Background: an optimization exercise with open tools, aiming at small area and a short achievable clock period. Do not read the settings as production practice. Only simulation tests tie the RTL to the original design; equivalence was not proved. The series may have gaps, and a smaller design here may also do less where the tests do not look. The flow treats the clock pin as an ideal source, which a real chip does not have. Power and IR drop assume default switching activity.

Figure 1. Floorplan with the power grid (run 1).
Pins as bars on the die edge.
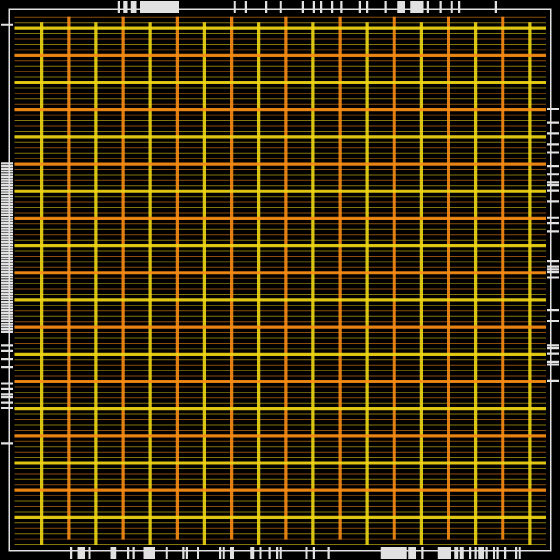
Figure 2. Cell classes on the final placement (run 1).
Scale bar: 100 um.
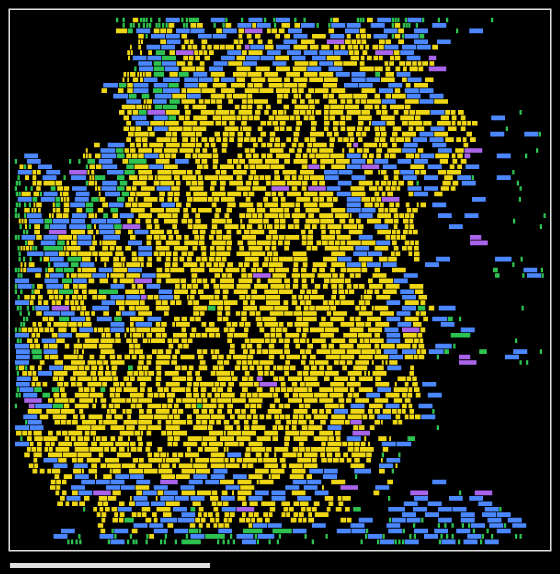
Figure 3. Clock network drawn from the DEF (run 1).
Scale bar: 100 um.
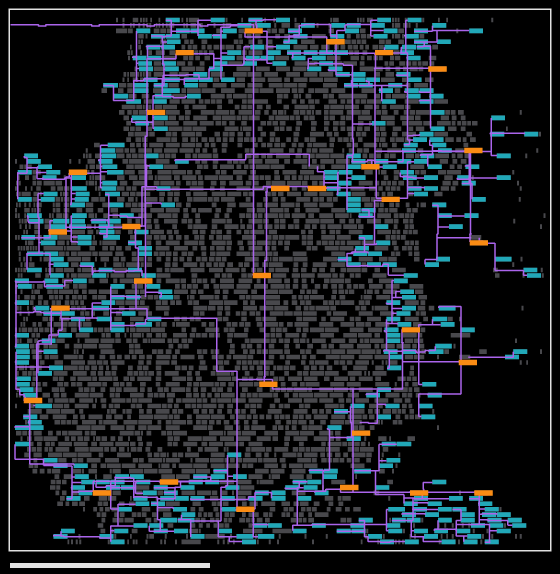
Figure 4. Metal layers overlaid (run 1).
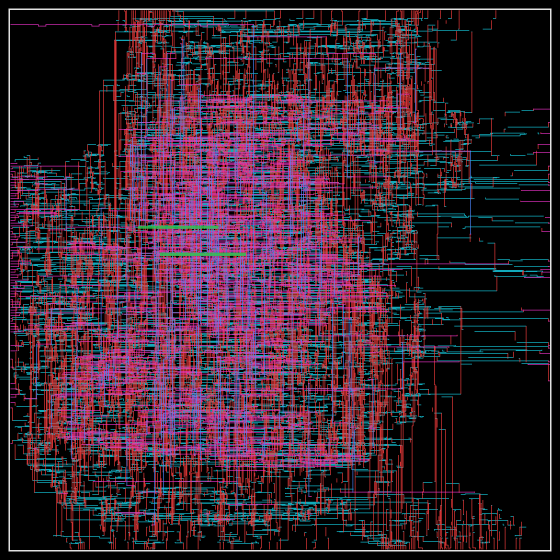
==> flow/design.v, too long to show whole: its modules and the start of the top module <==
// module mul: 2275 lines
// module mul_pg: 4 lines
// module mul_g: 3 lines
// module mul_fa: 4 lines
module mul(clk,reset,opcode,go,
	   src_A,
	   src_B,
	   src_hilo,
	   rob_ptr_in,
	   gpr_prf_ptr_in,
	   hilo_prf_ptr_in,
	   y,complete,
	   rob_ptr_out,
	   gpr_prf_ptr_val_out,
	   gpr_prf_ptr_out,
	   hilo_prf_ptr_val_out,
	   hilo_prf_ptr_out);
  // ...
==> flow/flow/run.sh <==
#!/bin/bash
set -euo pipefail
bash standard.sh SETUP_SLACK_MARGIN=6.85 "BUFFER_PORTS_ARGS=-buffer_cell sky130_fd_sc_hd__buf_1" finish > make_finish.log 2>&1
==> flow/standard.sh <==
#!/bin/bash
# synth_recipe.tcl (not shown) runs the flow's synth.tcl, then flattens the netlist and writes it again
# the make line also repeats each setting of config.mk as NAME=value (left out here)
make -C /OpenROAD-flow-scripts/flow DESIGN_CONFIG=/design/flow/config.mk WORK_HOME=/design/flow/orfs CLKGATE_MAP_FILE= SYNTH_SCRIPT=/design/flow/synth_recipe.tcl "${@:-finish}"
==> flow/config.mk <==
export PLATFORM = sky130hd
export DESIGN_NAME = mul
export DESIGN_NICKNAME = mul
export VERILOG_FILES = /design/flow/design.v
export SDC_FILE = /design/flow/constraint.sdc
export NUM_CORES = 4
export LEC_CHECK = 0
export CAP_MARGIN = 20
export CORE_MARGIN = 2
export CORE_UTILIZATION = 50
export CTS_CLUSTER_DIAMETER = 100
export CTS_CLUSTER_SIZE = 20
export PLACE_DENSITY = 0.75
export SLEW_MARGIN = 20
export SYNTH_HIERARCHICAL = 1
export SYNTH_MINIMUM_KEEP_SIZE = 0
==> flow/constraint.sdc <==
create_clock -name core_clock -period 10.5 [get_ports {clk}]
set_input_delay 2.1000 -clock core_clock [delete_from_list [all_inputs] [get_ports {clk}]]
set_output_delay 2.1000 -clock core_clock [all_outputs]
set_load 0.01 [all_outputs]
==> summary.txt, run 1 <==
Clock network
  • Post CTS Setup Buffer Count: 0
  • Clk root buf: clkbuf_16
  • Clk buf depth: 3
  • CTS tree: done

Placement
  • I/O Buffers: between 200 and 250
  • Setup WS pre-CTS: 6.30 ns
  • RD Place Congestion: between 0.8 and 0.9

Worst hold path
  • Hold Path Class: flip-flop to flip-flop
  • Hold path cells: 0

Setup path
  • Slowest CP cell: buf_4
  • Worst setup SP type: flip-flop
  • FF-to-FF path depth: 6
  • Worst Path Class, Setup: flip-flop to flip-flop

Synthesis
  • Largest family of logic cells by synthesized area: adder cells
  • Adder-cell share of the synthesized area: 0.346
  • Xor/xnor share of the synthesized area: 0.158
  • Cell Area, Synth: ~35000 um2
  • Post-synthesis cell type count: 29

Cells and area
  • Area Growth Syn to Fin: 7.41%
  • NonClk Buf Share: 0.0512
  • Multi-input gate area: roughly 25000 um2
  • Seq. cell area: 8790 um2
  • Nets@finish: between 3000 and 4000
  • Diodes inserted: 0
  • Most frequent cells in the layout: xnor2_1, fa_1, a22oi_1, dfxtp_1, buf_1

Timing
  • Final TNS setup: 0 ns
  • Fin crit share: 0.346

GRT
  • GR Util met2: 0.431
  • Antenna violations before repair: 0
  • Vias in the first global route: 27421
  • Met1 usage in global routing: 0.356
  • Global-route wire length before repair: between 150000 and 200000 um
  • Gr busiest metal: met2

Pwr
  • Top pwr grp: combinational logic
  • Sw Share: 0.451
  • Seq pwr: ~2600 uW
  • Comb power frac: 0.700

Drt
  • DRT Pass-1 Iters: 8

Run status
  • Status: finished clean

Die
  • TAP cells: 940
About Figure 1:
net	color
VSS	yellow
VDD	orange
met1 rails	98
rows	97
met4 straps	19
Core Region: 70100 um2
Die Ht: 270 um
worst vdd ir: 0.000318 V
Die Width: 270 um

About Figure 2:
class	color	cells	share of their area
sequential cells	blue	433	24%
clock drivers and dummy loads	purple	40	2.3%
combinational and other logic	yellow	2369	69%
remaining buffers and delay cells	green	313	5.3%
Site Rows: 97
sequential cell area share: 0.231
Finished Cell Area: 38100 um2

About Figure 3:
[clock wires] purple | length: 5430 um
[flip-flops] cyan | count: 433
[clock drivers] orange | count: 29
flops lie	widely spread
routed clock nets	30
Clock Skew: 0.0137 ns
Clock Power: 1130 uW
Clock power frac: 0.090
worst skew pair latency: 0.62 ns

About Figure 4:
layer	color	wire length
metal 2	red	46.7 mm
metal 1	cyan	38.7 mm
metal 3	magenta	15200 um
metal 4	blue	5580 um
metal 5	green	80.0 um
Total Routing Usage GR: 0.281
Total Wirelength: 106000 um
via count: 25829
WL/cell: 25.9 um

Figure 5. Final layout (run 1).
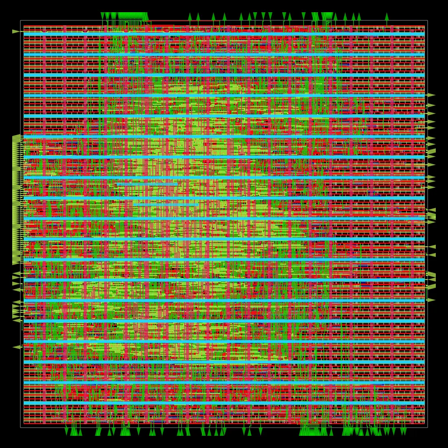

## Run 2: large edit since run 1, in outline
flow/design.v: 2286 -> 2188 lines; modules unchanged: 3
  mul: edited, 2275 -> 2177 lines
==> flow/flow/run.sh (replaced) <==
#!/bin/bash
set -euo pipefail
bash standard.sh SETUP_SLACK_MARGIN=6.85 "BUFFER_PORTS_ARGS=-buffer_cell sky130_fd_sc_hd__buf_1" MATCH_CELL_FOOTPRINT=0 finish > make_finish.log 2>&1
Figure 6. Final layout (run 2).
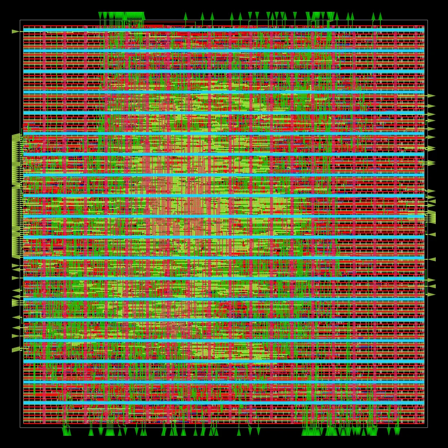
I/O pin count: 232
die area: 71600 um2
Finished Cell Area: 37200 um2

Figure 7. Floorplan with the power grid (run 2).
Pins as bars on the die edge.
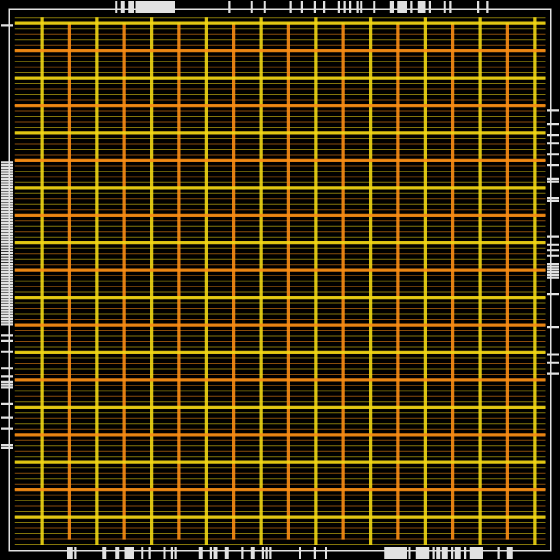
net	color
VDD	orange
VSS	yellow
met5 straps	19
met4 straps	19
Die Width: 268 um
worst vdd ir: 0.000205 V

==> summary.txt, run 2 <==
Run status
  • Status: finished clean

Die
  • Initial Utilization: 0.506
  • TAP cells: 931 (-0.96%)

Cells and area
  • Most frequent cells in the layout: xnor2_1, fa_1, a22oi_1, dfxtp_1, buf_1
  • Sequential cell area share: 0.237 (+0.00572)
  • Diodes inserted: 0 (unchanged)
  • NonClk Buf Share: 0.0480 (-0.00318)
  • Seq. cell area: 8800 um2 (about the same)
  • Nets@finish: 3851 (-2.8%)
  • Multi-input gates: between 2000 and 2500
  • Area Growth Syn to Fin: 6.90%
  • Seq cells: approximately 430
  • Inverters: just over 40
  • Layout cells sized above 1: 0.0552
  • Nonclk buf count: about 300
  • Multi-input gate area: 24500 um2 (-2.7%)

Clock network
  • CTS tree: done
  • Post CTS Setup Buffer Count: 0 (unchanged)
  • Post_cts resized: 37
  • Worst skew pair latency: 0.62 ns (about the same)
  • Clk buf depth: 3 (unchanged)
  • Clk root buf: clkbuf_16

GRT
  • GR Util met2: 0.439 (+0.00767)
  • Gr busiest metal: met2
  • Global-route wire length before repair: 156000 um (-2.6%)
  • Met1 usage in global routing: 0.367 (+0.0102)
  • Vias in the first global route: 26573 (-3.1%)
  • Antenna violations before repair: 1 (+1)

Synthesis
  • Syn_area_per_cell: approximately 11 um2
  • Cell Area, Synth: 34800 um2 (-1.9%)
  • Yosys warning count: 7

Drt
  • DRT Pass-1 Iters: 10 (+2)
  • Top Layer Used: met4

Pwr
  • Sw Share: 0.446 (-0.00473)
  • Clock Power: 1100 uW (about the same)
  • Clock power frac: 0.093 (+0.003)
  • P_sw: 5280 uW
  • Seq pwr: 2650 uW (about the same)
  • Comb power frac: 0.684 (-0.016)
  • Top pwr grp: combinational logic

Timing
  • Slew headroom: 0.452
  • Clock Skew: 0.0276 ns (+0.0139 ns)
  • Final TNS setup: 0 ns (unchanged)
  • Fin crit share: 0.347 (+0.00153)
  • Fin Hold WS: about 0.32 ns

Setup path
  • FF-to-FF path depth: 8 (+2)
  • Slowest CP cell: fa_1
  • R2r setup slk: between 6 and 7 ns
  • Worst setup SP type: flip-flop
  • Worst path arrival time: 4.15 ns
  • Worst Path Class, Setup: flip-flop to flip-flop

Placement
  • Post-DP HPWL: around 65000 um
  • Setup WS pre-CTS: 6.31 ns (+0.00471 ns)
  • RD Place Congestion: 0.877 (+0.17%)
  • I/O Buffers: 231 (unchanged)

Worst hold path
  • Hold path cells: 0 (unchanged)
  • Hold Path Class: flip-flop to flip-flop
Figure 8. Cell classes on the final placement (run 2).
Scale bar: 100 um.
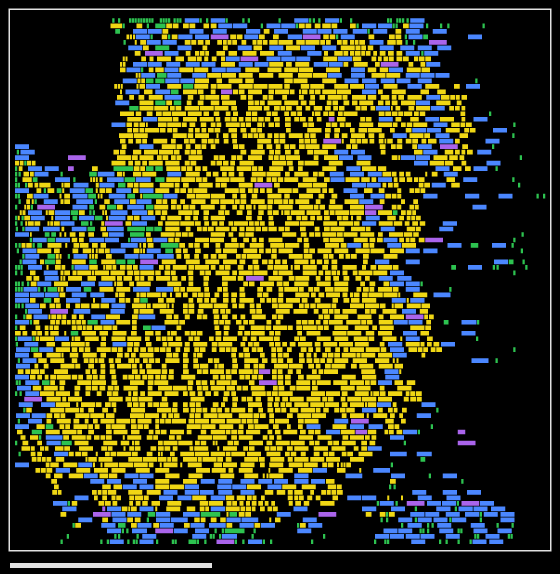
class	color	cells	share of their area
clock drivers and dummy loads	purple	36	2.2%
sequential cells	blue	433	24%
combinational and other logic	yellow	2271	68%
remaining buffers and delay cells	green	303	5.0%
Site Rows: 96
Core Region: 68700 um2
Core Util, Final: 0.541

Figure 9. Metal layers overlaid (run 2).
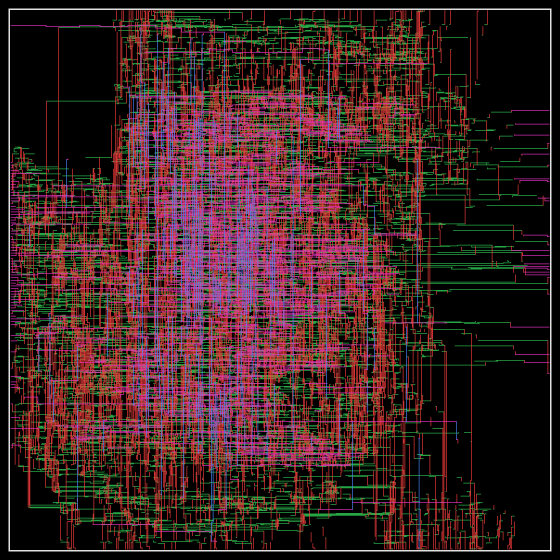
layer	color	wire length
metal 2	red	45.8 mm
metal 1	green	37.7 mm
metal 4	blue	5540 um
metal 3	magenta	13800 um
WL/cell: 25.9 um
Total Routing Usage GR: 0.284
Total Wirelength: 103000 um
via count: 25068

Figure 10. Clock network drawn from the DEF (run 2).
Scale bar: 100 um.
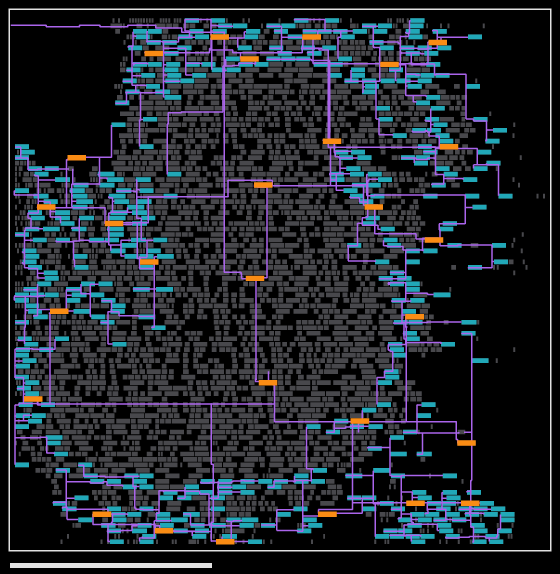

==> run 3, diff against run 2 <==
==> flow/flow/run.sh (replaced) <==
#!/bin/bash
set -euo pipefail
bash standard.sh SETUP_SLACK_MARGIN=7.0 "BUFFER_PORTS_ARGS=-buffer_cell sky130_fd_sc_hd__buf_1" MATCH_CELL_FOOTPRINT=0 finish > make_finish.log 2>&1
Figure 11. Clock network drawn from the DEF (run 3).
Scale bar: 100 um.
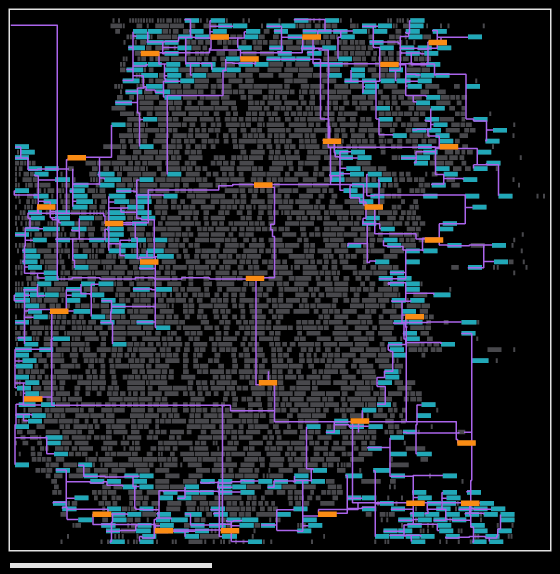
worst skew pair latency: 0.63 ns
Clock Power: 1100 uW
Clock Skew: 0.0282 ns
Clock power frac: 0.092

Figure 12. Metal layers overlaid (run 3).
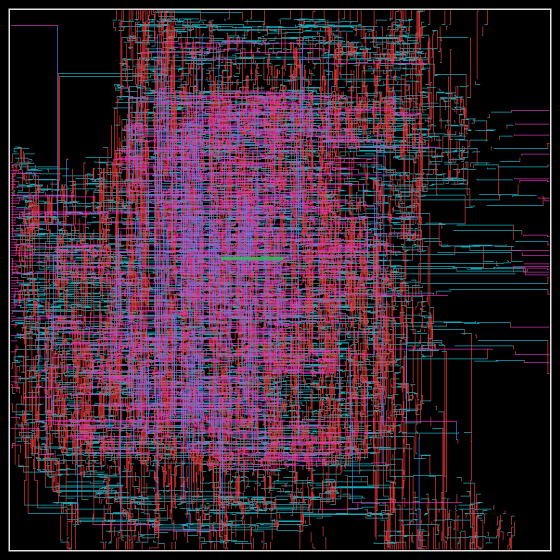
layer	color	wire length
metal 3	magenta	16100 um
metal 5	green	29.4 um
metal 2	red	48.0 mm
metal 1	cyan	38.7 mm
metal 4	blue	7360 um

Figure 13. Cell classes on the final placement (run 3).
Scale bar: 100 um.
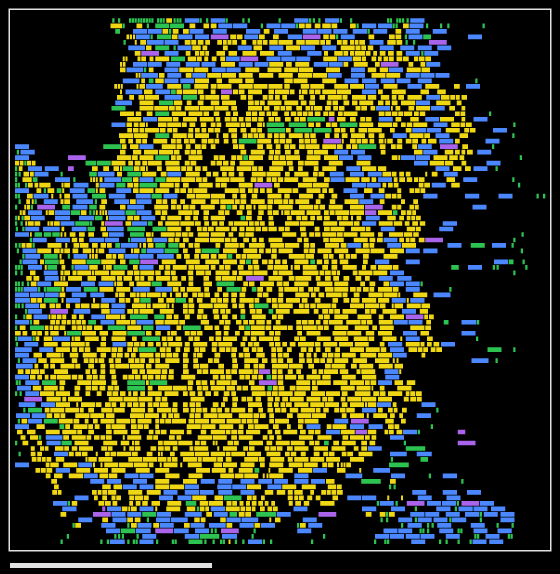
class	color	cells	share of their area
remaining buffers and delay cells	green	357	8.0%
clock drivers and dummy loads	purple	36	2.1%
sequential cells	blue	433	24%
combinational and other logic	yellow	2271	66%

Figure 14. Final layout (run 3).
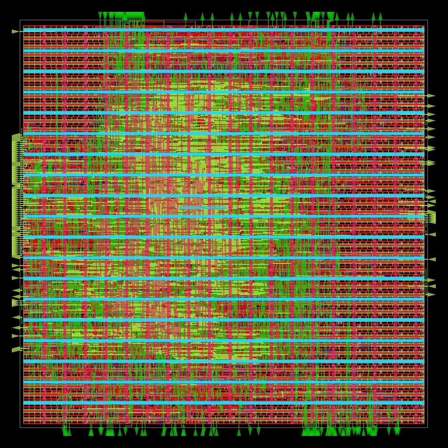
final non-filler cell total: 4028
Core Util, Final: 0.561

==> summary.txt, run 3 <==
GRT
  • GR Util met2: 0.451 (+0.0118)
  • Global-route wire length before repair: 159000 um (+2.1%)
  • Gr busiest metal: met2
  • Total congestion overflow: 0
  • Vias in the first global route: 26640 (+0.25%)
  • Total Routing Usage GR: 0.292 (+0.00799)
  • Met1 usage in global routing: 0.372 (+0.00576)
  • Largest net degree at the start of global routing: between 60 and 70
  • Antenna violations before repair: 0 (-1)

Synthesis
  • Yosys warning count: 7 (unchanged)
  • Syn_area_per_cell: 11.4 um2 (unchanged)
  • Syn Nets: just under 4000
  • Cell Area, Synth: 34800 um2 (unchanged)

Setup path
  • Family with the most delay on the worst path: adder cells
  • Crit-path max FO: 17
  • Worst setup SP type: flip-flop
  • Critical Path RT: 11.01 ns
  • Cell repeated most along the worst path: fa_1
  • Critical path depth: 8
  • R2r setup slk: 7.01 ns (+0.15 ns)
  • Worst Path Class, Setup: flip-flop to flip-flop
  • Worst path arrival time: 4.00 ns (-0.15 ns)
  • FF-to-FF path depth: 8 (unchanged)
  • Worst path buffer plus inverter count: 1
  • Critical Path End Type: flip-flop
  • Slowest CP cell: fa_1

Pwr
  • Logic power comb: slightly above 8000 uW
  • Leakage: 0.0153 uW
  • Seq pwr: 2640 uW (about the same)
  • Sequential fraction of design power: 0.219
  • P_sw: 5370 uW (+1.7%)
  • Worst vdd ir: 0.000207 V (+0.86%)
  • Pwr dens: 312 nW/um2
  • Comb power frac: 0.689 (+0.005)
  • Sw Share: 0.446 (about the same)
  • Top pwr grp: combinational logic

Clock network
  • Post-CTS Hold Buffers: 0
  • Post_cts resized: 111 (+200%)
  • Post CTS Setup Buffer Count: 14 (+14)
  • CTS buffer count: 28
  • CTS tree: done
  • Clk buf depth: 3 (unchanged)
  • Clk root buf: clkbuf_16
  • H-tree lvl count: 1

Drt
  • M1 WL: roughly 39000 um
  • Via count: 25790 (+2.9%)
  • Total Wirelength: 110000 um (+7.2%)
  • Drt initial violations: roughly 3800
  • DRT Pass-1 Iters: 8 (-2)
  • Via density: approximately 6.4
  • WL/cell: 27.4 um (+5.8%)
  • Top Layer Used: met5
  • Residual DRC count: 0
  • Antenna Violating Nets Remaining: 0

Die
  • Die area: 71600 um2 (unchanged)
  • Core Region: 68700 um2 (unchanged)
  • Site Rows: 96 (unchanged)
  • I/O pin count: 232 (unchanged)
  • TAP cells: 931 (unchanged)
  • Initial Utilization: 0.506 (unchanged)
  • Die Width: 268 um (unchanged)

Cells and area
  • Sequential cell area share: 0.230 (-0.00715)
  • Most frequent cells in the layout: xnor2_1, fa_1, a22oi_1, dfxtp_1, buf_1
  • Nonclk buf count: 357 (+18%)
  • Multi-input gate area: 24600 um2 (+0.59%)
  • Inverters: 41 (unchanged)
  • Most common cell after layout, fill and taps aside: xnor2_1
  • Multi-input gates: 2230 (unchanged)
  • Nets@finish: 3905 (+1.4%)
  • Area Growth Syn to Fin: 11.0%
  • Seq. cell area: 8860 um2 (+0.67%)
  • NonClk Buf Share: 0.0776 (+0.0296)
  • Seq cells: 433 (unchanged)
  • Diodes inserted: 0 (unchanged)
  • Finished Cell Area: 38600 um2 (+3.8%)
  • Multi-input gate share of total cell area: 0.638
  • Clock-cell share of area: 0.0207
  • Layout cells sized above 1: 0.0878 (+0.0326)
  • # fillers: ~5700

Worst hold path
  • Hold Path Class: flip-flop to flip-flop
  • Hold path cells: 0 (unchanged)

Timing
  • Slew headroom: 0.478 (+0.0256)
  • Fin Hold WS: 0.324 ns (-0.000328 ns)
  • Final Max Tran Viols: 0
  • Final Setup Violations: 0
  • Fin crit share: 0.333 (-0.0147)
  • Fmax: approximately 290 MHz
  • Final hold vios: 0
  • Final TNS setup: 0 ns (unchanged)

Placement
  • RD Place Congestion: 0.877 (unchanged)
  • Setup WS pre-CTS: 6.31 ns (unchanged)
  • Placed instance count: 3928
  • I/O Buffers: 231 (unchanged)
  • Post-DP HPWL: 64500 um (unchanged)
  • DP Area: approximately 36000 um2

Flow run
  • Max-cap violations: 0

Run status
  • Status: finished clean
==> run 4, diff against run 3 <==
==> flow/flow/run.sh (replaced) <==
#!/bin/bash
set -euo pipefail
bash standard.sh SETUP_SLACK_MARGIN=6.85 "BUFFER_PORTS_ARGS=-buffer_cell sky130_fd_sc_hd__buf_1" finish > make_finish.log 2>&1
==> summary.txt, run 4 <==
Placement
  • Post-DP HPWL: 64500 um (unchanged)
  • Setup WS pre-CTS: 6.31 ns (unchanged)
  • Placed instance count: 3928 (unchanged)

Drt
  • Top Layer Used: met4
  • DRT Pass-1 Iters: 10 (+2)
  • Residual DRC count: 0 (unchanged)
  • M1 WL: 37700 um (-2.7%)
  • Via count: 25068 (-2.8%)

Die
  • Die area: 71600 um2 (unchanged)
  • TAP cells: 931 (unchanged)
  • Initial Utilization: 0.506 (unchanged)

Clock network
  • Post-CTS Hold Buffers: 0 (unchanged)
  • CTS tree: done
  • CTS buffer count: 28 (unchanged)

Setup path
  • FF-to-FF path depth: 8 (unchanged)
  • Worst Path Class, Setup: flip-flop to flip-flop
  • Critical Path End Type: flip-flop
  • R2r setup slk: 6.85 ns (-0.15 ns)
  • Slowest CP cell: fa_1
  • Crit-path max FO: 33 (+16)
  • Family with the most delay on the worst path: adder cells

GRT
  • Total Routing Usage GR: 0.284 (-0.00799)
  • Vias in the first global route: 26573 (-0.25%)
  • Largest net degree at the start of global routing: 68 (unchanged)
  • Gr busiest metal: met2
  • Total congestion overflow: 0 (unchanged)
  • Global-route wire length before repair: 156000 um (-2.1%)

Timing
  • Clock Skew: 0.0276 ns (-0.000670 ns)
  • Final TNS setup: 0 ns (unchanged)
  • Fin crit share: 0.347 (+0.0147)
  • Slew headroom: 0.452 (-0.0256)
  • Final Max Tran Viols: 0 (unchanged)

Cells and area
  • Inverters: 41 (unchanged)
  • Most common cell after layout, fill and taps aside: xnor2_1
  • Seq cells: 433 (unchanged)
  • Area Growth Syn to Fin: 6.90%
  • NonClk Buf Share: 0.0480 (-0.0296)
  • Diodes inserted: 0 (unchanged)
  • Multi-input gates: 2230 (unchanged)
  • Layout cells sized above 1: 0.0552 (-0.0326)
  • Nonclk buf count: 303 (-15%)

Pwr
  • Clock power frac: 0.093 (about the same)
  • Top pwr grp: combinational logic
  • Leakage: 0.0147 uW (-3.8%)
  • Worst vdd ir: 0.000205 V (-0.85%)
  • Comb power frac: 0.684 (-0.005)
  • Sequential fraction of design power: 0.223 (+0.004)

Worst hold path
  • Hold path cells: 0 (unchanged)
  • Hold Path Class: flip-flop to flip-flop

Run status
  • Status: finished clean

Synthesis
  • Yosys warning count: 7 (unchanged)
==> run 5, diff against run 4 <==
==> flow/flow/run.sh (replaced) <==
#!/bin/bash
set -euo pipefail
export SKEW_BUF=sky130_fd_sc_hd__clkbuf_8
export SKEW_MAX=12
bash standard.sh SETUP_SLACK_MARGIN=7.0 "BUFFER_PORTS_ARGS=-buffer_cell sky130_fd_sc_hd__buf_1" \
  "POST_CTS_TCL=$PWD/flow/skew.tcl" MATCH_CELL_FOOTPRINT=0 finish > make_finish.log 2>&1
==> flow/flow/skew.tcl (new file) <==
# Run after clock tree synthesis (POST_CTS_TCL): give the stage-1 registers (r1_*) their
# clock through one more small buffer, at most SKEW_MAX registers per buffer, so they
# clock a little later than r0/r2. This moves slack from the r1 -> r2 paths to the
# r0 -> r1 paths. Only registers whose paths start and end at other registers are moved:
# r1_v, which reset feeds, keeps its clock.
set block [ord::get_db_block]
set dbu [$block getDbUnitsPerMicron]
set maxn $::env(SKEW_MAX)
array unset grp
foreach inst [$block getInsts] {
  set n [$inst getName]
  if {![string match {r1_*} $n] || [string match {r1_v*} $n]} { continue }
  set it [$inst findITerm CLK]
  if {$it == "NULL"} { continue }
  set net [$it getNet]
  if {$net == "NULL"} { continue }
  set loc [$inst getLocation]
  lappend grp([$net getName]) [list [lindex $loc 0] [lindex $loc 1] "$n/CLK"]
}
set i 0
foreach netname [lsort [array names grp]] {
  # sinks of this clock net sorted by x, cut into chunks of at most maxn
  set sinks [lsort -integer -index 0 $grp($netname)]
  set nchunks [expr {([llength $sinks] + $maxn - 1) / $maxn}]
  set per [expr {([llength $sinks] + $nchunks - 1) / $nchunks}]
  for {set c 0} {$c < [llength $sinks]} {incr c $per} {
    set chunk [lrange $sinks $c [expr {$c + $per - 1}]]
    set sx 0; set sy 0; set names {}
    foreach s $chunk {
      set sx [expr {$sx + [lindex $s 0]}]
      set sy [expr {$sy + [lindex $s 1]}]
      lappend names [lindex $s 2]
    }
    set x [expr {double($sx) / [llength $chunk] / $dbu}]
    set y [expr {double($sy) / [llength $chunk] / $dbu}]
    set pins {}
    foreach p [get_pins -of_objects [get_nets $netname]] {
      set it [sta::sta_to_db_pin $p]
      if {$it == "NULL"} { continue }
      if {[lsearch -exact $names "[[$it getInst] getName]/CLK"] >= 0} { lappend pins $p }
    }
    if {[llength $pins] != [llength $chunk]} { error "skew: lost pins on $netname" }
    set bsta [insert_buffer -buffer_cell $::env(SKEW_BUF) -net [get_nets $netname] -load_pins $pins \
      -location [list $x $y] -buffer_name skew_buf_$i -net_name skew_net_$i]
    set bi [sta::sta_to_db_inst $bsta]
    [[$bi findITerm X] getNet] setSigType CLOCK
    incr i
  }
}
puts "skew: inserted $i buffers for the r1 registers"
detailed_placement
check_placement -verbose
estimate_parasitics -placement
report_clock_skew
Figure 15. Final layout (run 5).
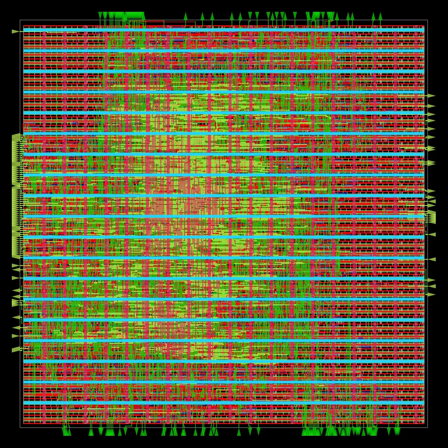
Die Ht: 268 um
final non-filler cell total: 4012

Figure 16. Metal layers overlaid (run 5).
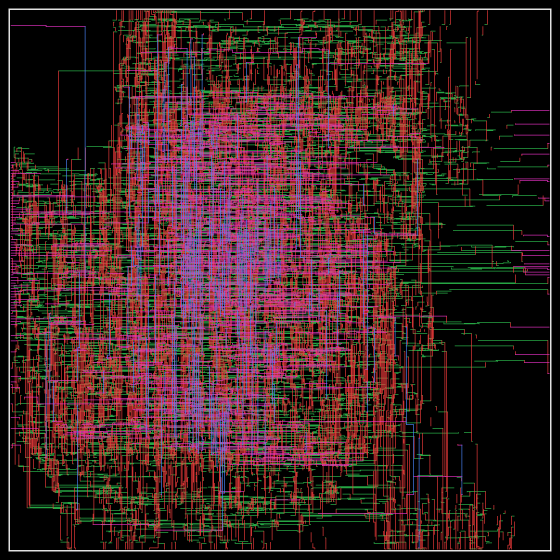
layer	color	wire length
metal 2	red	47.1 mm
metal 1	green	38.2 mm
metal 3	magenta	14100 um
metal 4	blue	5670 um

==> summary.txt, run 5 <==
Run status
  • Status: finished clean

Cells and area
  • Seq cells: 433 (unchanged)
  • Multi-input gates: 2230 (unchanged)
  • Most frequent cells in the layout: xnor2_1, fa_1, a22oi_1, dfxtp_1, buf_1
  • Multi-input gate area: 24500 um2
  • Diodes inserted: 0 (unchanged)
  • Finished Cell Area: 37800 um2
  • Area Growth Syn to Fin: 8.73%
  • # fillers: between 5000 and 6000
  • Most common cell after layout, fill and taps aside: xnor2_1
  • Layout cells sized above 1: 0.0685 (+0.0133)
  • Inverters: 41 (unchanged)
  • Seq. cell area: between 8000 and 9000 um2
  • Sequential cell area share: 0.233

Die
  • TAP cells: 931 (unchanged)
  • Die area: 71600 um2 (unchanged)
  • Site Rows: between 90 and 100
  • Initial Utilization: 0.506 (unchanged)
  • Core Region: a little under 70000 um2
  • Die Width: around 270 um

Synthesis
  • Yosys warning count: 7 (unchanged)
  • Syn Nets: roughly 3900
  • Gate Count Post-Synth: ~3100
  • Syn_area_per_cell: approximately 11 um2

GRT
  • Met1 usage in global routing: 0.373
  • Largest net degree at the start of global routing: 68 (unchanged)
  • Total Routing Usage GR: 0.294 (+0.00990)
  • Global-route wire length before repair: 160000 um (+2.7%)
  • Vias in the first global route: 26870 (+1.1%)
  • M3 GR Usage: 0.0977
  • GR Util met2: 0.453
  • Gr busiest metal: met2
  • Total congestion overflow: 0 (unchanged)

Pwr
  • Worst vdd ir: 0.000216 V (+5.2%)
  • Comb power frac: 0.670 (-0.014)
  • Top pwr grp: combinational logic
  • Power, Total: about 12000 uW
  • Sequential fraction of design power: 0.216 (-0.007)
  • Leakage: 0.0150 uW (+2.0%)
  • Pwr dens: about 320 nW/um2
  • Seq pwr: around 2600 uW
  • Internal power: between 6000 and 7000 uW

Worst hold path
  • Hold Path Class: flip-flop to flip-flop
  • Hold path cells: 0 (unchanged)

Placement
  • Setup WS pre-CTS: 6.31 ns (unchanged)
  • I/O Buffers: around 230
  • DP Area: ~36000 um2
  • RD Place Congestion: roughly 0.9
  • Post-DP HPWL: 64500 um (unchanged)
  • Placed instance count: 3928 (unchanged)

Timing
  • Final TNS setup: 0 ns (unchanged)
  • Fin Hold WS: 0.172 ns
  • Tmin final: 3.48 ns
  • Slew headroom: 0.435 (-0.0165)
  • Fin crit share: 0.332 (-0.0157)
  • Unrepaired setup endpoints after global routing: yes
  • Fmax: roughly 290 MHz
  • Final Setup Violations: 0
  • Final Max Tran Viols: 0 (unchanged)
  • Final setup margin: roughly 7 ns

Drt
  • DRT Pass-1 Iters: 9 (-1)
  • Residual DRC count: 0 (unchanged)
  • Top Layer Used: met4
  • Antenna Violating Nets Remaining: 0
  • M1 WL: 38200 um (+1.5%)
  • Via count: 25278 (+0.84%)
  • Via density: around 6.3

Clock network
  • CTS tree: done
  • Clock sinks: 433

Setup path
  • Cell repeated most along the worst path: fa_1
  • Family with the most delay on the worst path: adder cells
  • FF-to-FF path depth: 8 (unchanged)
  • R2r setup slk: 7.02 ns (+0.16 ns)
  • Worst setup SP type: flip-flop
  • Cell Chain, Critical Path: buf_8 -> a22oi_1 -> xnor2_1 -> fa_1 -> fa_1 -> fa_1 -> fa_1 -> fa_1
  • Worst Path Class, Setup: flip-flop to flip-flop
  • Crit-path max FO: 33 (unchanged)
  • Slowest CP cell: fa_1
  • CP peak stage delay: around 0.53 ns
  • Critical Path End Type: flip-flop
Figure 17. Clock network drawn from the DEF (run 5).
Scale bar: 100 um.
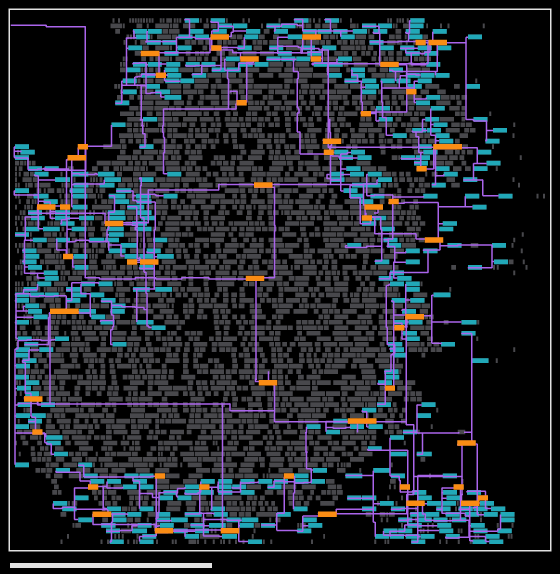
[clock wires] purple | length: 6240 um
[flip-flops] cyan | count: 433
[clock drivers] orange | count: 56
routed clock nets	57
flops lie	widely spread
Clock Skew: 0.190 ns
worst skew pair latency: 0.78 ns
Clock Power: 1410 uW
Clock power frac: 0.115

Figure 18. Cell classes on the final placement (run 5).
Scale bar: 100 um.
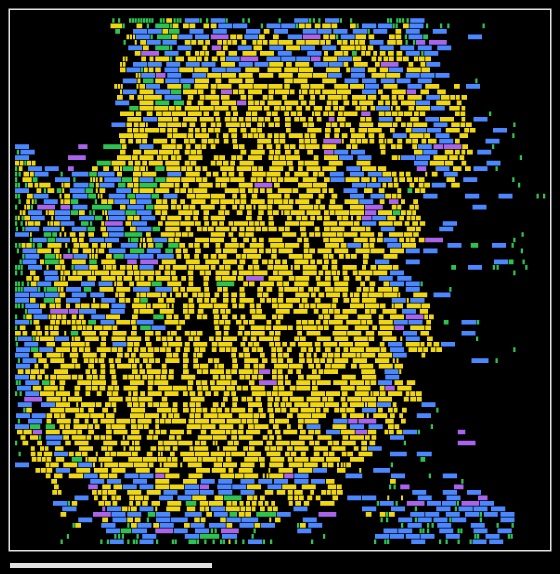
class	color	cells	share of their area
combinational and other logic	yellow	2271	67%
sequential cells	blue	433	24%
remaining buffers and delay cells	green	313	5.5%
clock drivers and dummy loads	purple	64	3.2%

==> run 6, diff against run 5 <==
==> flow/flow/run.sh (replaced) <==
#!/bin/bash
set -euo pipefail
export SKEW_BUF=sky130_fd_sc_hd__clkbuf_4
export SKEW_MAX=6
bash standard.sh SETUP_SLACK_MARGIN=7.0 "BUFFER_PORTS_ARGS=-buffer_cell sky130_fd_sc_hd__buf_1" \
  "POST_CTS_TCL=$PWD/flow/skew.tcl" MATCH_CELL_FOOTPRINT=0 finish > make_finish.log 2>&1
Figure 19. Clock network drawn from the DEF (run 6).
Scale bar: 100 um.
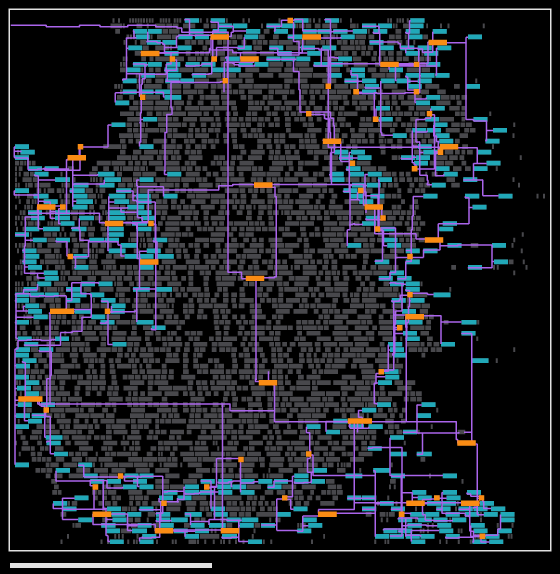
[clock wires] purple | length: 6370 um
[flip-flops] cyan | count: 433
[clock drivers] orange | count: 70
flops lie	widely spread
Clock Skew: 0.198 ns
worst skew pair latency: 0.79 ns
Clock power frac: 0.111
Clock Power: 1360 uW

Figure 20. Final layout (run 6).
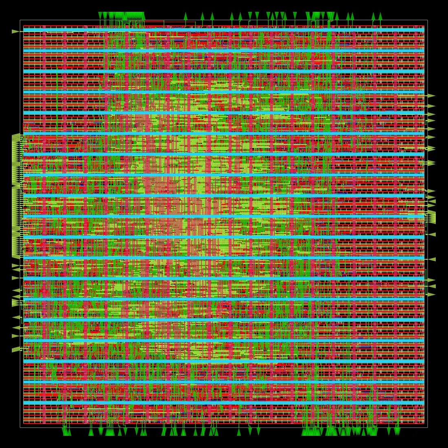
Finished Cell Area: 37700 um2
Total Wirelength: 105000 um
final non-filler cell total: 4025

==> summary.txt, run 6 <==
GRT
  • Total Routing Usage GR: 0.295 (+0.000448)
  • Met1 usage in global routing: 0.372 (-0.000882)
  • Total congestion overflow: 0 (unchanged)
  • Gr busiest metal: met2
  • GR Util met2: 0.457 (+0.00469)
  • Global-route wire length before repair: 160000 um (+0.15%)
  • Largest net degree at the start of global routing: 68 (unchanged)
  • M3 GR Usage: 0.0964 (-0.00138)
  • Vias in the first global route: 26977 (+0.40%)

Drt
  • M1 WL: 38300 um (+0.23%)
  • Residual DRC count: 0 (unchanged)
  • Via count: 25404 (+0.50%)
  • Top Layer Used: met4
  • Via density: 6.31 (+0.17%)
  • DRT Pass-1 Iters: 9 (unchanged)
  • Antenna Violating Nets Remaining: 0 (unchanged)
  • Drt initial violations: approximately 3300

Clock network
  • Clock sinks: 433 (unchanged)
  • CTS tree: done

Pwr
  • Worst vdd ir: 0.000221 V (+2.3%)
  • Seq pwr: 2640 uW (about the same)
  • Comb power frac: 0.673 (+0.003)
  • Internal power: 6810 uW (-0.73%)
  • Leakage: 0.0150 uW (-0.19%)
  • Power, Total: 12200 uW (-0.32%)
  • Pwr dens: 324 nW/um2 (about the same)
  • Top pwr grp: combinational logic
  • Sequential fraction of design power: 0.216 (about the same)

Setup path
  • Worst Path Class, Setup: flip-flop to flip-flop
  • FF-to-FF path depth: 7 (-1)
  • Cell repeated most along the worst path: fa_1
  • Crit-path max FO: 33 (unchanged)
  • R2r setup slk: 7.00 ns (about the same)
  • Critical path depth: 7
  • Worst setup SP type: flip-flop
  • Critical Path End Type: flip-flop
  • Slowest CP cell: dfxtp_4
  • Cell Chain, Critical Path: a22oi_1 -> xnor2_1 -> fa_1 -> fa_1 -> fa_1 -> fa_1 -> fa_1
  • Worst path arrival time: 4.10 ns
  • CP peak stage delay: 0.73 ns (+0.20 ns)
  • Family with the most delay on the worst path: adder cells

Timing
  • Fmax: 286 MHz (-0.42%)
  • Tmin final: 3.50 ns (+0.0146 ns)
  • Fin crit share: 0.333 (+0.00139)
  • Fin Hold WS: 0.154 ns (-0.0176 ns)
  • Final Max Tran Viols: 0 (unchanged)
  • Final TNS setup: 0 ns (unchanged)
  • Slew headroom: 0.450 (+0.0150)
  • Unrepaired setup endpoints after global routing: no
  • Final Setup Violations: 0 (unchanged)
  • Final setup margin: 7.00 ns (-0.0146 ns)

Cells and area
  • Layout cells sized above 1: 0.0724 (+0.00391)
  • Multi-input gates: 2230 (unchanged)
  • Seq. cell area: 8800 um2 (unchanged)
  • Seq cells: 433 (unchanged)
  • Area Growth Syn to Fin: 8.39%
  • Inverters: 41 (unchanged)
  • Most frequent cells in the layout: xnor2_1, fa_1, a22oi_1, dfxtp_1, buf_1
  • # fillers: 5893 (+0.49%)
  • Most common cell after layout, fill and taps aside: xnor2_1
  • Multi-input gate area: 24500 um2 (unchanged)
  • Diodes inserted: 0 (unchanged)

Die
  • Initial Utilization: 0.506 (unchanged)
  • Die area: 71600 um2 (unchanged)
  • Core Region: 68700 um2 (unchanged)
  • TAP cells: 931 (unchanged)
  • Die Ht: 268 um (unchanged)
  • Site Rows: 96 (unchanged)
  • Die Width: 268 um (unchanged)

Worst hold path
  • Hold path cells: 0 (unchanged)
  • Hold Path Class: flip-flop to flip-flop

Placement
  • Setup WS pre-CTS: 6.31 ns (unchanged)
  • I/O Buffers: 231 (unchanged)
  • Post-DP HPWL: 64500 um (unchanged)
  • RD Place Congestion: 0.877 (unchanged)
  • DP Area: 35800 um2 (unchanged)
  • Placed instance count: 3928 (unchanged)

Synthesis
  • Yosys warning count: 7 (unchanged)
  • Gate Count Post-Synth: 3052 (unchanged)
  • Syn_area_per_cell: 11.4 um2 (unchanged)
  • Syn Nets: 3866 (unchanged)

Run status
  • Status: finished clean
Figure 21. Metal layers overlaid (run 6).
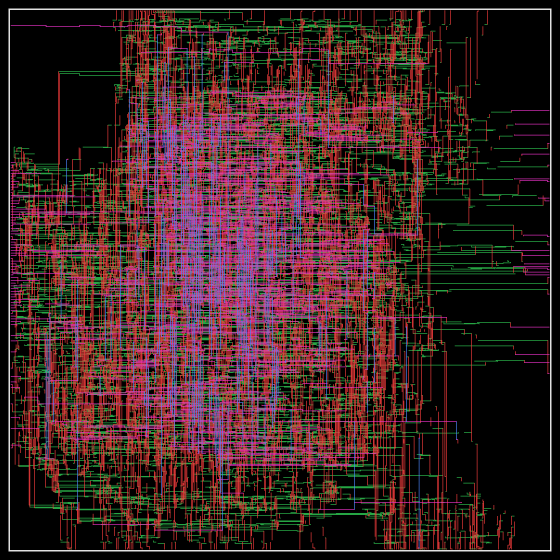
layer	color	wire length
metal 1	green	38.3 mm
metal 3	magenta	14000 um
metal 2	red	46.9 mm
metal 4	blue	6180 um

Figure 22. Cell classes on the final placement (run 6).
Scale bar: 100 um.
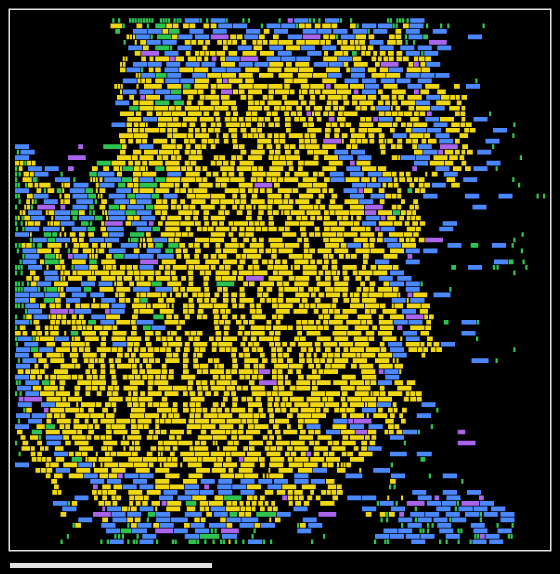
Core Util, Final: 0.548
sequential cell area share: 0.234

==> run 7, diff against run 6 <==
==> flow/flow/run.sh (replaced) <==
#!/bin/bash
set -euo pipefail
export SKEW_BUF=sky130_fd_sc_hd__clkbuf_16
bash standard.sh SETUP_SLACK_MARGIN=6.85 "BUFFER_PORTS_ARGS=-buffer_cell sky130_fd_sc_hd__buf_1" \
  "POST_CTS_TCL=$PWD/flow/skew.tcl" finish > make_finish.log 2>&1
==> flow/flow/skew.tcl (replaced) <==
# Run after clock tree synthesis (POST_CTS_TCL): give the stage-1 registers (r1_*) their
# clock through one more small buffer per clock leaf, so they clock a little later than
# r0/r2. This moves slack from the r1 -> r2 paths to the r0 -> r1 paths. Only registers
# whose paths start and end at other registers are moved: r1_v, which reset feeds,
# keeps its clock.
set block [ord::get_db_block]
array unset grp
foreach inst [$block getInsts] {
  set n [$inst getName]
  if {![string match {r1_*} $n] || [string match {r1_v*} $n]} { continue }
  set it [$inst findITerm CLK]
  if {$it == "NULL"} { continue }
  set net [$it getNet]
  if {$net == "NULL"} { continue }
  lappend grp([$net getName]) $inst
}
set i 0
foreach netname [lsort [array names grp]] {
  set sx 0; set sy 0; set cnt 0
  foreach inst $grp($netname) {
    set loc [$inst getLocation]
    set sx [expr {$sx + [lindex $loc 0]}]
    set sy [expr {$sy + [lindex $loc 1]}]
    incr cnt
  }
  set dbu [$block getDbUnitsPerMicron]
  set x [expr {double($sx) / $cnt / $dbu}]
  set y [expr {double($sy) / $cnt / $dbu}]
  set pins {}
  foreach p [get_pins -of_objects [get_nets $netname]] {
    set pn [get_full_name $p]
    if {[string match {r1_*/CLK} $pn] && ![string match {r1_v*} $pn]} { lappend pins $p }
  }
  if {[llength $pins] == 0} { continue }
  set bsta [insert_buffer -buffer_cell $::env(SKEW_BUF) -net [get_nets $netname] -load_pins $pins \
    -location [list $x $y] -buffer_name skew_buf_$i -net_name skew_net_$i]
  set bi [sta::sta_to_db_inst $bsta]
  [[$bi findITerm X] getNet] setSigType CLOCK
  incr i
}
puts "skew: inserted $i buffers for the r1 registers"
detailed_placement
check_placement -verbose
estimate_parasitics -placement
report_clock_skew
Figure 23. Clock network drawn from the DEF (run 7).
Scale bar: 100 um.
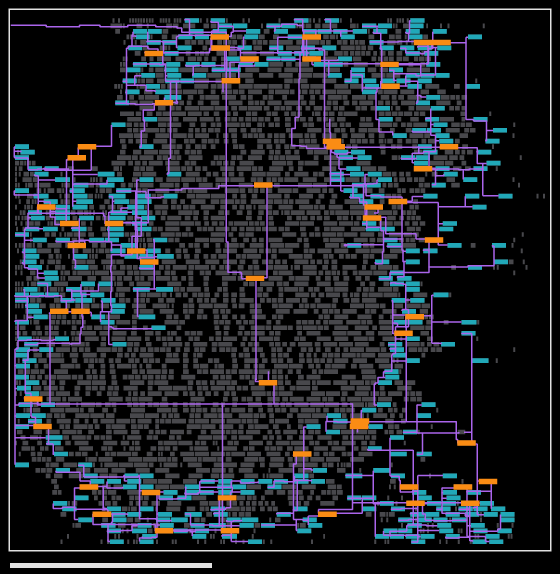
[flip-flops] cyan | count: 433
[clock wires] purple | length: 6120 um
[clock drivers] orange | count: 53
routed clock nets	54
flops lie	widely spread
Clock power frac: 0.130
Clock Power: 1600 uW
Clock Skew: 0.173 ns
worst skew pair latency: 0.76 ns

Figure 24. Metal layers overlaid (run 7).
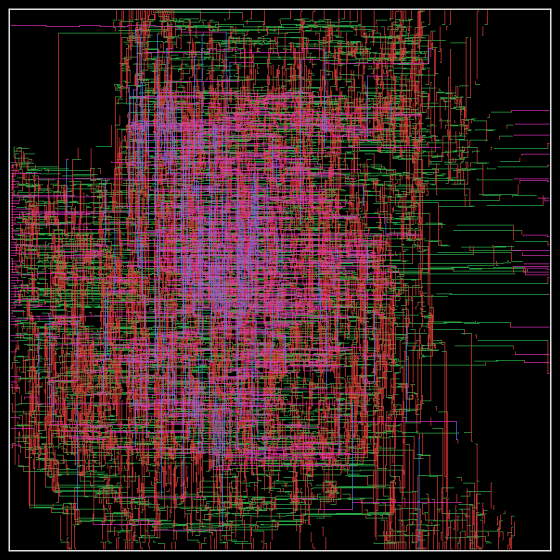
layer	color	wire length
metal 1	green	37.4 mm
metal 3	magenta	13900 um
metal 4	blue	5180 um
metal 2	red	45.8 mm
via count: 25007
Total Routing Usage GR: 0.287

Figure 25. Cell classes on the final placement (run 7).
Scale bar: 100 um.
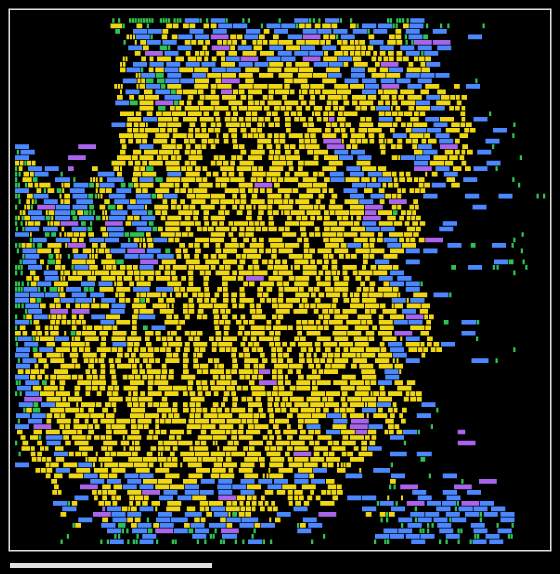
class	color	cells	share of their area
remaining buffers and delay cells	green	293	3.9%
clock drivers and dummy loads	purple	61	3.9%
combinational and other logic	yellow	2271	68%
sequential cells	blue	433	24%

Figure 26. Final layout (run 7).
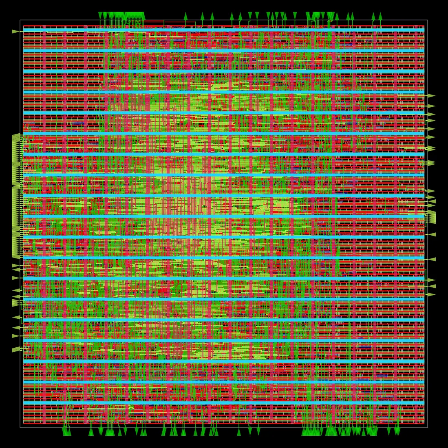
Core Util, Final: 0.544
Total Wirelength: 102000 um
Finished Cell Area: 37400 um2
final non-filler cell total: 3989

==> summary.txt, run 7 <==
Synthesis
  • Syn Nets: 3866 (unchanged)
  • Yosys warning count: 7 (unchanged)
  • Syn_area_per_cell: 11.4 um2 (unchanged)
  • Gate Count Post-Synth: 3052 (unchanged)

Die
  • Initial Utilization: 0.506 (unchanged)
  • Site Rows: 96 (unchanged)
  • Die Ht: 268 um (unchanged)
  • Core Region: 68700 um2 (unchanged)
  • Die Width: 268 um (unchanged)
  • I/O pin count: between 200 and 250
  • Die area: 71600 um2 (unchanged)
  • TAP cells: 931 (unchanged)

Timing
  • Fin crit share: 0.344 (+0.0113)
  • Final Max Tran Viols: 0 (unchanged)
  • Final Setup Violations: 0 (unchanged)
  • Final setup margin: 6.89 ns (-0.118 ns)
  • Final TNS setup: 0 ns (unchanged)
  • Unrepaired setup endpoints after global routing: yes
  • Slew @ Worst Pin: between 1 and 1.5 ns
  • Tmin final: 3.61 ns (+0.118 ns)
  • Fmax: 277 MHz (-3.3%)
  • Slew headroom: 0.275 (-0.176)
  • Final hold vios: 0
  • Fin Hold WS: 0.166 ns (+0.0121 ns)

Setup path
  • Worst path arrival time: 4.25 ns (+0.15 ns)
  • Family with the most delay on the worst path: adder cells
  • Critical Path End Type: flip-flop
  • Cell Chain, Critical Path: buf_4 -> a22oi_1 -> xnor2_1 -> fa_1 -> fa_1 -> fa_1 -> fa_1 -> fa_1
  • Cell repeated most along the worst path: fa_1
  • Worst setup SP type: flip-flop
  • Crit-path max FO: 33 (unchanged)
  • R2r setup slk: 6.89 ns (-0.12 ns)
  • Critical path depth: 8 (+1)
  • FF-to-FF path depth: 8 (+1)
  • Worst Path Class, Setup: flip-flop to flip-flop
  • Slowest CP cell: fa_1
  • CP peak stage delay: 0.64 ns (-0.09 ns)

Cells and area
  • Most common cell after layout, fill and taps aside: xnor2_1
  • # fillers: 5925 (+0.54%)
  • Most frequent cells in the layout: xnor2_1, fa_1, a22oi_1, dfxtp_1, buf_1
  • Max-area cell class: multi-input combinational cells
  • Inverters: 41 (unchanged)
  • Multi-input gate area: 24500 um2 (-0.13%)
  • Seq cells: 433 (unchanged)
  • Multi-input gates: 2230 (unchanged)
  • Sequential cell area share: 0.235 (+0.00157)
  • Layout cells sized above 1: 0.0595 (-0.0129)
  • Area Growth Syn to Fin: 7.57%
  • Diodes inserted: 0 (unchanged)
  • Seq. cell area: 8800 um2 (about the same)

Drt
  • Via density: 6.27 (-0.67%)
  • Residual DRC count: 0 (unchanged)
  • DRT Pass-1 Iters: 8 (-1)
  • Top Layer Used: met4
  • M1 WL: 37400 um (-2.4%)
  • Antenna Violating Nets Remaining: 0 (unchanged)
  • WL/cell: between 20 and 30 um
  • DR WL met2: 45800 um

Pwr
  • Leakage: 0.0148 uW (-0.83%)
  • Comb power frac: 0.654 (-0.019)
  • Sequential fraction of design power: 0.216 (about the same)
  • Internal power: 6950 uW (+2.1%)
  • Top pwr grp: combinational logic
  • Worst vdd ir: 0.000193 V (-13%)
  • Pwr dens: 329 nW/um2 (+1.7%)
  • Power, Total: 12300 uW (+0.94%)
  • Seq pwr: 2660 uW (about the same)
  • P_sw: roughly 5400 uW

Placement
  • I/O Buffers: 231 (unchanged)
  • Post-DP HPWL: 64500 um (unchanged)
  • Setup WS pre-CTS: 6.31 ns (unchanged)
  • DP Area: 35800 um2 (unchanged)
  • Placed instance count: 3928 (unchanged)
  • RD Place Congestion: 0.877 (unchanged)

Run status
  • Status: finished clean

GRT
  • Met1 usage in global routing: 0.369 (-0.00307)
  • Largest net degree at the start of global routing: 68 (unchanged)
  • Gr busiest metal: met2
  • Global-route wire length before repair: 157000 um (-1.8%)
  • M3 GR Usage: 0.0910 (-0.00533)
  • GR Util met2: 0.445 (-0.0125)
  • Vias in the first global route: 26784 (-0.72%)

Worst hold path
  • Hold path cells: 0 (unchanged)
  • Hold Path Class: flip-flop to flip-flop

Clock network
  • Clock sinks: 433 (unchanged)
  • CTS tree: done
==> run 8, diff against run 7 <==
==> flow/flow/run.sh (replaced) <==
#!/bin/bash
set -euo pipefail
export SKEW_BUF=sky130_fd_sc_hd__clkbuf_16
bash standard.sh SETUP_SLACK_MARGIN=7.15 "BUFFER_PORTS_ARGS=-buffer_cell sky130_fd_sc_hd__buf_1" \
  "POST_CTS_TCL=$PWD/flow/skew.tcl" MATCH_CELL_FOOTPRINT=0 finish > make_finish.log 2>&1
Figure 27. Clock network drawn from the DEF (run 8).
Scale bar: 100 um.
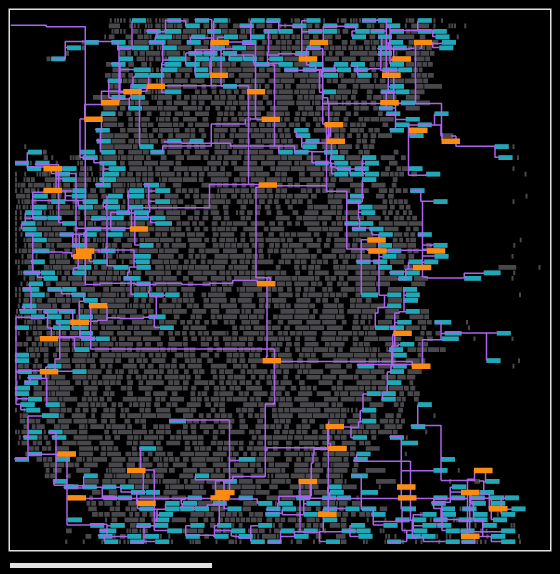
Clock Power: 1590 uW
Clock power frac: 0.120

Figure 28. Final layout (run 8).
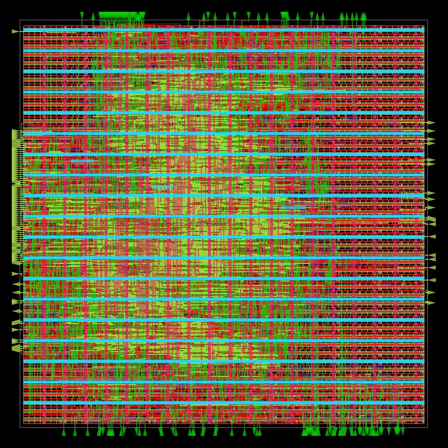
Core Util, Final: 0.578
Total Wirelength: 113000 um

Figure 29. Cell classes on the final placement (run 8).
Scale bar: 100 um.
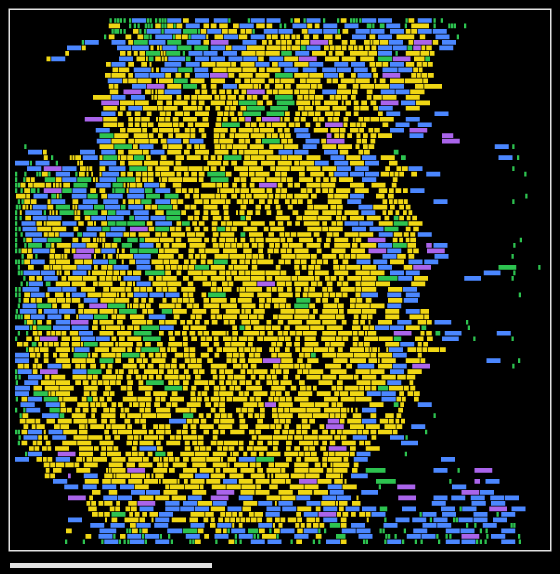
class	color	cells	share of their area
sequential cells	blue	433	23%
remaining buffers and delay cells	green	370	8.4%
combinational and other logic	yellow	2271	65%
clock drivers and dummy loads	purple	61	3.6%

Figure 30. Floorplan with the power grid (run 8).
Pins as bars on the die edge.
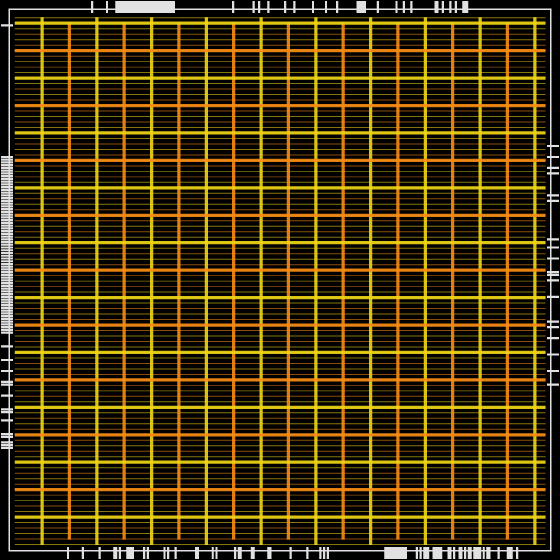
net	color
VSS	yellow
VDD	orange
met5 straps	19
signal pins	232
worst vdd ir: 0.000291 V

==> summary.txt, run 8 <==
Placement
  • Post-DP HPWL: 65200 um (+1.2%)
  • Setup WS pre-CTS: 6.38 ns (+0.0771 ns)
  • RD Place Congestion: 0.895 (+2.1%)
  • Placed instance count: 3928 (unchanged)
  • I/O Buffers: 231 (unchanged)

Clock network
  • Clock sinks: 433 (unchanged)
  • Worst skew pair latency: 0.78 ns (+0.02 ns)
  • CTS tree: done

GRT
  • Total Routing Usage GR: 0.306 (+0.0187)
  • M3 GR Usage: 0.114 (+0.0226)
  • Global-route wire length before repair: 165000 um (+4.9%)
  • Gr busiest metal: met2
  • Met1 usage in global routing: 0.384 (+0.0156)

Die
  • Initial Utilization: 0.506 (unchanged)
  • Die Ht: 268 um (unchanged)
  • Die Width: 268 um (unchanged)
  • Site Rows: 96 (unchanged)
  • Core Region: 68700 um2 (unchanged)

Setup path
  • Critical path depth: 12 (+4)
  • Critical Path End Type: flip-flop
  • Slowest CP cell: fa_1
  • Cell Chain, Critical Path: fa_1 -> ha_4 -> and2_1 -> a21o_4 -> a21o_1 -> a21o_1 -> a21o_1 -> buf_12 -> a21o_1 -> a21o_1 -> xor2_2 -> xnor2_1
  • Family with the most delay on the worst path: compound AO/OA/AOI/OAI gates
  • Worst setup SP type: flip-flop
  • CP peak stage delay: 0.64 ns (about the same)
  • Cell repeated most along the worst path: a21o_1
  • R2r setup slk: 7.08 ns (+0.19 ns)

Drt
  • Top Layer Used: met5
  • DRT Pass-1 Iters: 8 (unchanged)
  • M1 WL: 40000 um (+6.9%)
  • DR WL met2: 48700 um (+6.3%)
  • Residual DRC count: 0 (unchanged)
  • Via density: 6.42 (+2.5%)
  • WL/cell: 27.8 um (+8.4%)
  • Via count: 26124 (+4.5%)
  • Antenna Violating Nets Remaining: 0 (unchanged)

Timing
  • Fin Hold WS: 0.196 ns (+0.0297 ns)
  • Slew headroom: 0.531 (+0.256)
  • Unrepaired setup endpoints after global routing: yes
  • Fmax: 292 MHz (+5.7%)
  • Final setup margin: 7.08 ns (+0.195 ns)

Cells and area
  • Area Growth Syn to Fin: 14.2%
  • Multi-input gates: 2230 (unchanged)
  • Seq. cell area: 8870 um2 (+0.80%)
  • Sequential cell area share: 0.223 (-0.0120)
  • Finished Cell Area: 39700 um2 (+6.2%)
  • # fillers: 5545 (-6.4%)
  • Max-area cell class: multi-input combinational cells
  • Layout cells sized above 1: 0.113 (+0.0537)
  • Seq cells: 433 (unchanged)

Synthesis
  • Gate Count Post-Synth: 3052 (unchanged)
  • Syn Nets: 3866 (unchanged)
  • Syn_area_per_cell: 11.4 um2 (unchanged)

Run status
  • Status: finished clean

Worst hold path
  • Hold path cells: 0 (unchanged)
  • Hold Path Class: flip-flop to flip-flop

Pwr
  • Seq pwr: 2650 uW (about the same)
  • Sequential fraction of design power: 0.200 (-0.016)
Figure 31. Metal layers overlaid (run 8).
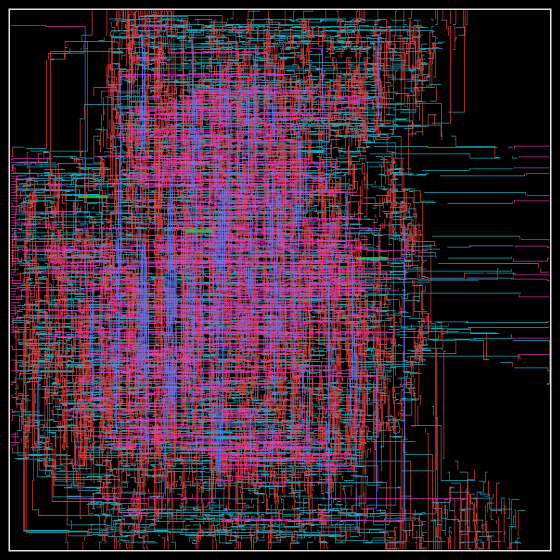

==> run 9, diff against run 8 <==
==> flow/flow/run.sh (replaced) <==
#!/bin/bash
set -euo pipefail
export SKEW_BUF=sky130_fd_sc_hd__clkbuf_16
bash standard.sh SETUP_SLACK_MARGIN=7.0 "BUFFER_PORTS_ARGS=-buffer_cell sky130_fd_sc_hd__buf_1" \
  "POST_CTS_TCL=$PWD/flow/skew.tcl" MATCH_CELL_FOOTPRINT=0 finish > make_finish.log 2>&1
Figure 32. Metal layers overlaid (run 9).
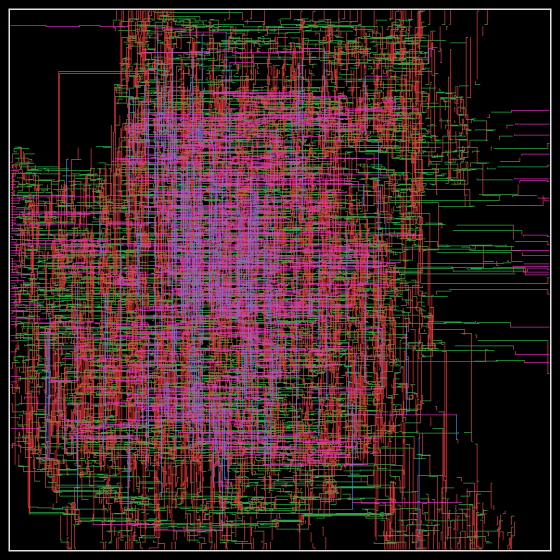
layer	color	wire length
metal 3	magenta	14500 um
metal 1	green	38.0 mm
metal 2	red	47.2 mm
metal 4	blue	6270 um
Total Routing Usage GR: 0.295
Total Wirelength: 106000 um

Figure 33. Final layout (run 9).
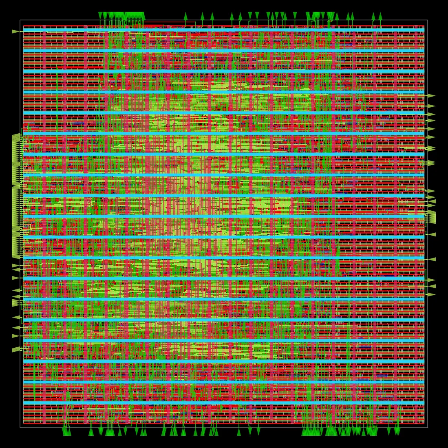
final non-filler cell total: 4013
Finished Cell Area: 38100 um2
Core Util, Final: 0.555

Figure 34. Cell classes on the final placement (run 9).
Scale bar: 100 um.
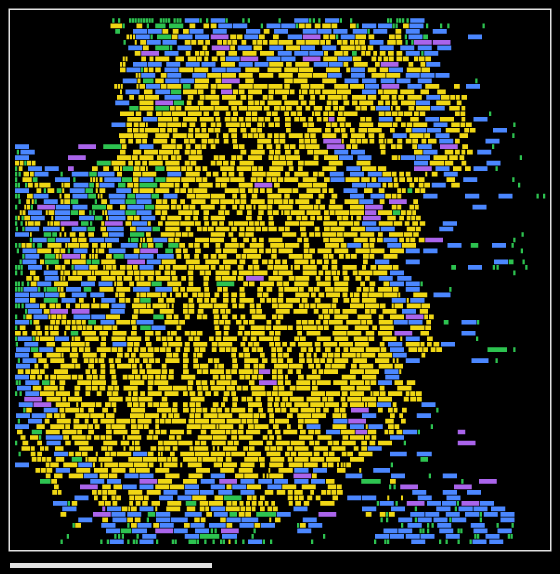
class	color	cells	share of their area
sequential cells	blue	433	24%
combinational and other logic	yellow	2271	67%
remaining buffers and delay cells	green	317	5.6%
clock drivers and dummy loads	purple	61	3.9%
sequential cell area share: 0.231

Figure 35. Clock network drawn from the DEF (run 9).
Scale bar: 100 um.
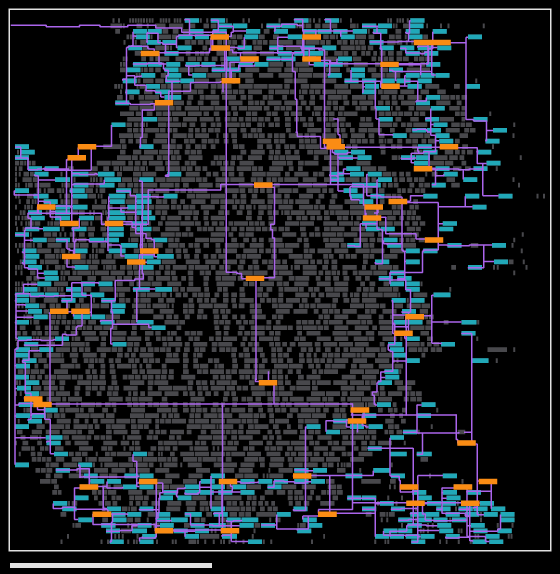
[clock drivers] orange | count: 53
[clock wires] purple | length: 6140 um
[flip-flops] cyan | count: 433
flops lie	widely spread

==> summary.txt, run 9 <==
GRT
  • Gr busiest metal: met2
  • M3 GR Usage: 0.0954 (-0.0182)
  • Met1 usage in global routing: 0.375 (-0.00944)
  • Largest net degree at the start of global routing: 68

Run status
  • Status: finished clean

Clock network
  • Clock sinks: 433 (unchanged)
  • CTS tree: done
  • Worst skew pair latency: 0.76 ns (-0.02 ns)

Setup path
  • Cell Chain, Critical Path: buf_8 -> a22oi_1 -> xnor2_1 -> fa_1 -> fa_1 -> fa_1 -> fa_1 -> fa_1
  • Worst setup SP type: flip-flop
  • Critical path depth: 8 (-4)
  • CP peak stage delay: 0.66 ns (+0.02 ns)
  • Family with the most delay on the worst path: adder cells
  • R2r setup slk: 7.02 ns (-0.06 ns)
  • Critical Path End Type: flip-flop
  • Slowest CP cell: fa_1

Die
  • Die Width: 268 um (unchanged)
  • Site Rows: 96 (unchanged)
  • Die Ht: 268 um (unchanged)
  • Initial Utilization: 0.506 (unchanged)
  • Core Region: 68700 um2 (unchanged)
  • I/O pin count: around 230

Cells and area
  • Area Growth Syn to Fin: 9.60%
  • Seq. cell area: 8800 um2 (-0.71%)
  • # fillers: 5833 (+5.2%)
  • Max-area cell class: multi-input combinational cells
  • Multi-input gates: 2230 (unchanged)
  • Seq cells: 433 (unchanged)

Pwr
  • Power, Total: around 12000 uW
  • Clock Power: 1600 uW (about the same)
  • Sequential fraction of design power: 0.211 (+0.011)
  • Clock power frac: 0.128 (+0.008)
  • Worst vdd ir: 0.000202 V (-31%)
  • Seq pwr: 2640 uW (about the same)

Placement
  • I/O Buffers: 231 (unchanged)
  • Placed instance count: 3928 (unchanged)
  • Setup WS pre-CTS: 6.31 ns (-0.0771 ns)
  • Post-DP HPWL: 64500 um (-1.1%)
  • RD Place Congestion: 0.877 (-2.0%)
  • DP Area: 35800 um2

Timing
  • Slew headroom: 0.459 (-0.0711)
  • Unrepaired setup endpoints after global routing: yes
  • Fin Hold WS: 0.166 ns (-0.0301 ns)
  • Fmax: 287 MHz (-1.7%)
  • Final setup margin: 7.02 ns (-0.0606 ns)

Drt
  • Via count: 25462 (-2.5%)
  • DR WL met2: 47200 um (-3.1%)
  • Via density: 6.34 (-1.2%)
  • Residual DRC count: 0 (unchanged)
  • M1 WL: 38000 um (-4.8%)
  • DRT Pass-1 Iters: 10 (+2)
  • WL/cell: 26.4 um (-5.0%)
  • Top Layer Used: met4
  • Antenna Violating Nets Remaining: 0 (unchanged)

Worst hold path
  • Hold path cells: 0 (unchanged)

Synthesis
  • Syn_area_per_cell: 11.4 um2 (unchanged)
  • Syn Nets: 3866 (unchanged)
  • Gate Count Post-Synth: 3052 (unchanged)

[re-timing with driven ports]
How much do the figures lean on ideal ports? The routed layouts below were timed once more, with nothing changed but the port constraints. Step 1 sets driving cells, clkbuf_16 on the clock port and buf_2 on the other inputs (assumed; they add their load-dependent delay and slew). Step 2 also shifts input and output timing later by t, the mid clock arrival at the registers, as if the neighbouring blocks saw the same clock. a / b / c = ideal ports / drivers / drivers and shift; a / b = the first two.
run	t (ns)	setup WS [ns]	worst slew at a driven data input, ns
run 1	0.675	6.870 / 6.870 / 6.596	0.08
run 2	0.674	6.854 / 6.854 / 6.568	0.08
run 3	0.684	7.008 / 7.008 / 6.535	0.09
run 4	0.674	6.854 / 6.854 / 6.568	0.08
run 5	0.748	7.019 / 7.019 / 6.489	0.09
run 6	0.750	7.004 / 7.004 / 6.465	0.08
run 7	0.737	6.886 / 6.886 / 6.491	0.08
run 8	0.748	7.080 / 7.080 / 6.541	0.07
run 9	0.740	7.020 / 7.020 / 6.488	0.08
After both steps every run listed still meets setup and hold.
